Source: an optimization exercise on an open RTL-to-GDS flow (aim: small area and a short achievable clock period). Production flows keep margins and buffers that such runs may drop.
In this exercise RTL edits were held to simulation tests only and were not proved equivalent to the original.
Not every run is shown, and edits may drop behaviour that the tests do not exercise. The clock port is modelled as an ideal driver; clocking choices that lean on that would not hold on a real chip.

Fig. 1: run 1, supply network
Scale bar: 200 um. Pins as bars on the die edge. Tap cells in gray.
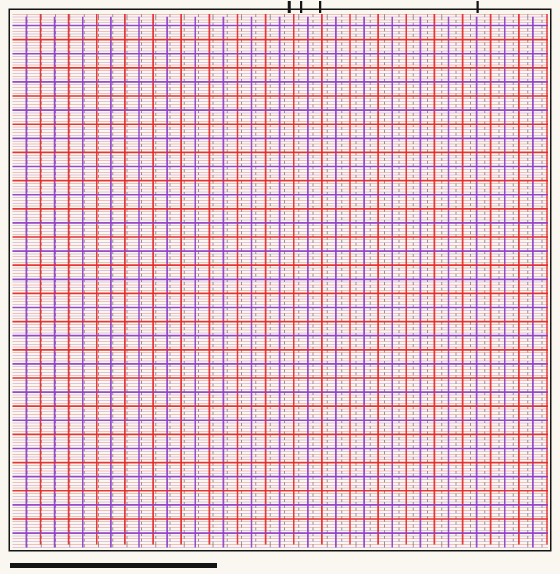
Fig. 2: run 1, placed cells, one color a class
Scale bar: 200 um.
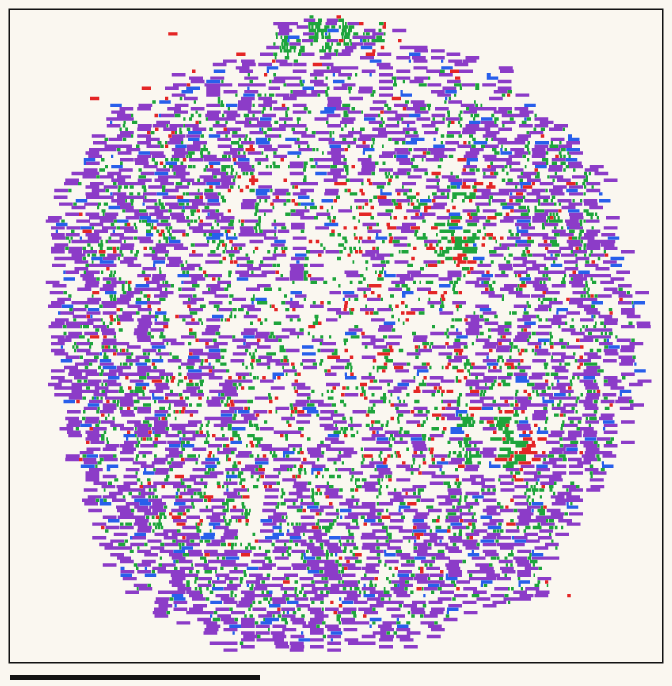
Fig. 3: run 1, clock distribution
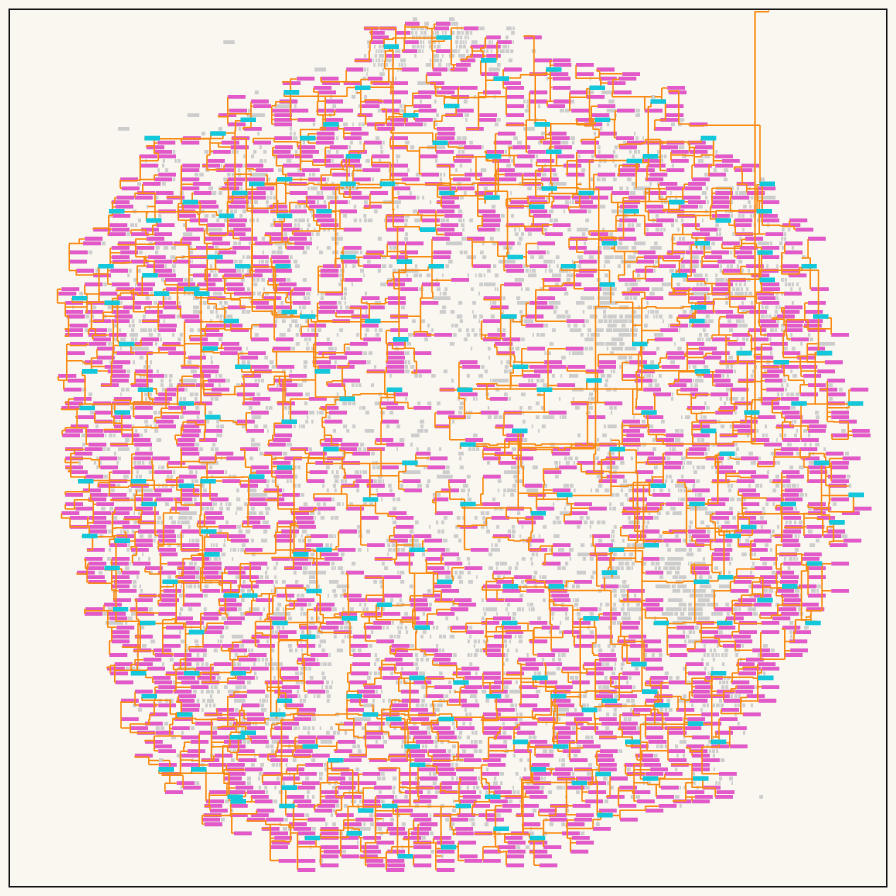
Fig. 4: run 1, routed metal, one color a layer
Only two layers are drawn.
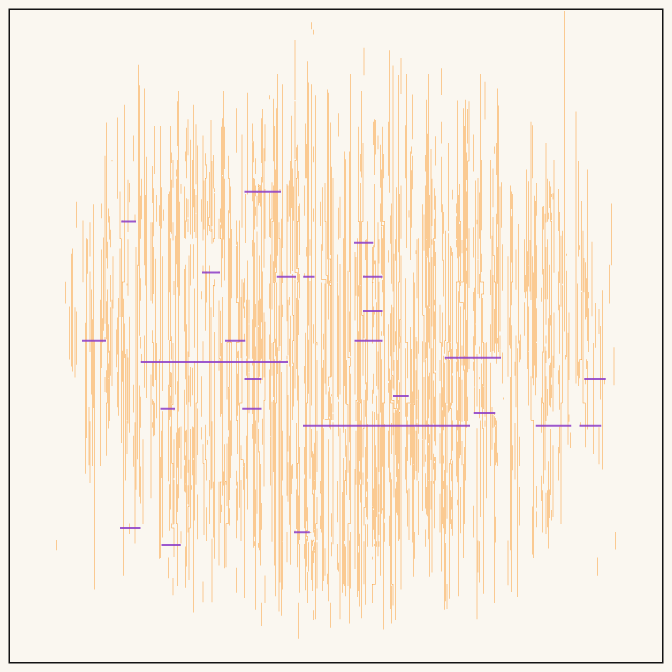
==> flow/design.v <==
module SPImem(din, rx_valid, clk, rst_n, dout, tx_valid);
	input rx_valid, clk, rst_n;
	parameter MEM_DEPTH=256, ADDR_SIZE=8;
	input [ADDR_SIZE+1:0] din;
	output reg [ADDR_SIZE-1:0]dout;
	output reg tx_valid;
	reg [ADDR_SIZE-1:0] addr;
	reg sent;
	reg [ADDR_SIZE-1:0] mem [MEM_DEPTH-1:0];
	always @(posedge clk or negedge rst_n) begin
		if (~rst_n) begin
			dout<='b0;
			tx_valid<=0;
			sent<=0;
		end
		else if (rx_valid && din[9:8]!=2'b11) begin
			if (din[9:8]==2'b01) begin
				mem[addr]<=din[7:0];
				tx_valid<=0;
			end
			else begin
				addr<=din[7:0];
				tx_valid<=0;
				if (din[9:8]==2'b10) begin
					sent<=0;
				end
				else begin
					sent<=1;
				end
			end
		end
		else if (din[9:8]==2'b11 && sent==0) begin
			dout<=mem[addr];
			tx_valid<=1;
			sent<=1;
		end
		else begin
			tx_valid<=0;
		end
	end
endmodule
module SPIslav(MOSI, MISO, SS_n, clk, rst_n, rx_data, rx_valid, tx_data, tx_valid);
	parameter IDLE=3'b000, CHK_CMD=3'b001, WRITE=3'b010, READ_ADD=3'b011, READ_DATA=3'b100;
	input MOSI, SS_n, tx_valid, clk, rst_n;
	output reg MISO, rx_valid;
	input [7:0] tx_data;
	output reg [9:0] rx_data;
	reg [2:0] cs,ns;
	reg readflag;
	reg [3:0] counter;
	reg [9:0] addr_data;
	always @(posedge clk or negedge rst_n) begin
		if (~rst_n) begin
			MISO<=0;
			counter<=0;
			readflag<=0;
			addr_data<=0;
			rx_valid<=0;
			rx_data<=0;
			cs<=IDLE;
		end
		else begin
			cs<=ns;
			if (~SS_n) begin
				if (cs==IDLE) begin
					rx_valid<=0;
					MISO<=0;
				end
				else if (cs==CHK_CMD) begin
					rx_valid<=0;
					MISO<=0;				
				end
				else if (counter!=9 && cs!=READ_DATA) begin
					addr_data<={addr_data,MOSI};
					counter<=counter+1;
					rx_valid<=0;
					MISO<=0;
				end
				else if (cs==WRITE) begin
					rx_valid<=1;
					rx_data<={addr_data,MOSI};
					counter<=0;
				end
				else if (cs==READ_ADD) begin
					rx_valid<=1;
					rx_data<={addr_data,MOSI};
					counter<=0;
					readflag<=1;
				end
				else if (cs==READ_DATA) begin
					if (counter!=9 && readflag) begin
						addr_data<={addr_data,MOSI};
						counter<=counter+1;
						rx_valid<=0;
						MISO<=0;
					end
					else if (readflag) begin
						rx_valid<=1;
						rx_data<={addr_data,MOSI};
						readflag<=0;
					end
					else begin
						rx_valid<=0;
						rx_data<=0;
						if (~readflag && counter==9) begin
							counter<=0;
						end
						else if (tx_valid==1) begin
							addr_data[7:0]<=tx_data;
							MISO<=tx_data[7];
						end
						else begin
							{MISO, addr_data[6:1]}<=addr_data[6:0];
						end
					end
				end
				else begin
					rx_valid<=0;
					MISO<=0;
					counter<=0;
				end
			end
			else begin
				rx_valid<=0;
				MISO<=0;
				counter<=0;
			end
		end
	end
	always @(*) begin
		case (cs)
			IDLE:
				if (~SS_n) begin
					ns=CHK_CMD;
				end
				else begin
					ns=IDLE;
				end
			CHK_CMD:
				if (~SS_n) begin
					if (~MOSI) begin
						ns=WRITE;
					end
					else if (~readflag) begin
						ns=READ_ADD;
					end
					else begin
						ns=READ_DATA;
					end
				end
				else begin
					ns=IDLE;
				end
			WRITE:
				if (~SS_n) begin
					ns=WRITE;
				end
				else begin
					ns=IDLE;
				end
			READ_ADD:
				if (~SS_n) begin
					ns=READ_ADD;
				end
				else begin
					ns=IDLE;
				end
			READ_DATA:
				if (~SS_n) begin
					ns=READ_DATA;
				end
				else begin
					ns=IDLE;
				end
			default: ns=IDLE;
		endcase
	end
endmodule
module SPIwrap(MOSI, SCK, SS_n, rst_n, MISO);
	input MOSI, SCK, SS_n, rst_n;
	output MISO;
	wire rx_valid, tx_valid;
	wire [7:0] tx_data;
	wire [9:0] rx_data;
	SPImem SPImem1(rx_data, rx_valid, SCK, rst_n, tx_data, tx_valid);
	SPIslav SPIslav1(MOSI, MISO, SS_n, SCK, rst_n, rx_data, rx_valid, tx_data, tx_valid);
endmodule
==> flow/run.sh <==
#!/bin/bash
# synth_recipe.tcl (not shown) runs the flow's synth.tcl, then flattens the netlist and writes it again
# the make line also repeats each setting of config.mk as NAME=value (left out here)
make -C /OpenROAD-flow-scripts/flow DESIGN_CONFIG=/design/flow/config.mk WORK_HOME=/design/flow/orfs CLKGATE_MAP_FILE= SYNTH_SCRIPT=/design/flow/synth_recipe.tcl finish
==> flow/config.mk <==
export PLATFORM = sky130hd
export DESIGN_NAME = SPIwrap
export DESIGN_NICKNAME = SPIwrap
export VERILOG_FILES = /design/flow/design.v
export SDC_FILE = /design/flow/constraint.sdc
export NUM_CORES = 4
export LEC_CHECK = 0
export CAP_MARGIN = 20
export CORE_MARGIN = 2
export CORE_UTILIZATION = 30
export SLEW_MARGIN = 20
export SYNTH_MEMORY_MAX_BITS = 4096
==> flow/constraint.sdc <==
create_clock -name core_clock -period 6.0 [get_ports {SCK}]
set_input_delay 1.2000 -clock core_clock [delete_from_list [all_inputs] [get_ports {SCK}]]
set_output_delay 1.2000 -clock core_clock [all_outputs]
set_load 0.01 [all_outputs]
==> flow_metrics.env, run 1 <==
export IMPL_status="timing/DRC/antenna clean"
export IMPL_maxCapViolCount=0
export IMPL_cp_arrival_ns=6.60
export IMPL_met1_length_um=183000
export IMPL_finalHoldViolCount=0
export IMPL_ys_async_sr_fraction_pct=1.86
export IMPL_finalSetupViolCount=0
export IMPL_max_freq_mhz=174
export IMPL_post_cts_buffers=0
export IMPL_drtAntennaViolNets=0
export IMPL_final_nets=5449
export IMPL_grt_pass1_wl_um=680000
export IMPL_first_pass_iters=9
export IMPL_gr_total_overflow=0
export IMPL_dp_final_hpwl_um=371000
export IMPL_fin_ws_ns=0.239
export IMPL_syn_nets=5083
export IMPL_ys_types=64
export IMPL_final_common_cell="edfxtp_1"
export IMPL_clockBufferDepth=3
export IMPL_drt_total_wl_um=553000
export IMPL_cts_buffers=223
export IMPL_hold_buffers=0
export IMPL_relSlewSlack_pct=6.48
export IMPL_startpoint_type="flop"
export IMPL_grt_max_degree=154
export IMPL_drt_wirelength_per_cell_um=59.9
export IMPL_cpPeakStageDelay_ns=1.05
export IMPL_cp_cell_sequence="buf_4, nand4bb_4, buf_12, nor2_1, a32oi_1, nand4_1, or4_1, nor4_4, buf_4, a21oi_1"
export IMPL_drtIter0Drc=16400
export IMPL_drive_above_1_share_pct=20.1
export IMPL_worst_clock_skew_ns=0.103
export IMPL_avgViaCountPerCell=7.19
export IMPL_gp_congestion=1.10
export IMPL_wl_met3_um=98800
export IMPL_synth_edf_count=2056
export IMPL_final_max_slew_viol_count=0
export IMPL_ys_seq_elements=2095
export IMPL_grt_most_used_layer="met2"
export IMPL_setup_tns_ns=0
export IMPL_n_fill_cell=24800
export IMPL_tightest_slew_ns=1.40
export IMPL_fin_hold_ws_ns=0.339
export IMPL_die_area_um2=271000
export IMPL_clock_sinks=2095
export IMPL_ys_seq_area_share_pct=78.2
export IMPL_cp_slowest_cell="edfxtp_1"
export IMPL_antenna_found_initial=95
export IMPL_cts_root_buffer="clkbuf_16"
export IMPL_io_buffers=4
export IMPL_crit_required_ns=6.84
export IMPL_syn_to_final_growth_pct=20.9
export IMPL_initial_core_util_pct=30.2
export IMPL_multi_input_area_um2=17000
export IMPL_global_route_usage_met3_pct=22.4
export IMPL_path_max_fanout=38
export IMPL_met2_usage_pct=52.1
export IMPL_register_area_um2=62700
export IMPL_rsz0062_at_grt="no"
export IMPL_dp_cells=8742
export IMPL_placed_cell_area_um2=89100
export IMPL_cp_end_kind="flop"
export IMPL_finalCritPeriodShare_pct=96.0
export IMPL_grt_pass1_vias=56600
export IMPL_ios=5
export IMPL_rr_startpoint="SPImem1.addr[7]$_DFFE_PP_"
export IMPL_synth_area_um2=80200
Notes on Fig. 1 above:
VSS: drawn in purple. VDD: drawn in red.
The core has 189 rows. 3,533 tap cells.
Core ar.: 266,000 um^2
chip width: 521 um
die height: 521 um

Notes on Fig. 2 above:
remaining buffers and delay cells: drawn in red, cells 561. remaining logic cells: drawn in green, cells 2,562. clock drivers and dummy loads: drawn in blue, cells 411. registers: drawn in purple, cells 2,095.
final instance area: 96,900 um^2
row cnt: 189
fin util: 36.5%
Seq/total area: 64.7%

Notes on Fig. 3 above:
flip-flops: drawn in magenta, count 2,095. clock wires: drawn in orange, length 27.0 mm. clock-net drivers: drawn in cyan, count 223.
There are 224 routed clock nets.
Clock Latency Late Sink: 0.98 ns

Notes on Fig. 4 above:
M4: drawn in orange, wire length 58.0 mm. M5: drawn in purple, wire length 617 um.
via count: 66,400
GRT Resource Usage Total: 39.7%

==> run 1: cells by family after synthesis <==
family	after synthesis	synth area share [%]
AO/OA/AOI/OAI	1003	9.14
XOR/XNOR	1	0.0109
multiplexers	15	0.190
flip-flops	2095	78.2
buffers and inverters	425	2.39
adder cells (fa/ha/maj)	2	0.0312
AND/OR/NAND/NOR	1536	9.99
==> run 1: final timing paths <==
path | end | slack [ns] | cells past startpoint
max | SPImem1.dout[5]$_DFFE_PN0P_ | 0.24 | 10
min | SPIslav1.counter[2]$_DFFE_PN0P_ | 0.34 | 2
max reg2reg | SPImem1.dout[5]$_DFFE_PN0P_ | 0.24 | 10
min reg2reg | SPIslav1.addr_data[8]$_DFFE_PN0P_ | 0.51 | 1
max in group asynchronous | SPIslav1.rx_data[1]$_DFFE_PN0P_ | 5.15 | 2
min in group core_clock | SPIslav1.addr_data[8]$_DFFE_PN0P_ | 0.51 | 1
==> run 1: sequential cells by signal (all words and copies together), names as in the netlist <==
register	cells
SPImem1.addr	8
SPImem1.dout	8
SPImem1.mem	2048
SPImem1.sent	1
SPImem1.tx_valid	1
SPIslav1.MISO	1
SPIslav1.addr_data	9
SPIslav1.counter	4
SPIslav1.cs	3
SPIslav1.readflag	1
SPIslav1.rx_data	10
SPIslav1.rx_valid	1
==> run 1: synth_stat cells, types with 36 or more instances <==
master       n  area (um^2)
a21oi_1    105          526
nand2_1    129          484
a32oi_1    119         1040
o21ai_0     36          180
nand4_1    186         1160
buf_1      108          405
a22oi_1    450         3380
a22o_1      42          368
clkbuf_1   143          537
nor2_1     314         1180
nand3_1    610         3050
edfxtp_1  2056        61700
o22ai_1    148          926
nor3_1      76          380
buf_2      145          726
nor4_1      83          519
dfrtp_1     39          976
==> run 1: layout make-up <==
class / count / share of cell area, %
Sequential cell: 2095 / 64.7
Multi-Input combinational cell: 2557 / 17.5
Timing Repair Buffer: 561 / 5.29
Inverter: 5 / 0.0194
Tap cell: 3533 / 4.56
Clock buffer: 264 / 5.92
Clock inverter: 147 / 1.76
Antenna cell: 70 / 0.181
==> run 1: critical path: cells and delay by family (launching register included) <==
family | cells | cell delay, ns
AND/OR/NAND/NOR | 5 | 2.61
buffers and inverters | 3 | 0.93
flip-flops | 1 | 1.05
AO/OA/AOI/OAI | 2 | 1.00
==> run 1 -> run 2 <==
--- a/flow/design.v
+++ b/flow/design.v
@@ -2,38 +2,55 @@
 	input rx_valid, clk, rst_n;
-	parameter MEM_DEPTH=256, ADDR_SIZE=8;
-	input [ADDR_SIZE+1:0] din;
-	output reg [ADDR_SIZE-1:0]dout;
+	input [9:0] din;
+	output [7:0] dout;
 	output reg tx_valid;
-	reg [ADDR_SIZE-1:0] addr;
+	reg [7:0] addr;
 	reg sent;
-	reg [ADDR_SIZE-1:0] mem [MEM_DEPTH-1:0];
+	reg [7:0] data;       
+	reg wpend;            
+	reg [2:0] ph;
+	reg [2047:0] ring;    
+	wire [255:0] tap = ring[2047:1792];
+	wire hit = (ph == addr[2:0]);
+	wire [7:0] tapbyte = tap[addr[7:3]*8 +: 8];
+	wire wr = rx_valid && din[9:8] == 2'b01;
+	wire ld = rx_valid && !din[8];
+	assign dout = data;
+	reg [255:0] first;
+	integer r;
+	always @(*) begin
+		for (r = 0; r < 32; r = r + 1)
+			first[r*8 +: 8] = (hit && wpend && addr[7:3] == r) ? data : tap[r*8 +: 8];
+	end
+	always @(posedge clk) begin
+		ring <= {ring[1791:0], first};
+		ph <= ph + 3'd1;
+		if (ld)
+			addr <= din[7:0];
+		if (wr) begin
+			data <= din[7:0];
+			wpend <= 1'b1;
+		end
+		else if (hit) begin
+			if (wpend)
+				wpend <= 1'b0;
+			else
+				data <= tapbyte;
+		end
+	end
 	always @(posedge clk or negedge rst_n) begin
 		if (~rst_n) begin
-			dout<='b0;
-			tx_valid<=0;
-			sent<=0;
-		end
-		else if (rx_valid && din[9:8]!=2'b11) begin
-			if (din[9:8]==2'b01) begin
-				mem[addr]<=din[7:0];
-				tx_valid<=0;
-			end
-			else begin
-				addr<=din[7:0];
-				tx_valid<=0;
-				if (din[9:8]==2'b10) begin
-					sent<=0;
-				end
-				else begin
-					sent<=1;
-				end
-			end
-		end
-		else if (din[9:8]==2'b11 && sent==0) begin
-			dout<=mem[addr];
-			tx_valid<=1;
-			sent<=1;
+			tx_valid <= 0;
+			sent <= 0;
+		end
+		else if (rx_valid && din[9:8] != 2'b11) begin
+			tx_valid <= 0;
+			if (din[9:8] != 2'b01)
+				sent <= ~din[9];
+		end
+		else if (din[9:8] == 2'b11 && sent == 0) begin
+			tx_valid <= 1;
+			sent <= 1;
 		end
 		else begin
-			tx_valid<=0;
+			tx_valid <= 0;
 		end
Fig. 5: run 2, supply network
Scale bar: 100 um. Pins as bars on the die edge. Tap cells in gray.
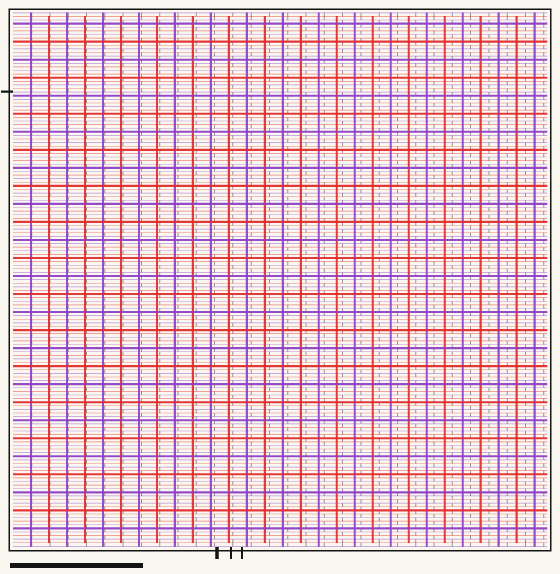
VDD: drawn in red. VSS: drawn in purple.
5 signal pins sit on the boundary. 149 met1 rails follow the rows.
die height: 407 um
chip width: 407 um
Core ar.: 162,000 um^2

Fig. 6: run 2, worst path highlighted
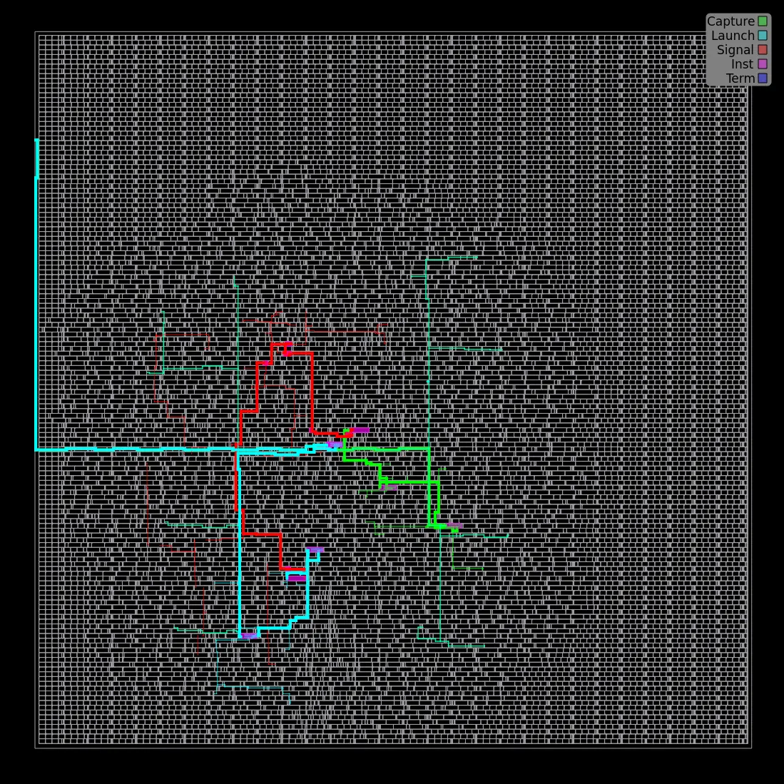
crit path time final: 2.95 ns
final setup margin: 3.05 ns
non-filler cells, final: 5,251
fin util: 35.6%
Setup TNS Final: 0 ns

==> flow_metrics.env, run 2 <==
export IMPL_cp_arrival_ns=3.47
export IMPL_fin_hold_ws_ns=0.306
export IMPL_synth_xor_area_share_pct=0.105
export IMPL_syn_to_final_growth_pct=18.3
export IMPL_startpoint_type="flop"
export IMPL_worstSkewPairLatency_ns=0.77
export IMPL_finalSetupViolCount=0
export IMPL_synth_area_leader_cell="dfxtp_1"
export IMPL_reg2regPathDepth=7
export IMPL_grt_max_degree=40
export IMPL_largest_reg_flops=2048
export IMPL_maxCapViolCount=0
export IMPL_top_regs="SPImem1.ring: 2048 flops, SPIslav1.rx_data: 10 flops, SPIslav1.addr_data: 9 flops"
export IMPL_initial_core_util_pct=30.1
export IMPL_first_pass_iters=4
export IMPL_synthMuxAreaShare_pct=9.29
export IMPL_rr_startpoint="SPImem1.addr[4]$_DFFE_PP_"
export IMPL_antenna_found_initial=0
export IMPL_syn_nets=2789
export IMPL_hold_path_depth=0
export IMPL_final_common_cell="dfxtp_1"
export IMPL_ys_types=59
export IMPL_clock_sinks=2099
export IMPL_finalHoldViolCount=0
export IMPL_gr_total_overflow=0
export IMPL_crit_required_ns=6.52
export IMPL_ys_async_sr_fraction_pct=1.48
export IMPL_hold_buffers=0
export IMPL_ios=5
export IMPL_worstSetupEndpoint="SPImem1.data[6]$_DFFE_PP_"
export IMPL_cts_buffers=185
export IMPL_path_max_fanout=30
export IMPL_synth_fa_ha_area_share_pct=0.0769
export IMPL_synth_most_common_cell="dfxtp_1"
export IMPL_regMostFlops="SPImem1.ring"
export IMPL_clockBufferDepth=3
export IMPL_rr_endpoint="SPImem1.data[6]$_DFFE_PP_"
export IMPL_worst_clock_skew_ns=0.0293
export IMPL_rsz0062_at_grt="no"
export IMPL_synth_area_um2=48800
export IMPL_status="timing/DRC/antenna clean"
export IMPL_avgViaCountPerCell=3.66
export IMPL_tightest_slew_ns=1.03
export IMPL_grt_pass1_wl_um=116000
export IMPL_synth_edf_count=16
export IMPL_drtAntennaViolNets=0
export IMPL_synthSimpleGateAreaFrac_pct=1.99
export IMPL_final_nets=2929
export IMPL_post_cts_buffers=0
export IMPL_yosys_top_cells_area="dfxtp_1 84%, mux2_2 5.4%, mux4_2 1.8%"
export IMPL_drtIter0Drc=833
export IMPL_ys_top_cells_by_count="2,052 x dfxtp_1, 234 x mux2_2, 63 x mux2i_1"
export IMPL_ys_seq_elements=2099
export IMPL_synth_compound_area_share_pct=1.11
Fig. 7: run 2, routed metal, one color a layer
Only two layers are drawn.
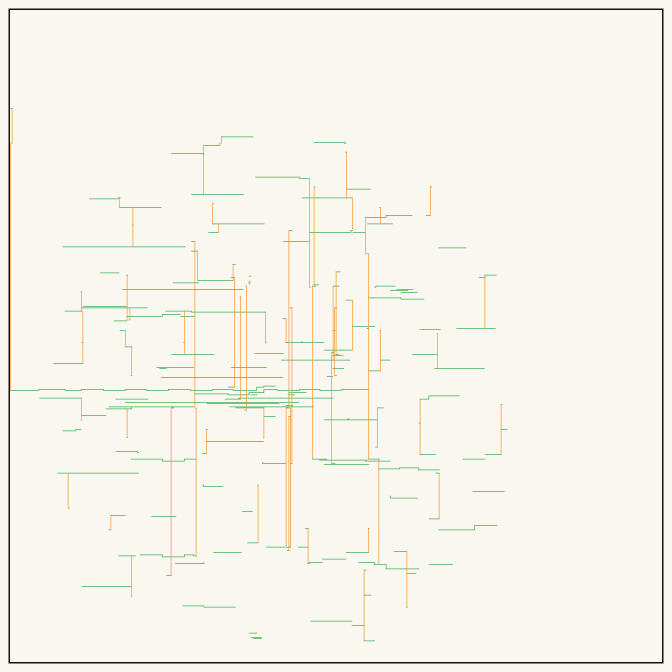
WL/cell: 14.4 um
wirelength, routed: 75,500 um
GRT Resource Usage Total: 9.10%

Fig. 8: run 2, placed cells, one color a class
Scale bar: 100 um.
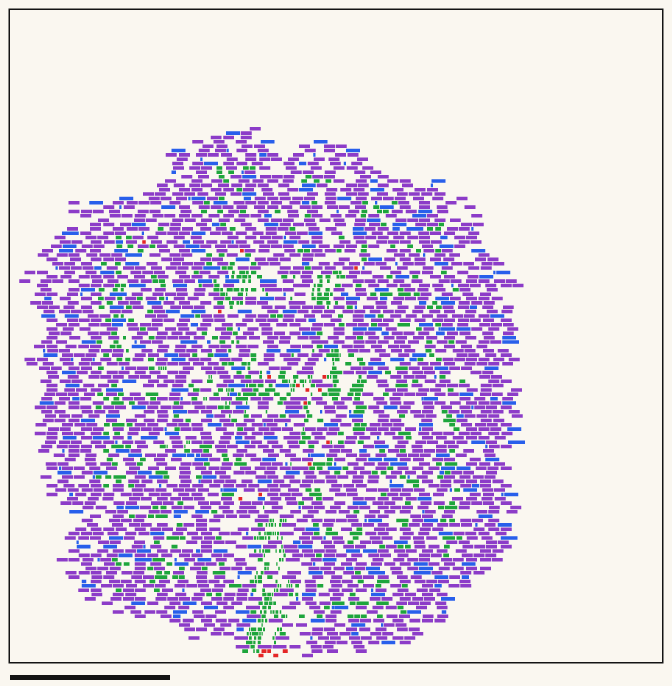
Seq/total area: 73.3%
final instance area: 57,700 um^2
row cnt: 148

run 2: cell count changes after synthesis, moves of 107 or more:
| cell | previous run | this run |
|---|---|---|
| a22oi_1 | 450 | 0 |
| o22ai_1 | 148 | 22 |
| edfxtp_1 | 2056 | 16 |
| nand3_1 | 610 | 2 |
| nand4_1 | 186 | 1 |
| buf_1 | 108 | 1 |
| buf_2 | 145 | 16 |
| nor2_1 | 314 | 23 |
| a32oi_1 | 119 | 0 |
| clkbuf_1 | 143 | 36 |
| mux2_2 | 2 | 234 |
| dfxtp_1 | 0 | 2052 |
run 2: layout make-up:
cell class	count	area (um^2)	area share [%]
clock inverters	76	1000	1.73
well taps	2175	2720	4.71
repair buffers	19	153	0.264
flip-flops and latches	2099	42300	73.3
diodes	1	2.50	0.00433
inverters	8	30.0	0.0520
multi-input cells	609	6140	10.6
clock buffers	264	5360	9.28
run 2: through the flow:
| step | instances | util (%) | instance area [um^2] |
|---|---|---|---|
| after detailed placement | 4910 | 31.7 | 51400 |
| final | 5251 | 35.6 | 57700 |
| after floorplan | 2782 | - | 48800 |
| after global placement | 4910 | 31.7 | 51400 |
| after global routing | 5250 | 35.6 | 57700 |
| after CTS | 5250 | 35.6 | 57700 |
run 2: critical path: stages (launching register included):
cell and delay, ns:
edfxtp_1 0.36, buf_4 0.51, buf_4 0.60, mux2i_1 0.25, o22ai_1 0.10, nor4_1 0.46
o21ai_0 0.24, o211a_1 0.16
run 2: routing by layer:
layer	up-vias	global-route usage, %
met5	-	0
met4	0	4.40
met3	149	2.02
met2	293	13.7
met1	9303	12.3
li1	9469	-
run 2: cell families (layout without fill, tap and decap cells):
group           count (synthesis)  count (layout)
compound gates                 84              84
buf+inv                        74             367
simple gates                  147             147
xor+xnor                        5               5
other cells                     0               1
fa+ha+maj                       3               3
mux                           370             370
flops                        2099            2099
==> run 2 -> run 3 <==
==> flow/design.v (replaced) <==
module SPImem(din, rx_valid, clk, rst_n, dout, tx_valid);
	input rx_valid, clk, rst_n;
	input [9:0] din;
	output [7:0] dout;
	output reg tx_valid;
	reg [7:0] addr;
	reg sent;
	reg [7:0] data;       
	reg wpend;            
	reg [2:0] ph;
	reg hit;              
	reg [2047:0] ring;    
	wire [255:0] tap = ring[2047:1792];
	wire wr = rx_valid && din[9:8] == 2'b01;
	wire ld = rx_valid && !din[8];
	assign dout = data;
	reg [31:0] rsel;
	reg [255:0] first;
	reg [7:0] tapbyte;
	integer r;
	always @(*) begin
		tapbyte = 8'd0;
		for (r = 0; r < 32; r = r + 1) begin
			rsel[r] = addr[7:3] == r;
			tapbyte = tapbyte | (tap[r*8 +: 8] & {8{rsel[r]}});
			first[r*8 +: 8] = (hit && wpend && rsel[r]) ? data : tap[r*8 +: 8];
		end
	end
	always @(posedge clk) begin
		ring <= {ring[1791:0], first};
		ph <= ph + 3'd1;
		hit <= ph + 3'd1 == addr[2:0];
		if (ld)
			addr <= din[7:0];
		if (wr) begin
			data <= din[7:0];
			wpend <= 1'b1;
		end
		else if (hit) begin
			if (wpend)
				wpend <= 1'b0;
			else
				data <= tapbyte;
		end
	end
	always @(posedge clk or negedge rst_n) begin
		if (~rst_n) begin
			tx_valid <= 0;
			sent <= 0;
		end
		else if (rx_valid && din[9:8] != 2'b11) begin
			tx_valid <= 0;
			if (din[9:8] != 2'b01)
				sent <= ~din[9];
		end
		else if (rx_valid && din[9:8] == 2'b11 && sent == 0) begin
			tx_valid <= 1;
			sent <= 1;
		end
		else begin
			tx_valid <= 0;
		end
	end
endmodule
module SPIslav(MOSI, MISO, SS_n, clk, rst_n, rx_data, rx_valid, tx_data, tx_valid);
	parameter IDLE=3'b000, CHK_CMD=3'b001, WRITE=3'b010, READ_ADD=3'b011, READ_DATA=3'b100;
	input MOSI, SS_n, tx_valid, clk, rst_n;
	output reg MISO, rx_valid;
	input [7:0] tx_data;
	output [9:0] rx_data;    
	reg [2:0] cs;
	reg readflag;
	reg [3:0] counter;
	reg [9:0] sr;            
	wire last = counter == 4'd9;
	assign rx_data = sr;
	always @(posedge clk) begin
		if (~SS_n) begin
			if ((cs == WRITE || cs == READ_ADD || (cs == READ_DATA && readflag)))
				sr <= {sr[8:0], MOSI};
			else if (cs == READ_DATA && !readflag && !last) begin
				if (tx_valid)
					sr[8:1] <= tx_data;
				else
					sr[7:2] <= sr[6:1];
			end
		end
	end
	always @(posedge clk or negedge rst_n) begin
		if (~rst_n) begin
			MISO <= 0;
			counter <= 0;
			readflag <= 0;
			rx_valid <= 0;
			cs <= IDLE;
		end
		else if (SS_n) begin
			cs <= IDLE;
			rx_valid <= 0;
			MISO <= 0;
			counter <= 0;
		end
		else begin
			case (cs)
				IDLE: begin
					cs <= CHK_CMD;
					rx_valid <= 0;
					MISO <= 0;
				end
				CHK_CMD: begin
					cs <= !MOSI ? WRITE : !readflag ? READ_ADD : READ_DATA;
					rx_valid <= 0;
					MISO <= 0;
				end
				WRITE, READ_ADD: begin
					counter <= last ? 4'd0 : counter + 4'd1;
					rx_valid <= last;
					MISO <= 0;
					if (last && cs == READ_ADD)
						readflag <= 1;
				end
				READ_DATA: begin
					if (readflag) begin
						if (!last)
							counter <= counter + 4'd1;
						else
							readflag <= 0;
						rx_valid <= last;
						MISO <= 0;
					end
					else begin
						rx_valid <= 0;
						if (last)
							counter <= 0;
						else if (tx_valid)
							MISO <= tx_data[7];
						else
							MISO <= sr[7];
					end
				end
				default: begin
					cs <= IDLE;
					rx_valid <= 0;
					MISO <= 0;
					counter <= 0;
				end
			endcase
		end
	end
endmodule
module SPIwrap(MOSI, SCK, SS_n, rst_n, MISO);
	input MOSI, SCK, SS_n, rst_n;
	output MISO;
	wire rx_valid, tx_valid;
	wire [7:0] tx_data;
	wire [9:0] rx_data;
	SPImem SPImem1(rx_data, rx_valid, SCK, rst_n, tx_data, tx_valid);
	SPIslav SPIslav1(MOSI, MISO, SS_n, SCK, rst_n, rx_data, rx_valid, tx_data, tx_valid);
endmodule
--- a/flow/config.mk
+++ b/flow/config.mk
@@ -9,3 +9,7 @@
 export CORE_MARGIN = 2
-export CORE_UTILIZATION = 30
+export CORE_UTILIZATION = 60
+export CTS_BUF_LIST = sky130_fd_sc_hd__clkbuf_16
+export CTS_CLUSTER_DIAMETER = 80
+export CTS_CLUSTER_SIZE = 24
+export SETUP_SLACK_MARGIN = 3.6
 export SLEW_MARGIN = 20
Fig. 9: run 3, worst path highlighted
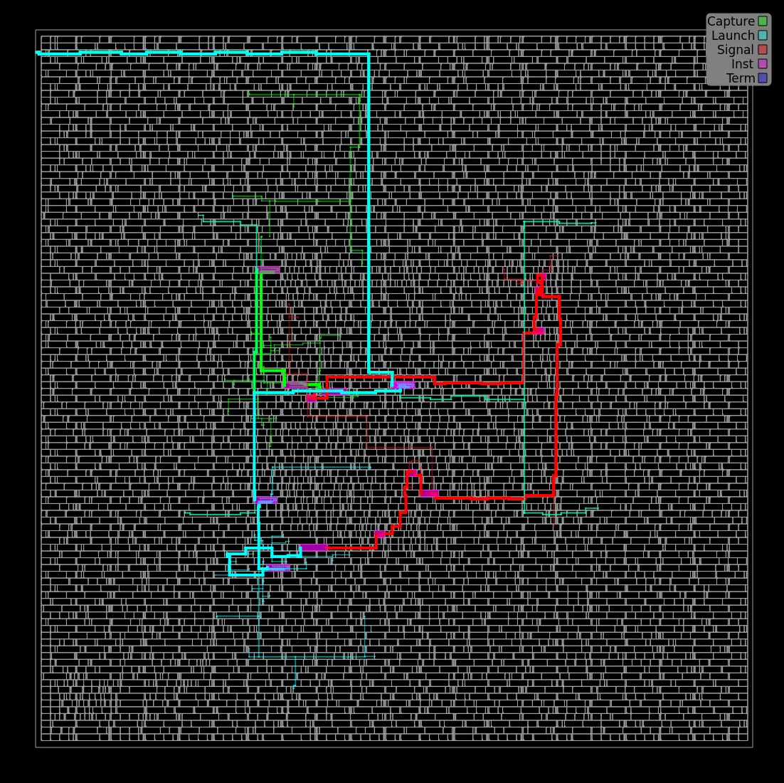
fin util: 66.0%
final setup margin: 3.58 ns
crit path time final: 2.42 ns

Fig. 10: run 3, placed cells, one color a class
Scale bar: 100 um.
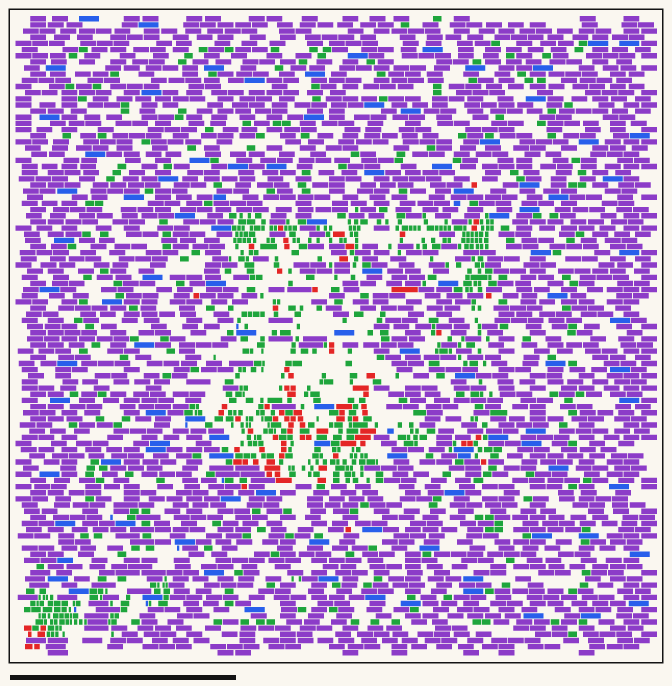
Core ar.: 80,300 um^2
Seq/total area: 79.6%
final instance area: 53,000 um^2
row cnt: 104

Fig. 11: run 3, routed metal, one color a layer
Only two layers are drawn.
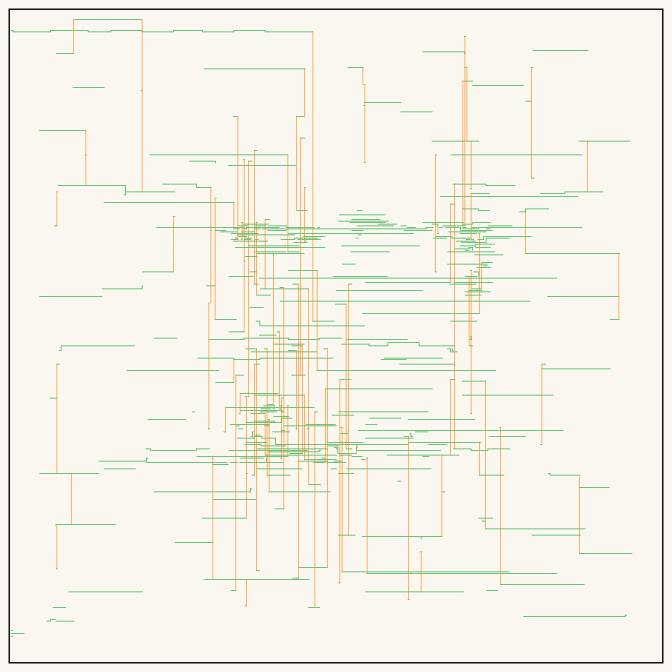
M3: drawn in green, wire length 5,330 um. M4: drawn in orange, wire length 3,960 um.
wirelength, routed: 97,200 um
WL/cell: 23.9 um
GRT Resource Usage Total: 23.5%
via count: 20,900

Fig. 12: run 3, clock distribution
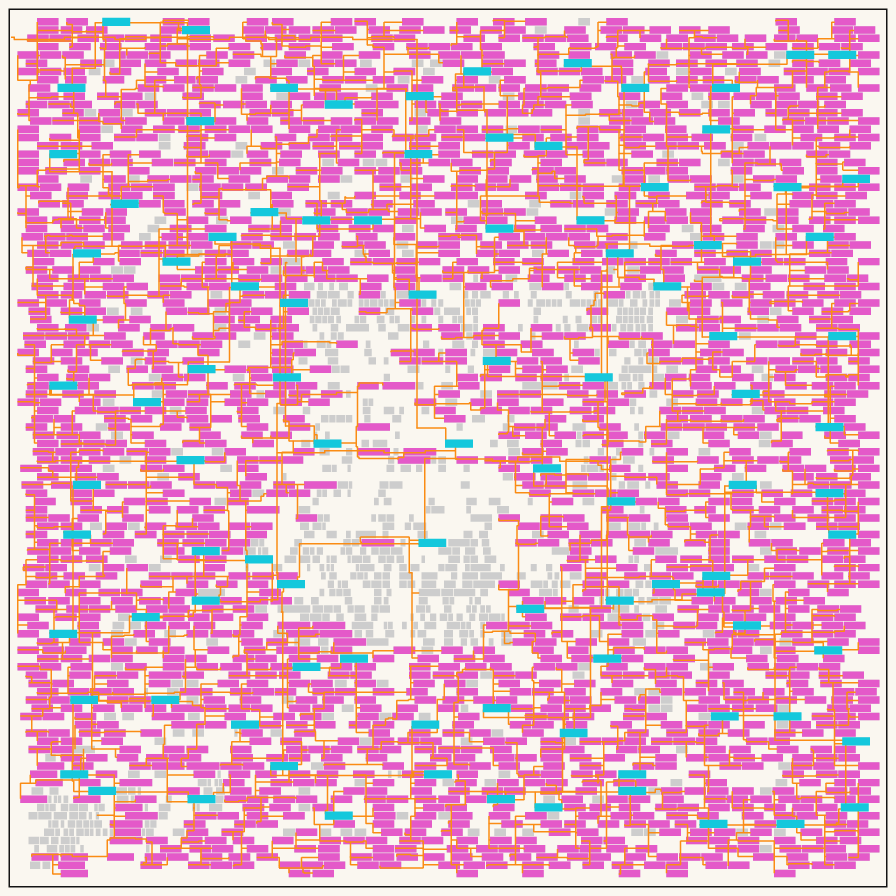
clock wires: drawn in orange, length 17,000 um. flip-flops: drawn in magenta, count 2,091. clock-net drivers: drawn in cyan, count 98.
There are 99 routed clock nets. Position of the flops: all over the die.
Clock Latency Late Sink: 0.68 ns
Worst Skew: 0.0246 ns

==> flow_metrics.env, run 3 <==
export IMPL_initial_core_util_pct=60.3
export IMPL_dp_final_hpwl_um=62600
export IMPL_status="timing/DRC/antenna clean"
export IMPL_synth_area_um2=48400
export IMPL_clock_sinks=2091
export IMPL_rr_startpoint="SPImem1.addr[5]$_DFFE_PP_"
export IMPL_gr_total_overflow=0
export IMPL_grt_pass1_wl_um=139000
export IMPL_clockBufferDepth=3
export IMPL_synth_ff_type="dfxtp_1"
export IMPL_antenna_found_initial=4
export IMPL_cp_end_kind="flop"
export IMPL_syn_nets=2916
export IMPL_ys_top_cells_by_count="2,053 x dfxtp_1, 268 x mux2_2, 158 x nand3_1"
export IMPL_largest_reg_flops=2048
export IMPL_post_place_ws_ns=2.78
export IMPL_die_x_um=288
export IMPL_grt_max_degree=40
export IMPL_tightest_slew_ns=1.24
export IMPL_startpoint_type="flop"
export IMPL_finalHoldViolCount=0
export IMPL_yosys_top_cells_area="dfxtp_1 85%, mux2_2 6.2%, nand3_1 1.6%"
export IMPL_critical_path_class="reg -> reg"
export IMPL_drtIter0Drc=1408
export IMPL_die_area_um2=83000
export IMPL_hp_class="reg -> reg"
export IMPL_synth_area_leader_cell="dfxtp_1"
export IMPL_cts_root_buffer="clkbuf_16"
export IMPL_yosysWarnings=2
export IMPL_gp_congestion=0.887
export IMPL_synth_most_common_cell="dfxtp_1"
export IMPL_drive_above_1_share_pct=17.2
export IMPL_avgViaCountPerCell=5.13
export IMPL_grt_pass1_vias=20400
export IMPL_top_regs="SPImem1.ring: 2048 flops, SPIslav1.sr: 10 flops"
export IMPL_synth_top_cell_area_share_pct=84.9
export IMPL_avgSynthCellArea_um2=16.7
export IMPL_maxCapViolCount=0
export IMPL_drc_errors=0
export IMPL_synth_edf_count=26
export IMPL_rsz0062_at_grt="yes"
export IMPL_first_pass_iters=6
export IMPL_setup_tns_ns=0
export IMPL_synth_cells=2909
export IMPL_max_freq_mhz=413
export IMPL_crit_required_ns=6.43
export IMPL_final_nets=3000
export IMPL_finalSetupViolCount=0
export IMPL_fin_hold_ws_ns=0.311
export IMPL_syn_to_final_growth_pct=9.35
export IMPL_relSlewSlack_pct=17.1
export IMPL_cts_buffers=98
export IMPL_drtAntennaViolNets=0
export IMPL_path_max_fanout=11
export IMPL_cp_arrival_ns=2.85
export IMPL_ys_async_sr_fraction_pct=0.574
export IMPL_n_fill_cell=5557
export IMPL_final_max_slew_viol_count=0
export IMPL_regMostFlops="SPImem1.ring"
export IMPL_ys_types=62
export IMPL_die_y_um=288
export IMPL_ios=5
export IMPL_io_buffers=4
export IMPL_hold_buffers=0
export IMPL_ys_seq_elements=2091
export IMPL_finalCritPeriodShare_pct=40.4
export IMPL_final_common_cell="dfxtp_1"
export IMPL_crit_start="SPImem1.addr[5]$_DFFE_PP_"
export IMPL_htreeDepth=3
export IMPL_most_common_layout_cells="2,053 x dfxtp_1, 268 x mux2_2, 155 x nand3_1, 100 x clkbuf_16, 60 x buf_4"
export IMPL_min_delay_start="SPImem1.ring[1181]$_DFF_P_"
export IMPL_cts_tree="done"
export IMPL_clkTransAtPathRegs_ns=0.10
export IMPL_ys_seq_area_share_pct=87.1
==> run 3: logic make-up after synthesis <==
logic type / Yosys count / share of synthesized area (%)
compound gates: 86 / 1.37
xor+xnor: 4 / 0.0723
fa+ha+maj: 3 / 0.0775
buf+inv: 111 / 1.11
flops: 2091 / 87.1
mux: 276 / 6.40
simple gates: 338 / 3.89
==> run 3: critical path, stage by stage (launching register included) <==
cell,delay [ns]
edfxtp_1,0.49
buf_6,0.17
and3b_2,0.23
buf_12,0.16
nand3_1,0.10
nand4_1,0.12
or4_4,0.59
o32a_1,0.31
==> run 3: layer usage <==
metal | share of wire [%] | track usage [%] | wire [um]
met1 | 47 | 33.5 | 45600
met2 | 44 | 35.6 | 42300
met3 | 5.5 | 4.66 | 5330
met4 | 4.1 | 9.30 | 3960
met5 | 0 | 0 | 0
==> run 3: final cells by class <==
class	count	area (um^2)	area share (%)
sequential	2091	42200	79.6
multi-input combinational	711	5980	11.3
clock buffer	100	2500	4.72
tap	1060	1330	2.50
timing repair buffer	84	801	1.51
clock inverter	14	146	0.276
inverter	7	26.3	0.0496
antenna	2	5.00	0.00945
==> run 3: path summary, 6_finish.rpt <==
| kind | endpoint | slack [ns] | depth (start not counted) |
|---|---|---|---|
| min reg2reg | SPImem1.ring[1437]$_DFF_P_ | 0.31 | 0 |
| max in group asynchronous | SPIslav1.counter[3]$_DFFE_PN0P_ | 4.77 | 1 |
| max | SPImem1.data[2]$_DFFE_PP_ | 3.58 | 7 |
| max reg2reg | SPImem1.data[2]$_DFFE_PP_ | 3.58 | 7 |
| min | SPImem1.ring[1437]$_DFF_P_ | 0.31 | 0 |
| min in group asynchronous | SPIslav1.MISO$_DFFE_PN0P_ | 0.86 | 1 |
==> run 3: metrics by stage <==
| step | instances | cell area [um^2] |
|---|---|---|
| 2_1_floorplan | 2909 | 48400 |
| 3_3_place_gp | 3892 | 49500 |
| 3_5_place_dp | 3892 | 49500 |
| 4_1_cts | 4056 | 52800 |
| 5_1_grt | 4067 | 53000 |
| 6_report | 4069 | 53000 |
==> run 3: repair_timing <==
action | in CTS | in global routing
endpoints found under the hold margin | 0 | 0
setup buffers | 45 | 11
pin swaps | 9 | 10
endpoints found under the setup margin | 265 | 46
gates resized for setup | 48 | 26
gates cloned | 5 | 0
Fig. 13: run 3, supply network
Scale bar: 100 um. Pins as bars on the die edge. Tap cells in gray.
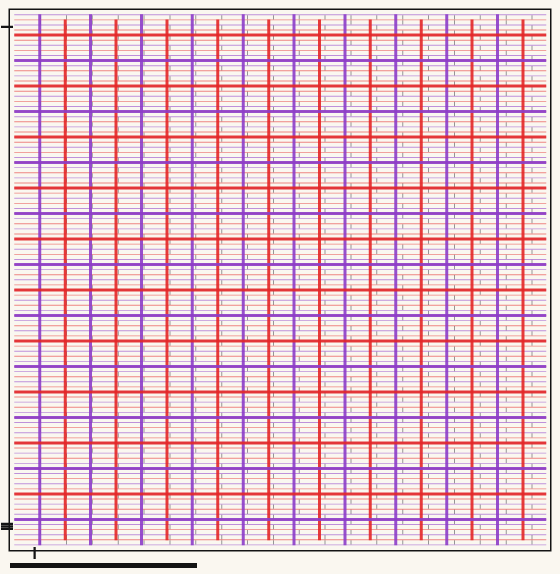

==> run 3 -> run 4 <==
--- a/flow/design.v
+++ b/flow/design.v
@@ -9,5 +9,7 @@
 	reg wpend;            
-	reg [2:0] ph;
+	reg [3:0] cnt;        
 	reg hit;              
+	reg ins, keep_n;      
 	reg [2047:0] ring;    
+	wire lap = cnt[3];
 	wire [255:0] tap = ring[2047:1792];
@@ -15,6 +17,9 @@
 	wire ld = rx_valid && !din[8];
+	wire hit_next = cnt[2:0] + 3'd1 == addr[2:0];
+	wire wpend_next = wr || (wpend && !ins);
+	wire [7:0] wdata = data ^ {8{lap}};
 	assign dout = data;
-	reg [31:0] rsel;
 	reg [255:0] first;
 	reg [7:0] tapbyte;
+	reg sel, keep;
 	integer r;
@@ -23,5 +28,6 @@
 		for (r = 0; r < 32; r = r + 1) begin
-			rsel[r] = addr[7:3] == r;
-			tapbyte = tapbyte | (tap[r*8 +: 8] & {8{rsel[r]}});
-			first[r*8 +: 8] = (hit && wpend && rsel[r]) ? data : tap[r*8 +: 8];
+			sel = ins && addr[7:3] == r;
+			keep = keep_n || addr[7:3] != r;
+			tapbyte = tapbyte | (tap[r*8 +: 8] & {8{addr[7:3] == r}});
+			first[r*8 +: 8] = ~((tap[r*8 +: 8] | {8{sel}}) & (wdata | {8{keep}}));
 		end
@@ -30,16 +36,13 @@
 		ring <= {ring[1791:0], first};
-		ph <= ph + 3'd1;
-		hit <= ph + 3'd1 == addr[2:0];
+		cnt <= cnt + 4'd1;
+		hit <= hit_next;
+		ins <= hit_next && wpend_next;
+		keep_n <= !(hit_next && wpend_next);
+		wpend <= wpend_next;
 		if (ld)
 			addr <= din[7:0];
-		if (wr) begin
+		if (wr)
 			data <= din[7:0];
-			wpend <= 1'b1;
-		end
-		else if (hit) begin
-			if (wpend)
-				wpend <= 1'b0;
-			else
-				data <= tapbyte;
-		end
+		else if (hit && !wpend)
+			data <= tapbyte ^ {8{lap}};
 	end
--- a/flow/config.mk
+++ b/flow/config.mk
@@ -11,4 +11,4 @@
 export CTS_BUF_LIST = sky130_fd_sc_hd__clkbuf_16
-export CTS_CLUSTER_DIAMETER = 80
-export CTS_CLUSTER_SIZE = 24
+export CTS_CLUSTER_DIAMETER = 100
+export CTS_CLUSTER_SIZE = 32
 export SETUP_SLACK_MARGIN = 3.6
Fig. 14: run 4, supply network
Scale bar: 100 um. Pins as bars on the die edge. Tap cells in gray.
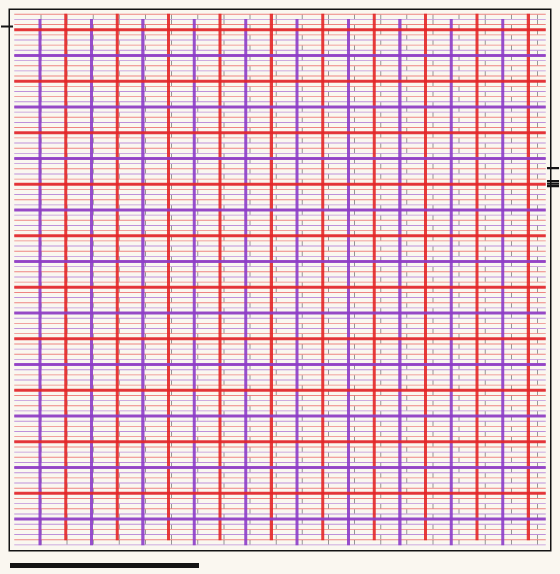
VDD: drawn in red. VSS: drawn in purple.
20 straps on met4. 104 met1 rails follow the rows. 1,050 tap cells. 20 straps on met5. 5 signal pins sit on the boundary.
die height: 285 um
chip width: 285 um
Core ar.: 78,600 um^2

Fig. 15: run 4, worst path highlighted
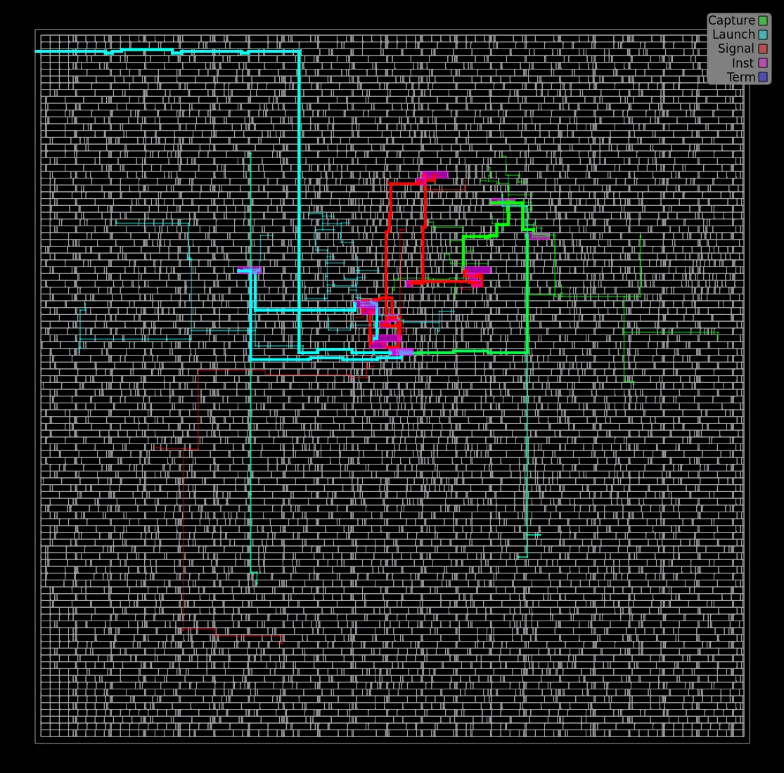
fin util: 65.4%
crit path time final: 2.46 ns
final setup margin: 3.54 ns

Fig. 16: run 4, routed metal, one color a layer
Only two layers are drawn.
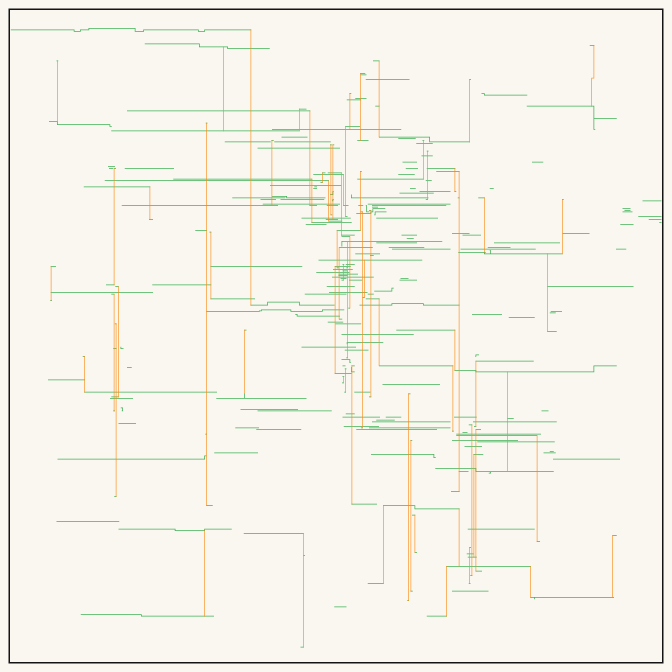
M3: drawn in green, wire length 3,870 um. M4: drawn in orange, wire length 2,580 um.
wirelength, routed: 84,800 um
GRT Resource Usage Total: 20.9%

Fig. 17: run 4, placed cells, one color a class
Scale bar: 100 um.
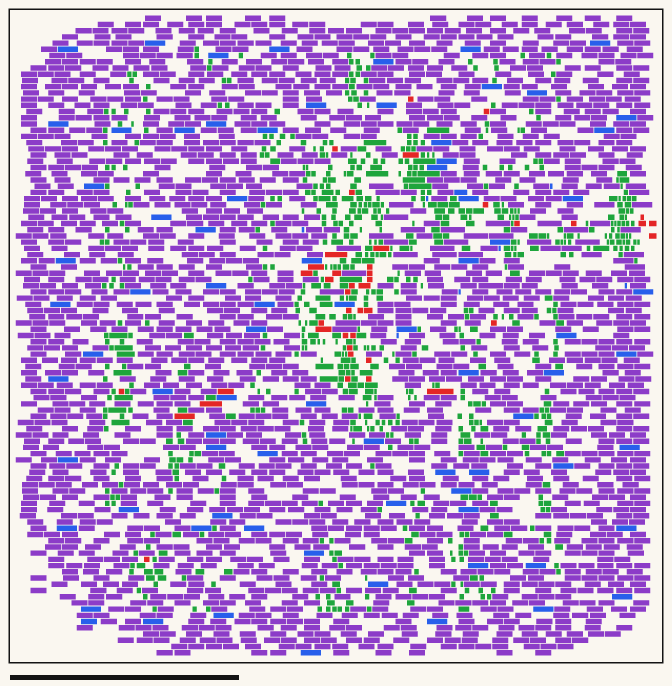
remaining logic cells: drawn in green, cells 719. registers: drawn in purple, cells 2,094. remaining buffers and delay cells: drawn in red, cells 43. clock drivers and dummy loads: drawn in blue, cells 87.
row cnt: 103
Seq/total area: 82.2%
final instance area: 51,400 um^2

==> flow_metrics.env, run 4 <==
export IMPL_finalSetupViolCount=0
export IMPL_cp_slowest_cell="edfxtp_1"
export IMPL_clockBufferDepth=3
export IMPL_grt_max_degree=35
export IMPL_final_common_cell="dfxtp_1"
export IMPL_tightest_slew_ns=1.08
export IMPL_most_common_layout_cells="2,055 x dfxtp_1, 268 x o22ai_1, 79 x clkbuf_16, 49 x nor2_1, 43 x and3_1"
export IMPL_fin_hold_ws_ns=0.323
export IMPL_synth_edf_count=26
export IMPL_rr_endpoint="SPImem1.data[0]$_DFFE_PP_"
export IMPL_synth_area_leader_cell="dfxtp_1"
export IMPL_hold_path_depth=0
export IMPL_antenna_found_initial=1
export IMPL_min_delay_start="SPImem1.ring[1187]$_DFF_P_"
export IMPL_max_freq_mhz=407
export IMPL_worst_clock_skew_ns=0.0213
export IMPL_drtIter0Drc=1540
export IMPL_cp_end_kind="flop"
export IMPL_die_area_um2=81300
export IMPL_ys_top_cells_by_count="2,056 x dfxtp_1, 271 x o22ai_1, 70 x nor2_1"
export IMPL_finalCritPeriodShare_pct=41.0
export IMPL_post_cts_buffers=14
export IMPL_synth_area_um2=47400
export IMPL_gr_total_overflow=0
export IMPL_hp_class="reg -> reg"
export IMPL_status="timing/DRC/antenna clean"
export IMPL_cts_buffers=75
export IMPL_maxCapViolCount=0
export IMPL_multi_input_area_um2=5280
export IMPL_register_area_um2=42200
export IMPL_cts_root_buffer="clkbuf_16"
export IMPL_io_buffers=4
export IMPL_regMostFlops="SPImem1.ring"
export IMPL_ys_types=57
export IMPL_finalHoldViolCount=0
export IMPL_drt_wirelength_per_cell_um=21.2
export IMPL_synth_top_cell_area_share_pct=86.8
export IMPL_syn_nets=2896
export IMPL_path_max_fanout=10
export IMPL_gp_congestion=0.888
export IMPL_synth_cells=2889
export IMPL_synth_ff_type="dfxtp_1"
export IMPL_drc_errors=0
export IMPL_grt_pass1_vias=19800
export IMPL_ys_seq_area_share_pct=89.1
export IMPL_cp_cell_sequence="buf_6, buf_12, nor3b_4, buf_6, and3_4, a2111oi_4, nand4_1, o311a_1, nor3_2"
export IMPL_yosys_top_cells_area="dfxtp_1 87%, o22ai_1 3.6%, edfxtp_1 1.6%"
export IMPL_clkTransAtPathRegs_ns=0.12
export IMPL_ys_async_sr_fraction_pct=0.573
export IMPL_r2r_slack_ns=3.54
export IMPL_min_to="SPImem1.ring[1443]$_DFF_P_"
export IMPL_final_max_slew_viol_count=0
export IMPL_dp_cells=3880
export IMPL_final_nets=2940
export IMPL_largest_reg_flops=2048
export IMPL_cpPeakStageDelay_ns=0.41
export IMPL_finalNonFillerCells=3993
export IMPL_ios=5
export IMPL_vias=20400
export IMPL_worstSkewPairLatency_ns=0.65
export IMPL_dp_final_hpwl_um=53200
export IMPL_clock_sinks=2094
export IMPL_n_fill_cell=5585
export IMPL_cts_tree="done"
export IMPL_syn_to_final_growth_pct=8.35
export IMPL_synth_most_common_cell="dfxtp_1"
export IMPL_cts_resized_gates=66
export IMPL_drive_above_1_share_pct=7.99
export IMPL_rr_startpoint="SPImem1.addr[7]$_DFFE_PP_"
export IMPL_cp_arrival_ns=2.96
export IMPL_grt_pass1_wl_um=126000
export IMPL_n_antenna_cell=0
export IMPL_critical_path_class="reg -> reg"
export IMPL_yosysWarnings=2
export IMPL_crit_required_ns=6.50
export IMPL_drtAntennaViolNets=0
export IMPL_rsz0062_at_grt="yes"
export IMPL_initial_core_util_pct=60.3
export IMPL_top_regs="SPImem1.ring: 2048 flops, SPIslav1.sr: 10 flops"
export IMPL_first_pass_iters=7
export IMPL_ys_seq_elements=2094
run 4: metal layers:
metal / track usage [%] / routed length (um) / up-vias
li1: - / - / 9747
met1: 32.2 / 42800 / 10100
met2: 30.2 / 35500 / 466
met3: 3.11 / 3870 / 155
met4: 7.04 / 2580 / 0
met5: 0 / 0 / -
run 4: final cells by class:
cell class / instances / area share (%)
sequential: 2094 / 82.2
multi-input combinational: 711 / 10.3
clock buffer: 78 / 3.80
tap: 1050 / 2.56
timing repair buffer: 43 / 0.972
clock inverter: 9 / 0.122
inverter: 8 / 0.0584
run 4: how the worst max path moves through the flow:
stage	startpoint	to	slack, ns	cells past startpoint
finish	SPImem1.addr[7]$_DFFE_PP_	SPImem1.data[0]$_DFFE_PP_	3.54	9
global route	SPImem1.addr[7]$_DFFE_PP_	SPImem1.data[1]$_DFFE_PP_	3.51	9
CTS	SPImem1.addr[7]$_DFFE_PP_	SPImem1.data[6]$_DFFE_PP_	3.44	7
detailed placement	SS_n	SPIslav1.sr[8]$_DFFE_PP_	2.91	5
global placement	SS_n	SPIslav1.sr[1]$_DFFE_PP_	3.00	5
floorplan	SS_n	SPIslav1.sr[1]$_DFFE_PP_	3.75	4
run 4: cells by family after synthesis:
logic type	after synthesis	share of synthesized area (%)
multiplexers	63	1.61
XOR/XNOR	13	0.240
AND/OR/NAND/NOR	266	3.15
AO/OA/AOI/OAI	365	5.03
flip-flops	2094	89.1
buffers and inverters	85	0.813
adder cells (fa/ha/maj)	3	0.0792
run 4: worst max-delay path, delay by kind of cell, from the launching register on:
family / cells / cell delay, ns
flops: 1 / 0.41
simple gates: 4 / 0.70
compound gates: 2 / 0.73
buf+inv: 3 / 0.46
run 4: metrics by stage:
stage          area [um^2]  utilization (%)  setup slack, ns
2_1_floorplan        47400                -             3.75
5_1_grt              51400             65.4             3.51
3_3_place_gp         48600             61.8             3.00
6_report             51400             65.4             3.54
4_1_cts              51000             64.9             3.44
3_5_place_dp         48600             61.8             2.91
==> run 4 -> run 5 <==
--- a/flow/design.v
+++ b/flow/design.v
@@ -8,2 +8,3 @@
 	reg [7:0] data;       
+	reg dpol;             
 	reg wpend;            
@@ -12,2 +13,5 @@
 	reg ins, keep_n;      
+	reg [7:0] tcap;       
+	reg tpol;             
+	reg capn;             
 	reg [2047:0] ring;    
@@ -19,4 +23,4 @@
 	wire wpend_next = wr || (wpend && !ins);
-	wire [7:0] wdata = data ^ {8{lap}};
-	assign dout = data;
+	wire [7:0] wdata = data ^ {8{lap}};    
+	assign dout = data ^ {8{dpol}};
 	reg [255:0] first;
@@ -43,6 +47,13 @@
 			addr <= din[7:0];
-		if (wr)
+		tcap <= tapbyte;
+		tpol <= lap;
+		capn <= hit && !wpend && !wr;
+		if (wr) begin
 			data <= din[7:0];
-		else if (hit && !wpend)
-			data <= tapbyte ^ {8{lap}};
+			dpol <= 1'b0;
+		end
+		else if (capn) begin
+			data <= tcap;
+			dpol <= tpol;
+		end
 	end
Fig. 18: run 5, clock distribution
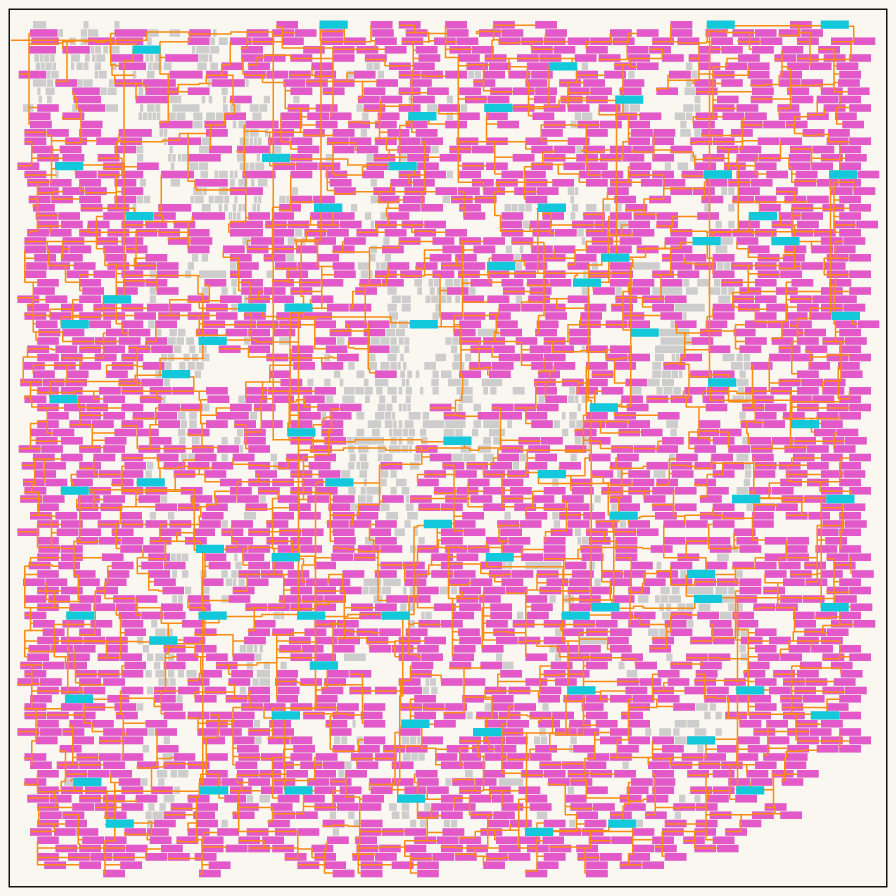
Clock Latency Late Sink: 0.65 ns
Worst Skew: 0.0247 ns

Fig. 19: run 5, worst path highlighted
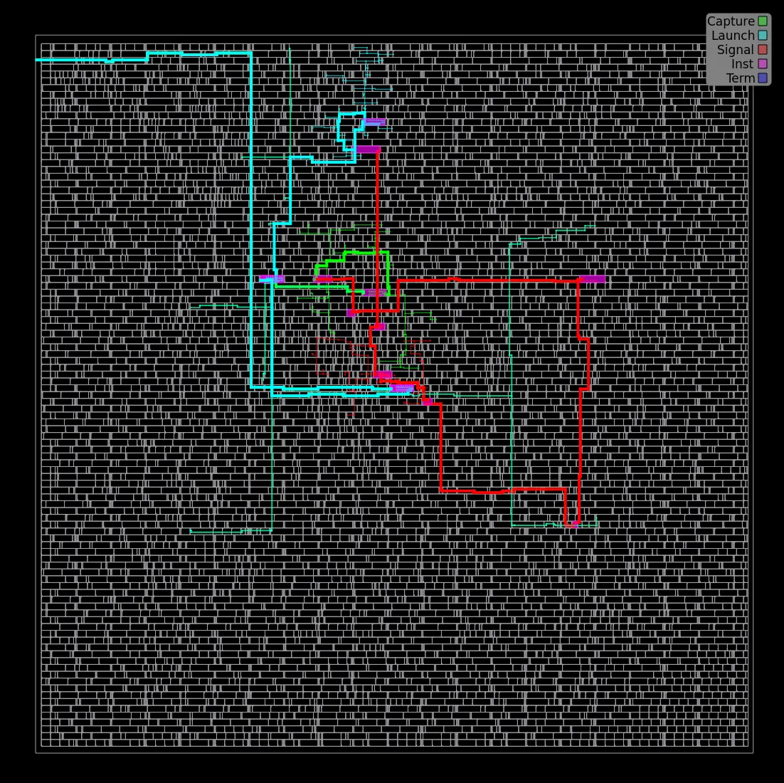
non-filler cells, final: 4,029
fin util: 65.0%

Fig. 20: run 5, placed cells, one color a class
Scale bar: 100 um.
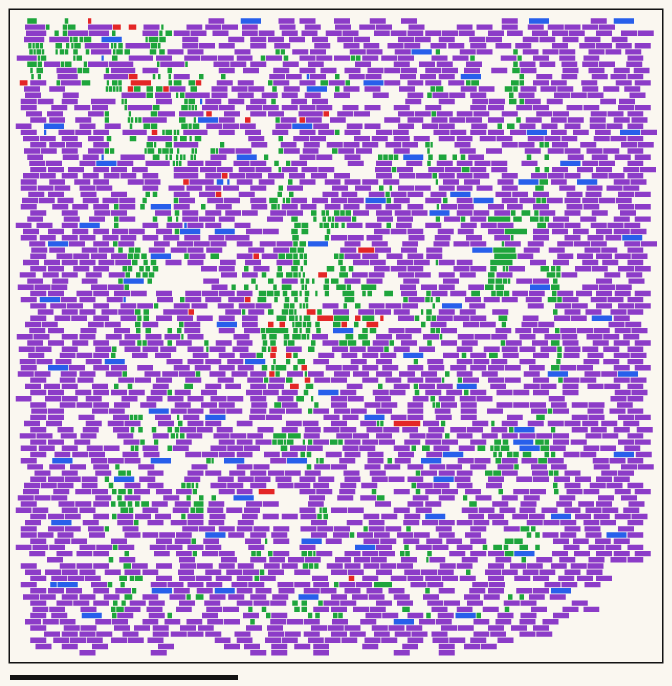
clock drivers and dummy loads: drawn in blue, cells 89. remaining logic cells: drawn in green, cells 744. remaining buffers and delay cells: drawn in red, cells 40. registers: drawn in purple, cells 2,105.
final instance area: 51,400 um^2
Seq/total area: 82.7%
Core ar.: 79,000 um^2

Fig. 21: run 5, supply network
Scale bar: 100 um. Pins as bars on the die edge. Tap cells in gray.
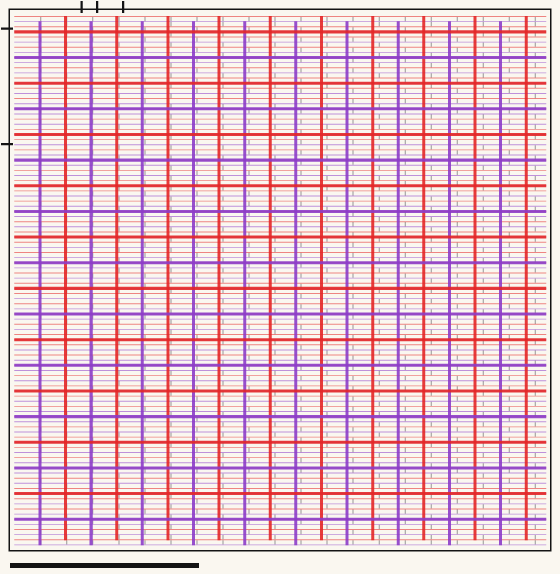
VDD: drawn in red. VSS: drawn in purple.
The core has 103 rows. 20 straps on met5. 1,050 tap cells.
chip width: 286 um
die height: 286 um

==> flow_metrics.env, run 5 <==
export IMPL_cpPeakStageDelay_ns=0.79
export IMPL_clockBufferDepth=3
export IMPL_most_common_layout_cells="2,066 x dfxtp_1, 263 x o22ai_1, 80 x clkbuf_16, 78 x nand2_1, 39 x mux2i_1"
export IMPL_htreeDepth=3
export IMPL_crit_required_ns=6.59
export IMPL_ys_async_sr_fraction_pct=0.570
export IMPL_avgViaCountPerCell=5.11
export IMPL_synth_cells=2956
export IMPL_tightest_slew_ns=0.961
export IMPL_finalSetupViolCount=0
export IMPL_die_area_um2=82000
export IMPL_synthSimpleGateAreaFrac_pct=2.88
export IMPL_worstSetupPathDepth=6
export IMPL_synth_area_leader_cell="dfxtp_1"
export IMPL_ys_seq_elements=2105
export IMPL_crit_family="simple AND/OR/NAND/NOR gates"
export IMPL_path_max_fanout=24
export IMPL_grt_pass1_wl_um=126000
export IMPL_io_buffers=4
export IMPL_rr_startpoint="SPImem1.addr[6]$_DFFE_PP_"
export IMPL_synthMuxAreaShare_pct=1.59
export IMPL_critical_path_class="reg -> reg"
export IMPL_max_freq_mhz=415
export IMPL_final_nets=2973
export IMPL_regMostFlops="SPImem1.ring"
export IMPL_first_pass_iters=7
export IMPL_gr_total_overflow=0
export IMPL_cp_num_buf_inv=2
export IMPL_rsz0062_at_grt="yes"
export IMPL_rows=103
export IMPL_ios=5
export IMPL_setup_tns_ns=0
export IMPL_ys_seq_area_share_pct=88.8
export IMPL_drt_total_wl_um=85800
export IMPL_clkTransAtPathRegs_ns=0.12
export IMPL_status="timing/DRC/antenna clean"
export IMPL_cts_buffers=75
export IMPL_min_delay_start="SPImem1.ring[587]$_DFF_P_"
export IMPL_synth_most_common_cell="dfxtp_1"
export IMPL_ys_top_cells_by_count="2,067 x dfxtp_1, 264 x o22ai_1, 79 x clkbuf_1"
export IMPL_antenna_found_initial=1
export IMPL_drtIter0Drc=1387
export IMPL_cp_slowest_cell="or4b_2"
export IMPL_post_place_ws_ns=2.57
export IMPL_synth_ff_type="dfxtp_1"
export IMPL_drive_above_1_share_pct=6.58
export IMPL_dp_final_hpwl_um=53700
export IMPL_vias=20600
export IMPL_clock_sinks=2105
export IMPL_grt_pass1_vias=20000
export IMPL_yosys_top_cells_area="dfxtp_1 87%, o22ai_1 3.5%, edfxtp_1 1.6%"
export IMPL_synth_compound_area_share_pct=5.23
export IMPL_cts_root_buffer="clkbuf_16"
export IMPL_grt_max_degree=63
export IMPL_ys_types=58
export IMPL_final_max_slew_viol_count=0
export IMPL_cp_cell_sequence="buf_6, buf_12, or4b_2, o21ai_1, a2111oi_4, nand4b_1"
export IMPL_synth_top_cell_area_share_pct=86.5
export IMPL_gp_congestion=0.936
export IMPL_largest_reg_flops=2048
export IMPL_synth_top_family_by_area="compound AO/OA/AOI/OAI gates"
export IMPL_cp_arrival_ns=3.00
export IMPL_cts_tree="done"
export IMPL_yosysWarnings=2
export IMPL_drc_errors=0
export IMPL_avgSynthCellArea_um2=16.2
export IMPL_top_regs="SPImem1.ring: 2048 flops, SPIslav1.sr: 10 flops"
export IMPL_synth_fa_ha_area_share_pct=0.0785
export IMPL_syn_to_final_growth_pct=7.38
export IMPL_reg2regPathDepth=6
export IMPL_relSlewSlack_pct=35.4
export IMPL_hp_class="reg -> reg"
export IMPL_finalHoldViolCount=0
export IMPL_synth_edf_count=26
export IMPL_cp_end_kind="flop"
export IMPL_initial_core_util_pct=60.5
export IMPL_synth_xor_area_share_pct=0.385
export IMPL_fin_ws_ns=3.59
export IMPL_drtAntennaViolNets=0
export IMPL_track_usage_pct=20.8
export IMPL_drt_wirelength_per_cell_um=21.3
export IMPL_syn_nets=2963
export IMPL_post_route_min_period_ns=2.41
export IMPL_startpoint_type="flop"
export IMPL_crit_start="SPImem1.addr[6]$_DFFE_PP_"
export IMPL_maxCapViolCount=0
export IMPL_hold_path_depth=0
export IMPL_synth_area_um2=47800
export IMPL_finalCritPeriodShare_pct=40.2
export IMPL_final_common_cell="dfxtp_1"
==> run 5: cell types whose count changed in the layout (fill, tap and decap cells not counted), moves of 8 or more <==
| cell | change |
|---|---|
| nor2_2 | -16 |
| and4_1 | -10 |
| o21ai_0 | +9 |
| nand2_1 | +37 |
| mux2_2 | +15 |
| xnor2_1 | +8 |
| a22oi_1 | +12 |
| nor2_1 | -18 |
| mux4_2 | -9 |
| dfxtp_1 | +11 |
==> run 5: layout make-up <==
type | instances | area [um^2]
Clock inverter | 10 | 47.5
Inverter | 9 | 33.8
Clock buffer | 79 | 1980
Tap cell | 1050 | 1310
Timing Repair Buffer | 40 | 405
Antenna cell | 1 | 2.50
Sequential cell | 2105 | 42500
Multi-Input combinational cell | 735 | 5110
Fill cell | 5632 | 27600
==> run 5: layer usage <==
metal	up-vias	global-route usage [%]	wire, um
li1	9887	-	-
met3	167	2.70	3070
met2	421	32.0	37700
met5	-	0	0
met4	0	8.19	3400
met1	10100	30.2	41600
==> run 5: logic make-up after synthesis <==
kind of cell,Yosys count
buffers and inverters,117
AND/OR/NAND/NOR,254
AO/OA/AOI/OAI,384
multiplexers,72
flip-flops,2105
XOR/XNOR,21
adder cells (fa/ha/maj),3
==> run 5: metrics by stage <==
step                      area, um^2  hold WS [ns]  cells
final                          51400         0.322   4029
after floorplan                47800         0.310   2956
after global placement         48900         0.310   3922
after global routing           51300         0.329   4028
after CTS                      51100         0.318   4016
after detailed placement       48900         0.312   3923
==> run 5: final timing paths <==
path,to,slack (ns)
worst min register to register,SPImem1.ring[843]$_DFF_P_,0.32
max in group asynchronous,SPIslav1.cs[1]$_DFFE_PN0P_,4.73
worst max register to register,SPImem1.tcap[3]$_DFF_P_,3.59
min in group asynchronous,SPImem1.tx_valid$_DFF_PN0_,0.90
worst max-delay path,SPImem1.tcap[3]$_DFF_P_,3.59
worst min-delay path,SPImem1.ring[843]$_DFF_P_,0.32
==> run 5: what timing repair did <==
item / 4_1_cts / 5_1_grt
hold buffers: 0 / 0
resized for setup: 35 / 25
setup buffers: 3 / 8
cloned: 1 / 4
pin swaps: 0 / 1
endpoints found under the setup margin: 246 / 53
Fig. 22: run 5, routed metal, one color a layer
Only two layers are drawn.
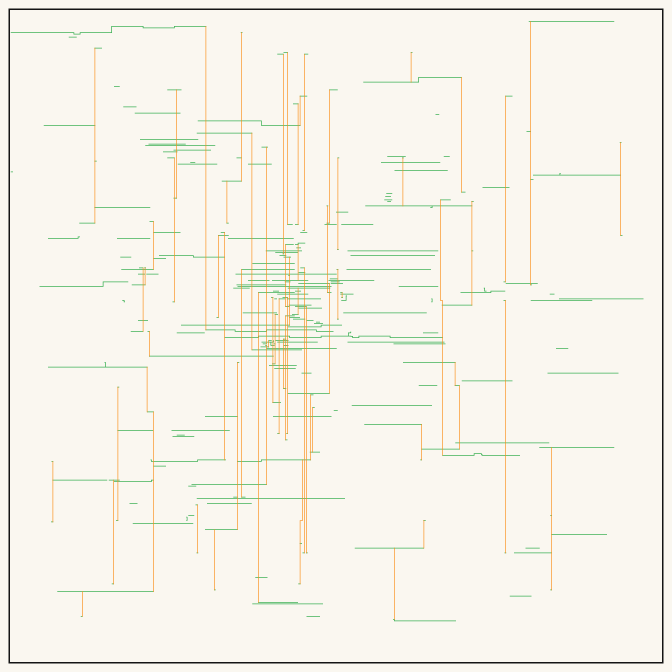

==> run 5 -> run 6 <==
==> flow/flow/run.sh (new file) <==
#!/bin/bash
# The standard layout, with clock tree synthesis told to cluster up to 32
# flip-flops within 100 um under each clkbuf_16 and to add no dummy loads.
set -euo pipefail
CTS="-sink_clustering_enable -repair_clock_nets -sink_clustering_size 32 -sink_clustering_max_diameter 100 -buf_list sky130_fd_sc_hd__clkbuf_16 -dont_use_dummy_load"
bash standard.sh "CTS_ARGS=$CTS" finish > flow_make.log 2>&1
==> flow/standard.sh (new file) <==
#!/bin/bash
# synth_recipe.tcl (not shown) runs the flow's synth.tcl, then flattens the netlist and writes it again
# the make line also repeats each setting of config.mk as NAME=value (left out here)
make -C /OpenROAD-flow-scripts/flow DESIGN_CONFIG=/design/flow/config.mk WORK_HOME=/design/flow/orfs CLKGATE_MAP_FILE= SYNTH_SCRIPT=/design/flow/synth_recipe.tcl "${@:-finish}"
--- a/flow/config.mk
+++ b/flow/config.mk
@@ -10,5 +10,2 @@
 export CORE_UTILIZATION = 60
-export CTS_BUF_LIST = sky130_fd_sc_hd__clkbuf_16
-export CTS_CLUSTER_DIAMETER = 100
-export CTS_CLUSTER_SIZE = 32
 export SETUP_SLACK_MARGIN = 3.6
removed: flow/run.sh
Fig. 23: run 6, routed metal, one color a layer
Only two layers are drawn.
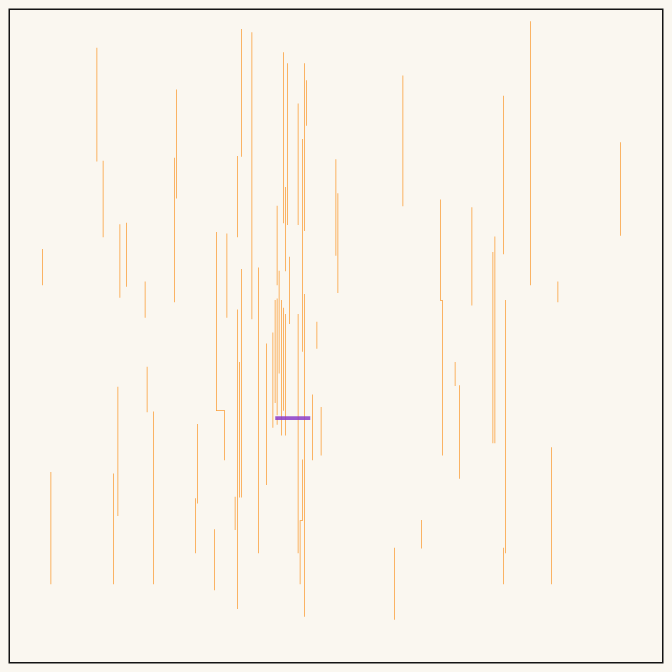
wirelength, routed: 85,100 um
WL/cell: 21.2 um
GRT Resource Usage Total: 20.9%
via count: 20,500

Fig. 24: run 6, worst path highlighted
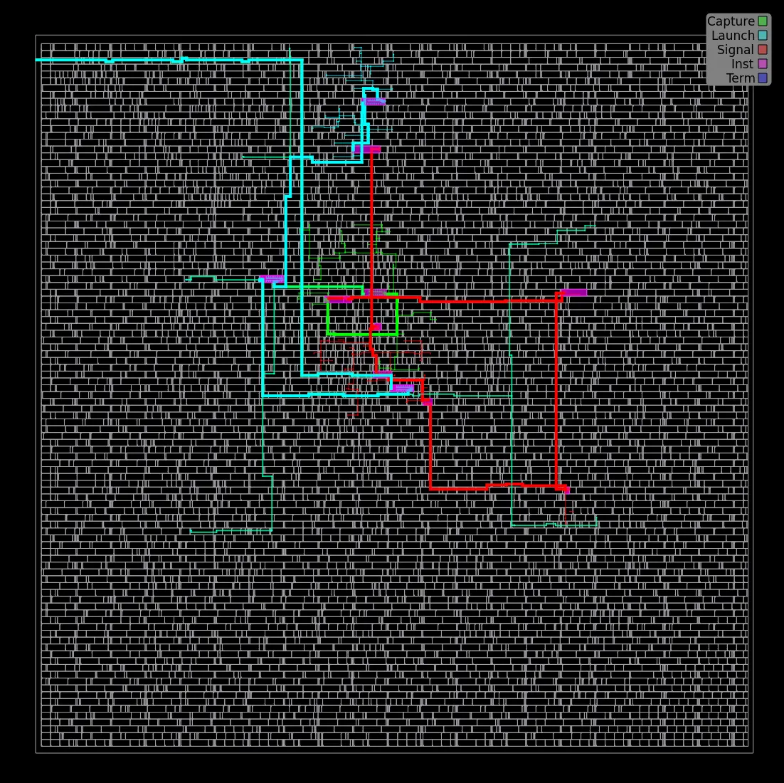
final setup margin: 3.61 ns
crit path time final: 2.39 ns
fin util: 64.9%

==> flow_metrics.env, run 6 <==
export IMPL_grt_pass1_wl_um=127000
export IMPL_crit_required_ns=6.58
export IMPL_multi_input_area_um2=5130
export IMPL_relSlewSlack_pct=38.4
export IMPL_rsz0062_at_grt="yes"
export IMPL_rr_endpoint="SPImem1.tcap[2]$_DFF_P_"
export IMPL_coreArea_um2=79000
export IMPL_clkTransAtPathRegs_ns=0.12
export IMPL_yosysWarnings=2
export IMPL_drtIter0Drc=1298
export IMPL_synth_area_leader_cell="dfxtp_1"
export IMPL_r2r_slack_ns=3.61
export IMPL_ys_seq_area_share_pct=88.8
export IMPL_ys_types=58
export IMPL_cts_tree="done"
export IMPL_min_delay_start="SPImem1.ring[1632]$_DFF_P_"
export IMPL_clockBufferDepth=3
export IMPL_drtAntennaViolNets=0
export IMPL_ys_seq_elements=2105
export IMPL_n_fill_cell=5623
export IMPL_reg2regPathDepth=6
export IMPL_tightest_slew_ns=0.924
export IMPL_setup_tns_ns=0
export IMPL_final_nets=2970
export IMPL_finalCritPeriodShare_pct=39.8
export IMPL_finalNonFillerCells=4011
export IMPL_synth_cells=2956
export IMPL_cp_end_kind="flop"
export IMPL_finalSetupViolCount=0
export IMPL_path_max_fanout=24
export IMPL_maxCapViolCount=0
export IMPL_global_route_usage_met3_pct=2.65
export IMPL_dp_cells=3923
export IMPL_grt_pass1_vias=20100
export IMPL_yosys_top_cells_area="dfxtp_1 87%, o22ai_1 3.5%, edfxtp_1 1.6%"
export IMPL_final_common_cell="dfxtp_1"
export IMPL_top_regs="SPImem1.ring: 2048 flops, SPIslav1.sr: 10 flops"
export IMPL_drc_errors=0
export IMPL_die_x_um=286
export IMPL_finalHoldViolCount=0
export IMPL_ys_top_cells_by_count="2,067 x dfxtp_1, 264 x o22ai_1, 79 x clkbuf_1"
export IMPL_grt_most_used_layer="met2"
export IMPL_register_area_um2=42500
export IMPL_cts_buffers=75
export IMPL_drive_above_1_share_pct=6.52
export IMPL_first_pass_iters=7
export IMPL_htreeDepth=3
export IMPL_avgViaCountPerCell=5.12
export IMPL_die_area_um2=82000
export IMPL_dp_final_hpwl_um=53700
export IMPL_final_max_slew_viol_count=0
export IMPL_regMostFlops="SPImem1.ring"
export IMPL_min_to="SPImem1.ring[1888]$_DFF_P_"
export IMPL_status="timing/DRC/antenna clean"
export IMPL_hold_path_depth=0
export IMPL_worstSkewPairLatency_ns=0.65
export IMPL_synth_top_cell_area_share_pct=86.5
export IMPL_largest_reg_flops=2048
export IMPL_synth_area_um2=47800
export IMPL_most_common_layout_cells="2,066 x dfxtp_1, 263 x o22ai_1, 78 x nand2_1, 76 x clkbuf_16, 39 x mux2i_1"
export IMPL_io_buffers=4
export IMPL_synth_most_common_cell="dfxtp_1"
export IMPL_ios=5
export IMPL_avgSynthCellArea_um2=16.2
export IMPL_synth_edf_count=26
export IMPL_syn_to_final_growth_pct=7.13
export IMPL_grtUsageMet1_pct=30.3
export IMPL_ys_async_sr_fraction_pct=0.570
export IMPL_met2_usage_pct=32.3
export IMPL_gr_total_overflow=0
export IMPL_hp_class="reg -> reg"
Fig. 25: run 6, clock distribution
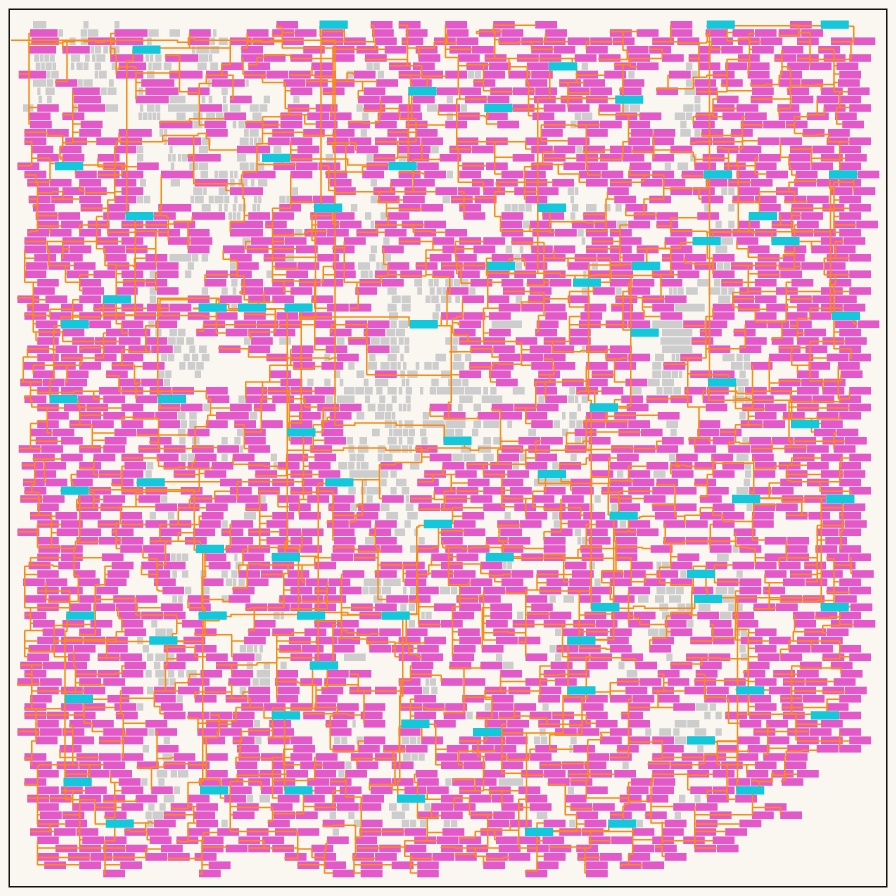
clock wires: drawn in orange, length 16,400 um. clock-net drivers: drawn in cyan, count 75. flip-flops: drawn in magenta, count 2,105.
Position of the flops: all over the die.
Worst Skew: 0.0317 ns

Fig. 26: run 6, placed cells, one color a class
Scale bar: 100 um.
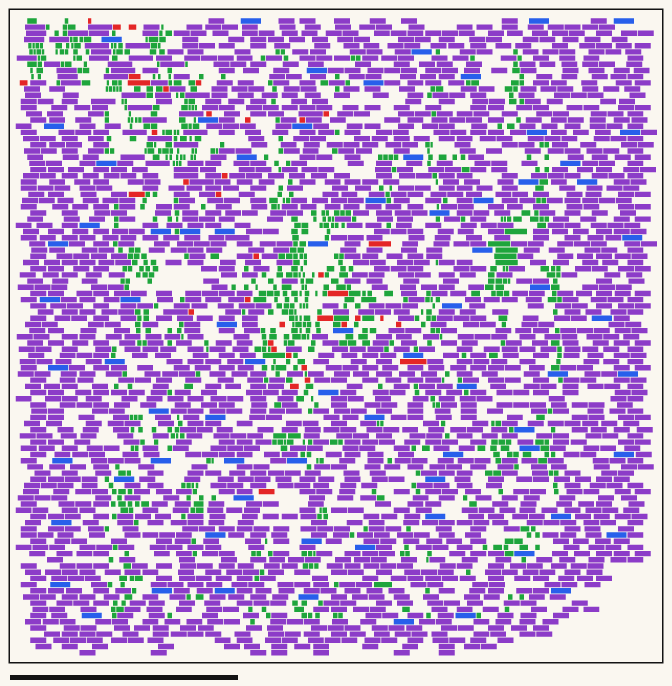
remaining logic cells: drawn in green, cells 744. clock-net drivers: drawn in blue, cells 75. registers: drawn in purple, cells 2,105. remaining buffers and delay cells: drawn in red, cells 37.
Seq/total area: 82.9%
final instance area: 51,200 um^2

==> run 6: timing repair <==
action | CTS | global route
buffers inserted | 4 | 5
setup endpoints to repair | 245 | 46
gates cloned | 2 | 2
resized for setup | 40 | 23
pin swaps | 0 | 1
==> run 6: logic make-up after synthesis <==
| logic type | share of synthesized area (%) |
|---|---|
| muxes | 1.59 |
| buffers and inverters | 1.05 |
| and+or+nand+nor | 2.88 |
| AOI/OAI and AO/OA | 5.23 |
| xor gates and xnor gates | 0.385 |
| adders and majority gates | 0.0785 |
| DFF | 88.8 |
==> run 6: layout make-up <==
type	count	area share, %
Clock buffer	75	3.66
Timing Repair Buffer	37	0.803
Multi-Input combinational cell	735	10.0
Sequential cell	2105	82.9
Tap cell	1050	2.56
Inverter	9	0.0659
==> run 6: critical path, stage by stage (launching register included) <==
cell,delay (ns)
edfxtp_1,0.46
buf_4,0.21
buf_12,0.17
or4b_2,0.81
o21ai_1,0.43
a2111oi_4,0.10
nand4b_1,0.15
==> run 6: worst max path at each step <==
stage,start,end,slack (ns),cells past startpoint
floorplan,SS_n,SPIslav1.sr[1]$_DFFE_PP_,3.73,3
global placement,SPImem1.addr[4]$_DFFE_PP_,SPImem1.tcap[3]$_DFF_P_,2.30,6
detailed placement,SPImem1.addr[4]$_DFFE_PP_,SPImem1.tcap[3]$_DFF_P_,2.57,6
CTS,SPImem1.addr[6]$_DFFE_PP_,SPImem1.tcap[2]$_DFF_P_,3.48,6
global route,SPIslav1.MISO$_DFFE_PN0P_,MISO,3.58,1
finish,SPImem1.addr[6]$_DFFE_PP_,SPImem1.tcap[2]$_DFF_P_,3.61,6
==> run 6: metal layers <==
metal | part of all wire [%] | wire [um]
met1 | 48 | 41100
met2 | 44 | 37100
met3 | 3.9 | 3320
met5 | 0.015 | 13
met4 | 4.3 | 3650
==> run 6: metrics by stage <==
stage                     setup slack [ns]  hold WS, ns  area (um^2)
final                                 3.61        0.308        51200
after global placement                2.30        0.310        48900
after floorplan                       3.73        0.310        47800
after global routing                  3.58        0.318        51200
after CTS                             3.48        0.309        51100
after detailed placement              2.57        0.312        48900
==> run 6 -> run 7 <==
--- a/flow/design.v
+++ b/flow/design.v
@@ -28,5 +28,12 @@
 	reg sel, keep;
-	integer r;
+	integer r, g, k;
+	reg [7:0] grp;
 	always @(*) begin
 		tapbyte = 8'd0;
+		for (g = 0; g < 8; g = g + 1) begin
+			grp = 8'd0;
+			for (k = 0; k < 4; k = k + 1)
+				grp = grp | (tap[(g*4+k)*8 +: 8] & {8{addr[4:3] == k}});
+			tapbyte = tapbyte | (grp & {8{addr[7:5] == g}});
+		end
 		for (r = 0; r < 32; r = r + 1) begin
@@ -34,3 +41,2 @@
 			keep = keep_n || addr[7:3] != r;
-			tapbyte = tapbyte | (tap[r*8 +: 8] & {8{addr[7:3] == r}});
 			first[r*8 +: 8] = ~((tap[r*8 +: 8] | {8{sel}}) & (wdata | {8{keep}}));
Fig. 27: run 7, routed metal, one color a layer
Only two layers are drawn.
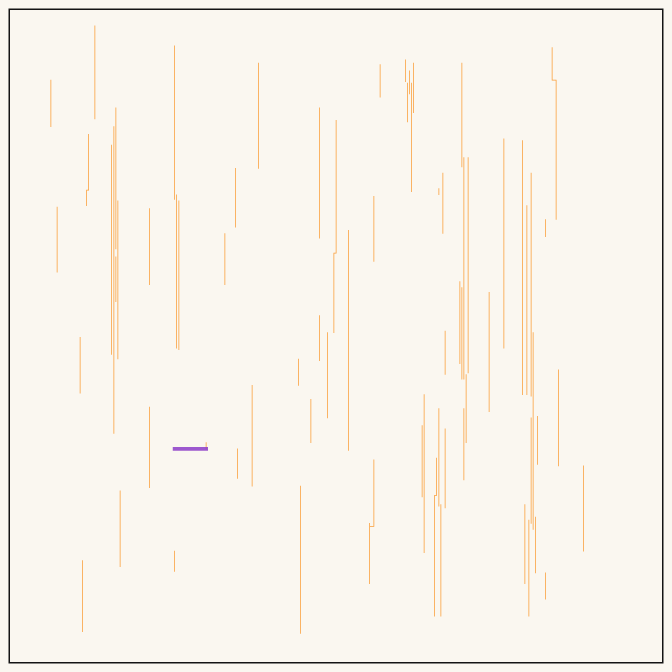
M4: drawn in orange, wire length 3,210 um. M5: drawn in purple, wire length 13.8 um.
wirelength, routed: 82,300 um
GRT Resource Usage Total: 20.4%
WL/cell: 21.4 um
via count: 19,400

Fig. 28: run 7, worst path highlighted
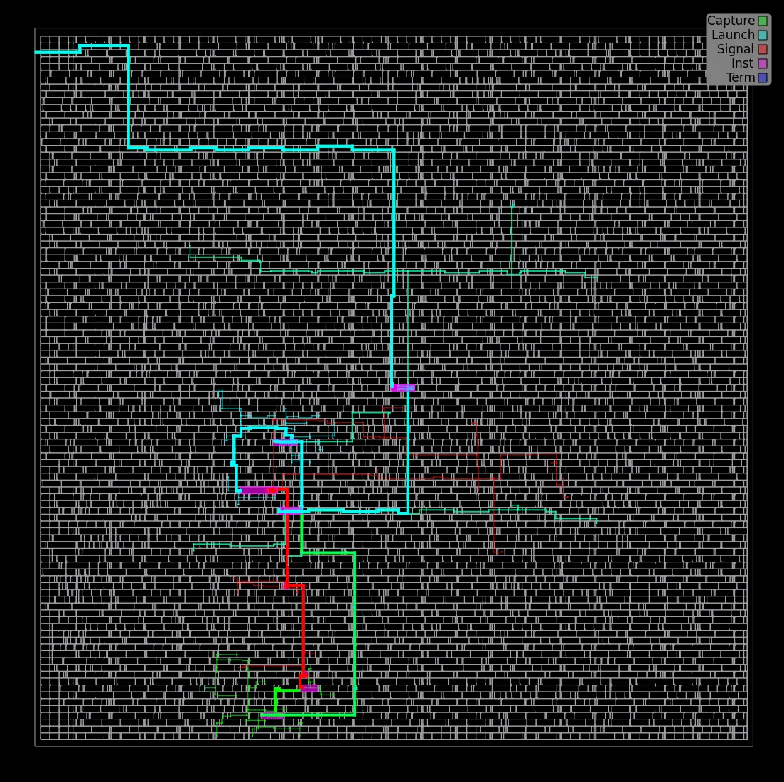
fin util: 64.8%
non-filler cells, final: 3,844
crit path time final: 2.37 ns
final setup margin: 3.63 ns

==> flow_metrics.env, run 7 <==
export IMPL_status="timing/DRC/antenna clean"
export IMPL_clockBufferDepth=3
export IMPL_worst_clock_skew_ns=0.0375
export IMPL_largest_reg_flops=2048
export IMPL_ys_seq_elements=2105
export IMPL_most_common_layout_cells="2,067 x dfxtp_1, 256 x o22ai_1, 75 x clkbuf_16, 61 x nand2_1, 50 x mux4_2"
export IMPL_drtAntennaViolNets=0
export IMPL_drc_errors=0
export IMPL_gr_total_overflow=0
export IMPL_finalHoldViolCount=0
export IMPL_finalSetupViolCount=0
export IMPL_clkTransAtPathRegs_ns=0.12
export IMPL_gp_congestion=0.832
export IMPL_final_max_slew_viol_count=0
export IMPL_tightest_slew_ns=0.943
export IMPL_rows=103
export IMPL_dp_final_hpwl_um=52100
export IMPL_synth_top_cell_area_share_pct=86.7
export IMPL_die_area_um2=81800
export IMPL_clock_sinks=2105
export IMPL_antenna_found_initial=3
export IMPL_synth_cells=2748
export IMPL_path_max_fanout=14
export IMPL_global_route_usage_met3_pct=3.62
export IMPL_met2_usage_pct=30.3
export IMPL_synth_most_common_cell="dfxtp_1"
export IMPL_io_buffers=4
export IMPL_ys_top_cells_by_count="2,067 x dfxtp_1, 256 x o22ai_1, 61 x nand2_1"
export IMPL_yosys_top_cells_area="dfxtp_1 87%, o22ai_1 3.4%, mux4_2 2.4%"
export IMPL_cts_buffers=75
export IMPL_cp_num_buf_inv=0
export IMPL_synth_edf_count=26
export IMPL_cts_root_buffer="clkbuf_16"
export IMPL_final_common_cell="dfxtp_1"
export IMPL_crit_required_ns=6.55
export IMPL_yosysWarnings=2
export IMPL_setup_tns_ns=0
export IMPL_grt_pass1_wl_um=122000
export IMPL_top_regs="SPImem1.ring: 2048 flops, SPIslav1.sr: 10 flops"
export IMPL_startpoint_type="flop"
export IMPL_ys_types=55
export IMPL_critical_path_class="reg -> reg"
export IMPL_grt_max_degree=33
export IMPL_ys_async_sr_fraction_pct=0.570
export IMPL_hold_buffers=0
export IMPL_cts_tree="done"
export IMPL_n_antenna_cell=0
export IMPL_ys_seq_area_share_pct=88.9
export IMPL_relSlewSlack_pct=37.0
export IMPL_cpPeakStageDelay_ns=0.76
export IMPL_synth_area_leader_cell="dfxtp_1"
export IMPL_cp_end_kind="flop"
export IMPL_syn_nets=2755
export IMPL_initial_core_util_pct=60.5
export IMPL_avgSynthCellArea_um2=17.4
export IMPL_drive_above_1_share_pct=8.05
export IMPL_cp_arrival_ns=2.93
export IMPL_final_nets=2803
export IMPL_first_pass_iters=5
export IMPL_finalCritPeriodShare_pct=39.6
export IMPL_cp_slowest_cell="edfxtp_1"
export IMPL_cp_cell_sequence="nand2_1, nor2_2, nand2_1, o22ai_1"
export IMPL_syn_to_final_growth_pct=7.00
export IMPL_dp_cells=3760
export IMPL_rsz0062_at_grt="yes"
export IMPL_max_freq_mhz=421
export IMPL_crit_family="simple AND/OR/NAND/NOR gates"
export IMPL_regMostFlops="SPImem1.ring"
export IMPL_fin_hold_ws_ns=0.316
export IMPL_grtUsageMet1_pct=29.9
export IMPL_ios=5
export IMPL_n_fill_cell=5646
export IMPL_hp_class="reg -> reg"
export IMPL_maxCapViolCount=0
export IMPL_synth_ff_type="dfxtp_1"
export IMPL_avgViaCountPerCell=5.06
export IMPL_grt_most_used_layer="met2"
export IMPL_grt_pass1_vias=19600
export IMPL_synth_area_um2=47700
export IMPL_worstSkewPairLatency_ns=0.66
export IMPL_htreeDepth=3
export IMPL_drtIter0Drc=1100
export IMPL_critPathMostFrequentCell="nand2_1"
Fig. 29: run 7, supply network
Scale bar: 100 um. Pins as bars on the die edge. Tap cells in gray.
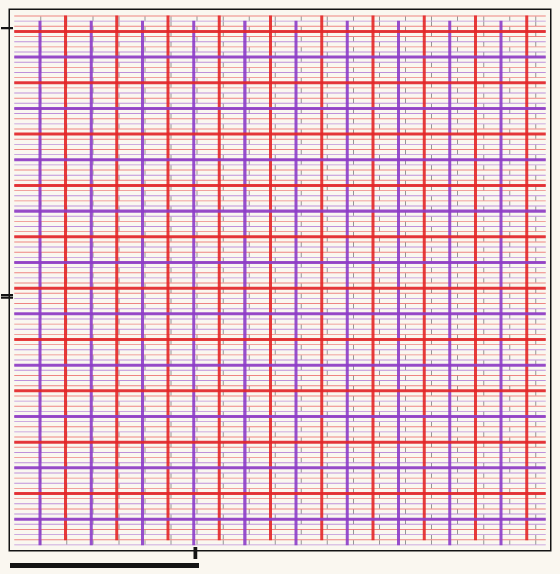
VDD: drawn in red. VSS: drawn in purple.
1,050 tap cells. 20 straps on met4.
chip width: 286 um
Core ar.: 78,900 um^2

Fig. 30: run 7, placed cells, one color a class
Scale bar: 100 um.
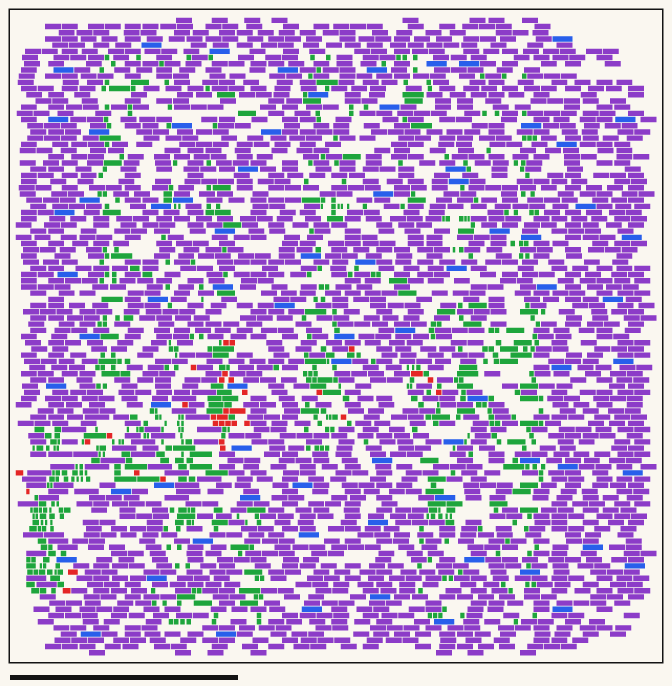
remaining buffers and delay cells: drawn in red, cells 33. remaining logic cells: drawn in green, cells 581. registers: drawn in purple, cells 2,105. clock-net drivers: drawn in blue, cells 75.
final instance area: 51,100 um^2
Seq/total area: 83.1%

run 7: cells by family (layout without fill, tap and decap cells):
logic type      after synthesis  in the layout  synth area share, %
mux                          77             77                 3.42
buf+inv                      69            115                0.744
flops                      2105           2105                 88.9
simple gates                167            167                 2.31
compound gates              307            307                 4.13
fa+ha+maj                     3              3               0.0786
xor+xnor                     20             20                0.367
run 7: worst paths after layout:
path	startpoint	depth (start not counted)	slack (ns)	end
worst max-delay path	SPImem1.addr[5]$_DFFE_PP_	4	3.63	SPImem1.ring[168]$_DFF_P_
worst min-delay path	SPImem1.ring[1440]$_DFF_P_	0	0.32	SPImem1.ring[1696]$_DFF_P_
worst max register to register	SPImem1.addr[5]$_DFFE_PP_	4	3.63	SPImem1.ring[168]$_DFF_P_
worst min register to register	SPImem1.ring[1440]$_DFF_P_	0	0.32	SPImem1.ring[1696]$_DFF_P_
max in group asynchronous	rst_n	1	4.72	SPIslav1.counter[3]$_DFFE_PN0P_
min in group asynchronous	rst_n	1	0.90	SPImem1.tx_valid$_DFF_PN0_
run 7: cell type report:
class                           instances  area (um^2)  share of cell area (%)
Multi-Input combinational cell        574         5120                    10.0
Timing Repair Buffer                   33          282                   0.551
Inverter                                7         26.3                  0.0514
Clock buffer                           75         1880                    3.67
Tap cell                             1050         1310                    2.57
Sequential cell                      2105        42500                    83.1
run 7: what timing repair did:
| item | in CTS | in global routing |
|---|---|---|
| pin swaps | 1 | 1 |
| buffers inserted | 7 | 2 |
| gates resized for setup | 9 | 10 |
| setup endpoints to repair | 238 | 30 |
run 7: per-stage QoR:
step / instance area (um^2) / setup slack (ns) / utilization (%)
2_1_floorplan: 47700 / 3.73 / -
3_3_place_gp: 49100 / 2.92 / 62.2
3_5_place_dp: 49100 / 2.91 / 62.2
4_1_cts: 51000 / 3.41 / 64.7
5_1_grt: 51100 / 3.56 / 64.8
6_report: 51100 / 3.63 / 64.8
run 7: routing by layer:
metal / part of all wire (%) / vias up
met1: 49 / 9653
li1: - / 9272
met5: 0.016 / -
met4: 3.9 / 2
met3: 4.2 / 168
met2: 43 / 351
==> run 7 -> run 8 <==
--- a/flow/design.v
+++ b/flow/design.v
@@ -13,2 +13,4 @@
 	reg ins, keep_n;      
+	reg [7:0] dec_hi;     
+	reg [3:0] dec_lo;     
 	reg [7:0] tcap;       
@@ -35,8 +37,8 @@
 			for (k = 0; k < 4; k = k + 1)
-				grp = grp | (tap[(g*4+k)*8 +: 8] & {8{addr[4:3] == k}});
-			tapbyte = tapbyte | (grp & {8{addr[7:5] == g}});
+				grp = grp | (tap[(g*4+k)*8 +: 8] & {8{dec_lo[k]}});
+			tapbyte = tapbyte | (grp & {8{dec_hi[g]}});
 		end
 		for (r = 0; r < 32; r = r + 1) begin
-			sel = ins && addr[7:3] == r;
-			keep = keep_n || addr[7:3] != r;
+			sel = ins && dec_hi[r/4] && dec_lo[r%4];
+			keep = keep_n || !(dec_hi[r/4] && dec_lo[r%4]);
 			first[r*8 +: 8] = ~((tap[r*8 +: 8] | {8{sel}}) & (wdata | {8{keep}}));
@@ -48,2 +50,4 @@
 		hit <= hit_next;
+		dec_hi <= 8'd1 << addr[7:5];
+		dec_lo <= 4'd1 << addr[4:3];
 		ins <= hit_next && wpend_next;
==> flow_metrics.env, run 8 <==
export IMPL_yosysWarnings=2
export IMPL_dp_cells=3888
export IMPL_finalCritPeriodShare_pct=39.0
export IMPL_grt_pass1_vias=19800
export IMPL_final_nets=2924
export IMPL_synth_ff_type="dfxtp_1"
export IMPL_relSlewSlack_pct=19.1
export IMPL_drtIter0Drc=1515
export IMPL_critical_path_class="reg -> out"
export IMPL_die_area_um2=81700
export IMPL_rsz0062_at_grt="no"
export IMPL_placed_cell_area_um2=48800
export IMPL_synth_cells=2926
export IMPL_avgViaCountPerCell=5.07
export IMPL_post_place_ws_ns=2.81
export IMPL_drtAntennaViolNets=0
export IMPL_clock_sinks=2117
export IMPL_final_common_cell="dfxtp_1"
export IMPL_startpoint_type="flop"
export IMPL_yosys_top_cells_area="dfxtp_1 87%, o22ai_1 3.4%, a22oi_1 2.5%"
export IMPL_ys_seq_area_share_pct=89.6
export IMPL_htreeDepth=3
export IMPL_synth_edf_count=26
export IMPL_dp_final_hpwl_um=48300
export IMPL_tightest_slew_ns=1.21
export IMPL_io_buffers=4
export IMPL_cpPeakStageDelay_ns=0.40
export IMPL_hold_buffers=0
export IMPL_max_freq_mhz=427
export IMPL_regMostFlops="SPImem1.ring"
export IMPL_setup_tns_ns=0
export IMPL_clockBufferDepth=3
export IMPL_first_pass_iters=5
export IMPL_antenna_found_initial=1
export IMPL_cp_arrival_ns=1.14
export IMPL_ys_async_sr_fraction_pct=0.567
export IMPL_initial_core_util_pct=60.5
export IMPL_cts_tree="done"
export IMPL_hp_class="reg -> reg"
export IMPL_syn_nets=2933
export IMPL_top_regs="SPImem1.ring: 2048 flops, SPIslav1.sr: 10 flops"
export IMPL_grt_max_degree=39
export IMPL_gr_total_overflow=0
export IMPL_cp_cell_sequence="clkbuf_2"
export IMPL_ys_top_cells_by_count="2,079 x dfxtp_1, 256 x o22ai_1, 160 x a22oi_1"
export IMPL_syn_to_final_growth_pct=6.44
export IMPL_drive_above_1_share_pct=4.36
export IMPL_drt_total_wl_um=80700
export IMPL_gp_congestion=0.814
export IMPL_cp_end_kind="output pin"
export IMPL_crit_family="flip-flops"
export IMPL_rows=103
export IMPL_final_max_slew_viol_count=0
export IMPL_finalHoldViolCount=0
export IMPL_most_common_layout_cells="2,074 x dfxtp_1, 256 x o22ai_1, 158 x a22oi_1, 125 x nand2_1, 76 x clkbuf_16"
export IMPL_maxCapViolCount=0
export IMPL_track_usage_pct=20.0
export IMPL_cp_num_buf_inv=1
export IMPL_crit_required_ns=4.80
export IMPL_synth_area_leader_cell="dfxtp_1"
export IMPL_drt_wirelength_per_cell_um=20.4
export IMPL_path_max_fanout=2
export IMPL_grt_pass1_wl_um=122000
export IMPL_synth_most_common_cell="dfxtp_1"
export IMPL_worst_clock_skew_ns=0.0614
export IMPL_cts_buffers=76
export IMPL_cts_root_buffer="clkbuf_16"
export IMPL_ys_seq_elements=2117
export IMPL_cp_slowest_cell="dfrtp_1"
export IMPL_drc_errors=0
export IMPL_synth_top_cell_area_share_pct=87.4
export IMPL_ys_types=49
export IMPL_avgSynthCellArea_um2=16.3
export IMPL_finalSetupViolCount=0
export IMPL_ios=5
export IMPL_largest_reg_flops=2048
export IMPL_fin_hold_ws_ns=0.257
export IMPL_synth_area_um2=47600
export IMPL_vias=20100
export IMPL_clkTransAtPathRegs_ns=0.11
export IMPL_status="timing/DRC/antenna clean"
## run 8: cell types whose count changed after synthesis, moves of 13 or more
cell	previous run	this run
a22oi_1	32	160
and3_1	3	35
buf_2	23	51
clkbuf_1	28	51
mux4_1	14	0
mux4_2	50	0
nand2_1	61	125
nor2_2	13	0
## run 8: cell type report
| type | count | area (um^2) |
|---|---|---|
| multi-input combinational | 693 | 4580 |
| sequential | 2117 | 42700 |
| antenna | 1 | 2.50 |
| tap | 1050 | 1310 |
| fill | 5617 | 28000 |
| timing repair buffer | 22 | 170 |
| inverter | 7 | 26.3 |
| clock buffer | 76 | 1900 |
## run 8: what timing repair did
action,4_1_cts,5_1_grt
resized for setup,7,3
cloned,0,0
pin swaps,0,0
buffers inserted,0,1
endpoints found under the setup margin,204,2
## run 8: path summary, 6_finish.rpt
path	start	to	slack [ns]	cells past startpoint
min in group asynchronous	rst_n	SPIslav1.cs[1]$_DFFE_PN0P_	0.91	1
hold reg to reg	SPImem1.ring[983]$_DFF_P_	SPImem1.ring[1239]$_DFF_P_	0.26	0
max in group asynchronous	rst_n	SPIslav1.rx_valid$_DFF_PN0_	4.66	1
setup / recovery	SPIslav1.MISO$_DFFE_PN0P_	MISO	3.66	1
hold / removal	SPImem1.ring[983]$_DFF_P_	SPImem1.ring[1239]$_DFF_P_	0.26	0
setup reg to reg	SPImem1.dec_lo[0]$_SDFF_PP0_	SPImem1.tcap[1]$_DFF_P_	3.66	5
## run 8: routing by layer
layer / share of wire, % / track usage (%) / up-vias
li1: - / - / 9709
met3: 4.5 / 2.89 / 140
met4: 2.8 / 6.58 / 2
met1: 51 / 31.3 / 9867
met2: 42 / 28.6 / 398
met5: 0.016 / 0 / -
## run 8: logic make-up (layout without fill, tap and decap cells)
kind of cell,Yosys count,count (layout),share of synthesized area (%)
multiplexers,10,10,0.276
AO/OA/AOI/OAI,437,437,6.17
AND/OR/NAND/NOR,223,223,2.32
buffers and inverters,116,105,1.12
other,0,1,0
flip-flops,2117,2117,89.6
XOR/XNOR,20,20,0.399
adder cells (fa/ha/maj),3,3,0.0788
Fig. 31: run 8, supply network
Scale bar: 100 um. Pins as bars on the die edge. Tap cells in gray.
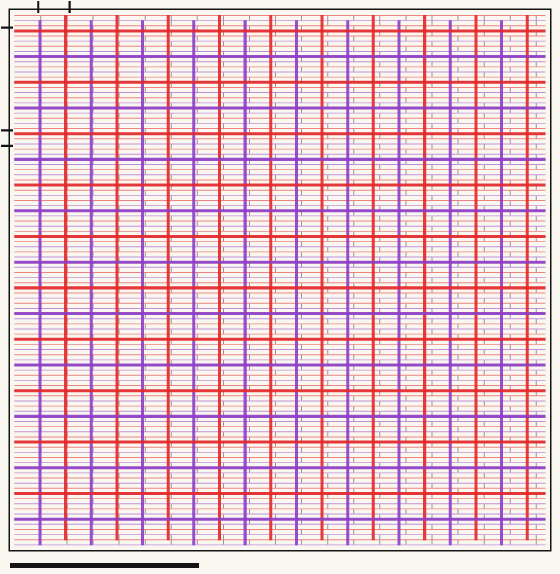
chip width: 286 um
Core ar.: 78,700 um^2
die height: 286 um

Fig. 32: run 8, placed cells, one color a class
Scale bar: 100 um.
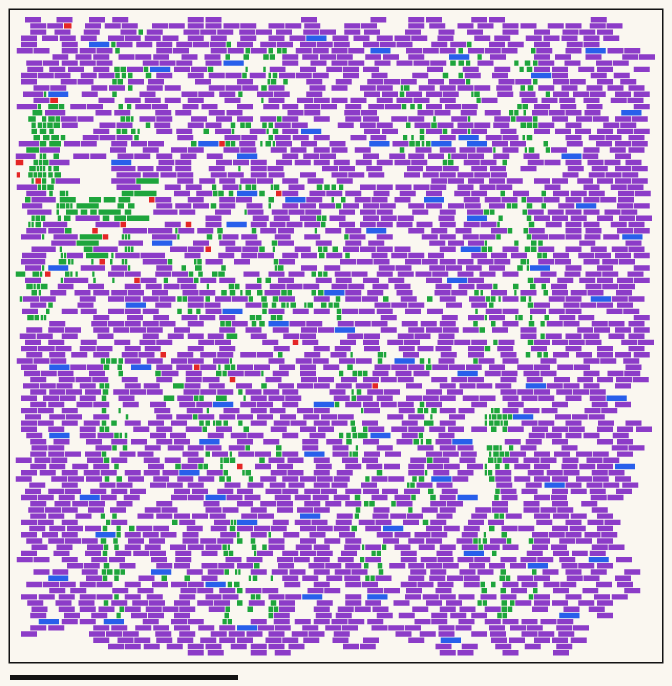
remaining logic cells: drawn in green, cells 700. remaining buffers and delay cells: drawn in red, cells 22. registers: drawn in purple, cells 2,117. clock-net drivers: drawn in blue, cells 76.
final instance area: 50,700 um^2
fin util: 64.4%
Seq/total area: 84.2%

Fig. 33: run 8, worst path highlighted
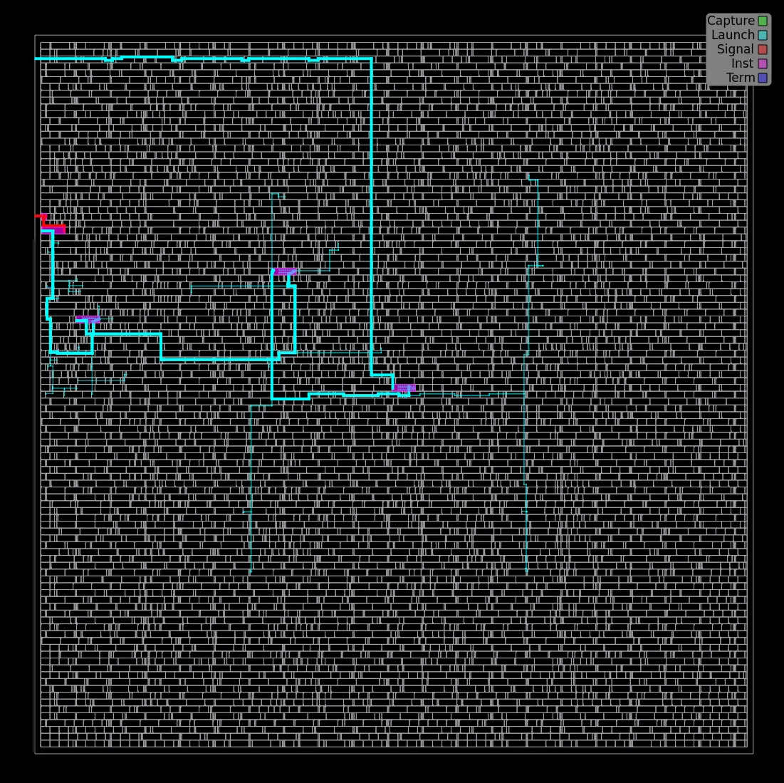
crit path time final: 2.34 ns
final setup margin: 3.66 ns
non-filler cells, final: 3,966

Fig. 34: run 8, clock distribution
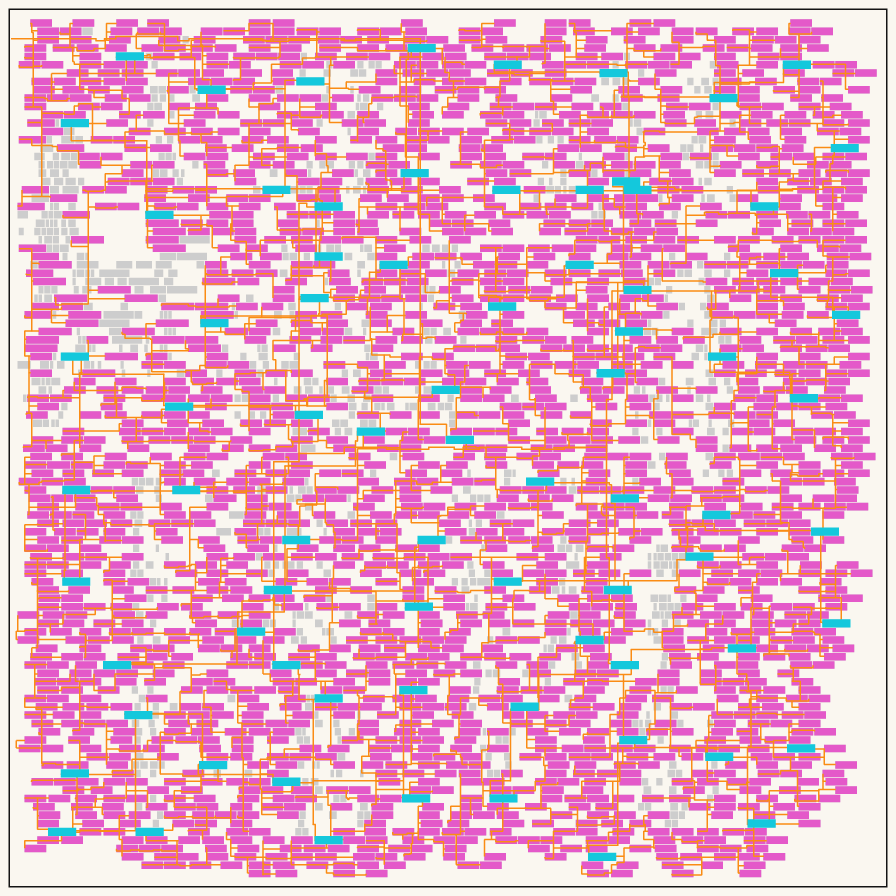
Clock Latency Late Sink: 0.66 ns


==> gallery <==
Clock distribution.
picture 1
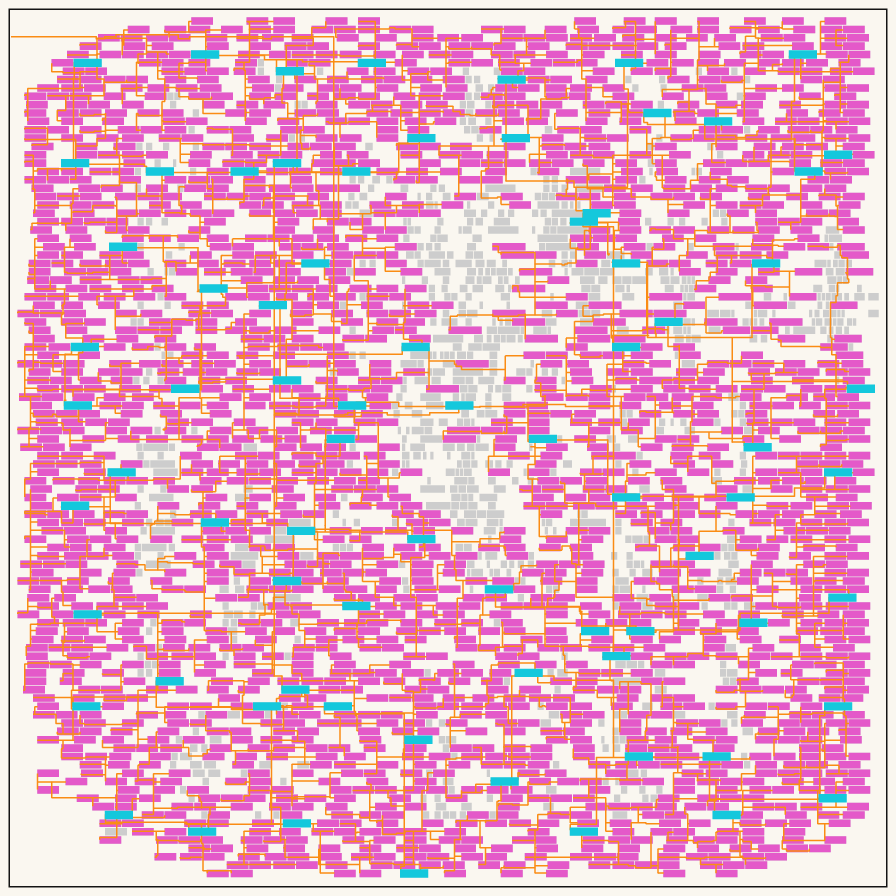
picture 2
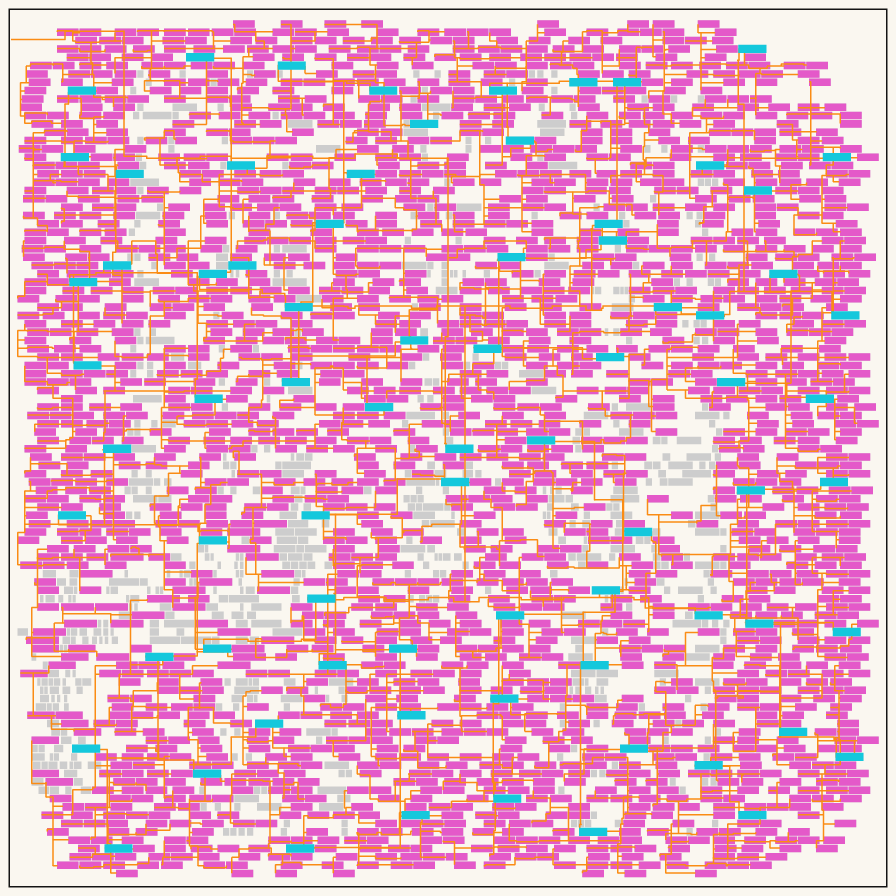
picture 3
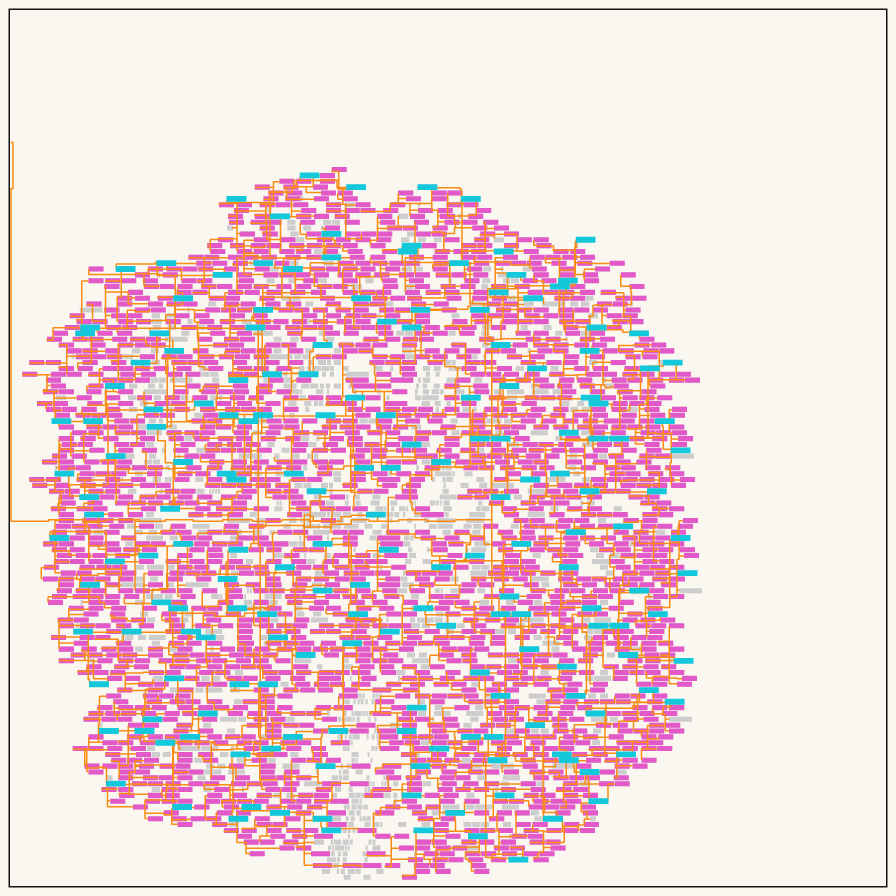
- picture 1 = run 4
- picture 3 = run 2
- picture 2 = run 7

[static timing again, ports no longer ideal]
Ports are ideal in the flow. The routed layouts listed here were re-timed in OpenROAD.
Step 1: set_driving_cell puts a clkbuf_16 on SCK and a buf_2 on each other input, an assumption about the parent block.
Step 2 moves the port delays by t, midway between the first and last clock arrival at a register: inputs arrive t later, outputs are due t later. That takes back most of the time a late clock gives input paths.
Three values: ideal, step 1, step 2; two values: the first two.
run	t, ns	setup slack, ns	hold WS [ns]
run 1	1.030	0.239 / 0.239 / 0.239	0.339 / 0.257 / 0.509
run 2	0.826	3.050 / 3.050 / 2.972	0.306 / 0.306 / 0.306
run 3	0.739	3.576 / 3.525 / 3.089	0.311 / 0.311 / 0.311
run 4	0.706	3.541 / 3.541 / 3.136	0.323 / 0.323 / 0.323
run 5	0.710	3.590 / 3.550 / 3.032	0.322 / 0.322 / 0.322
run 6	0.705	3.610 / 3.560 / 3.019	0.308 / 0.308 / 0.308
run 7	0.710	3.626 / 3.566 / 3.198	0.316 / 0.316 / 0.316
run 8	0.697	3.658 / 3.591 / 3.041	0.257 / 0.257 / 0.257
After both steps every run listed still meets setup and hold. For run 8, which loses most, drivers alone change the setup slack by -0.067 ns; drivers and shift together by -0.617 ns.
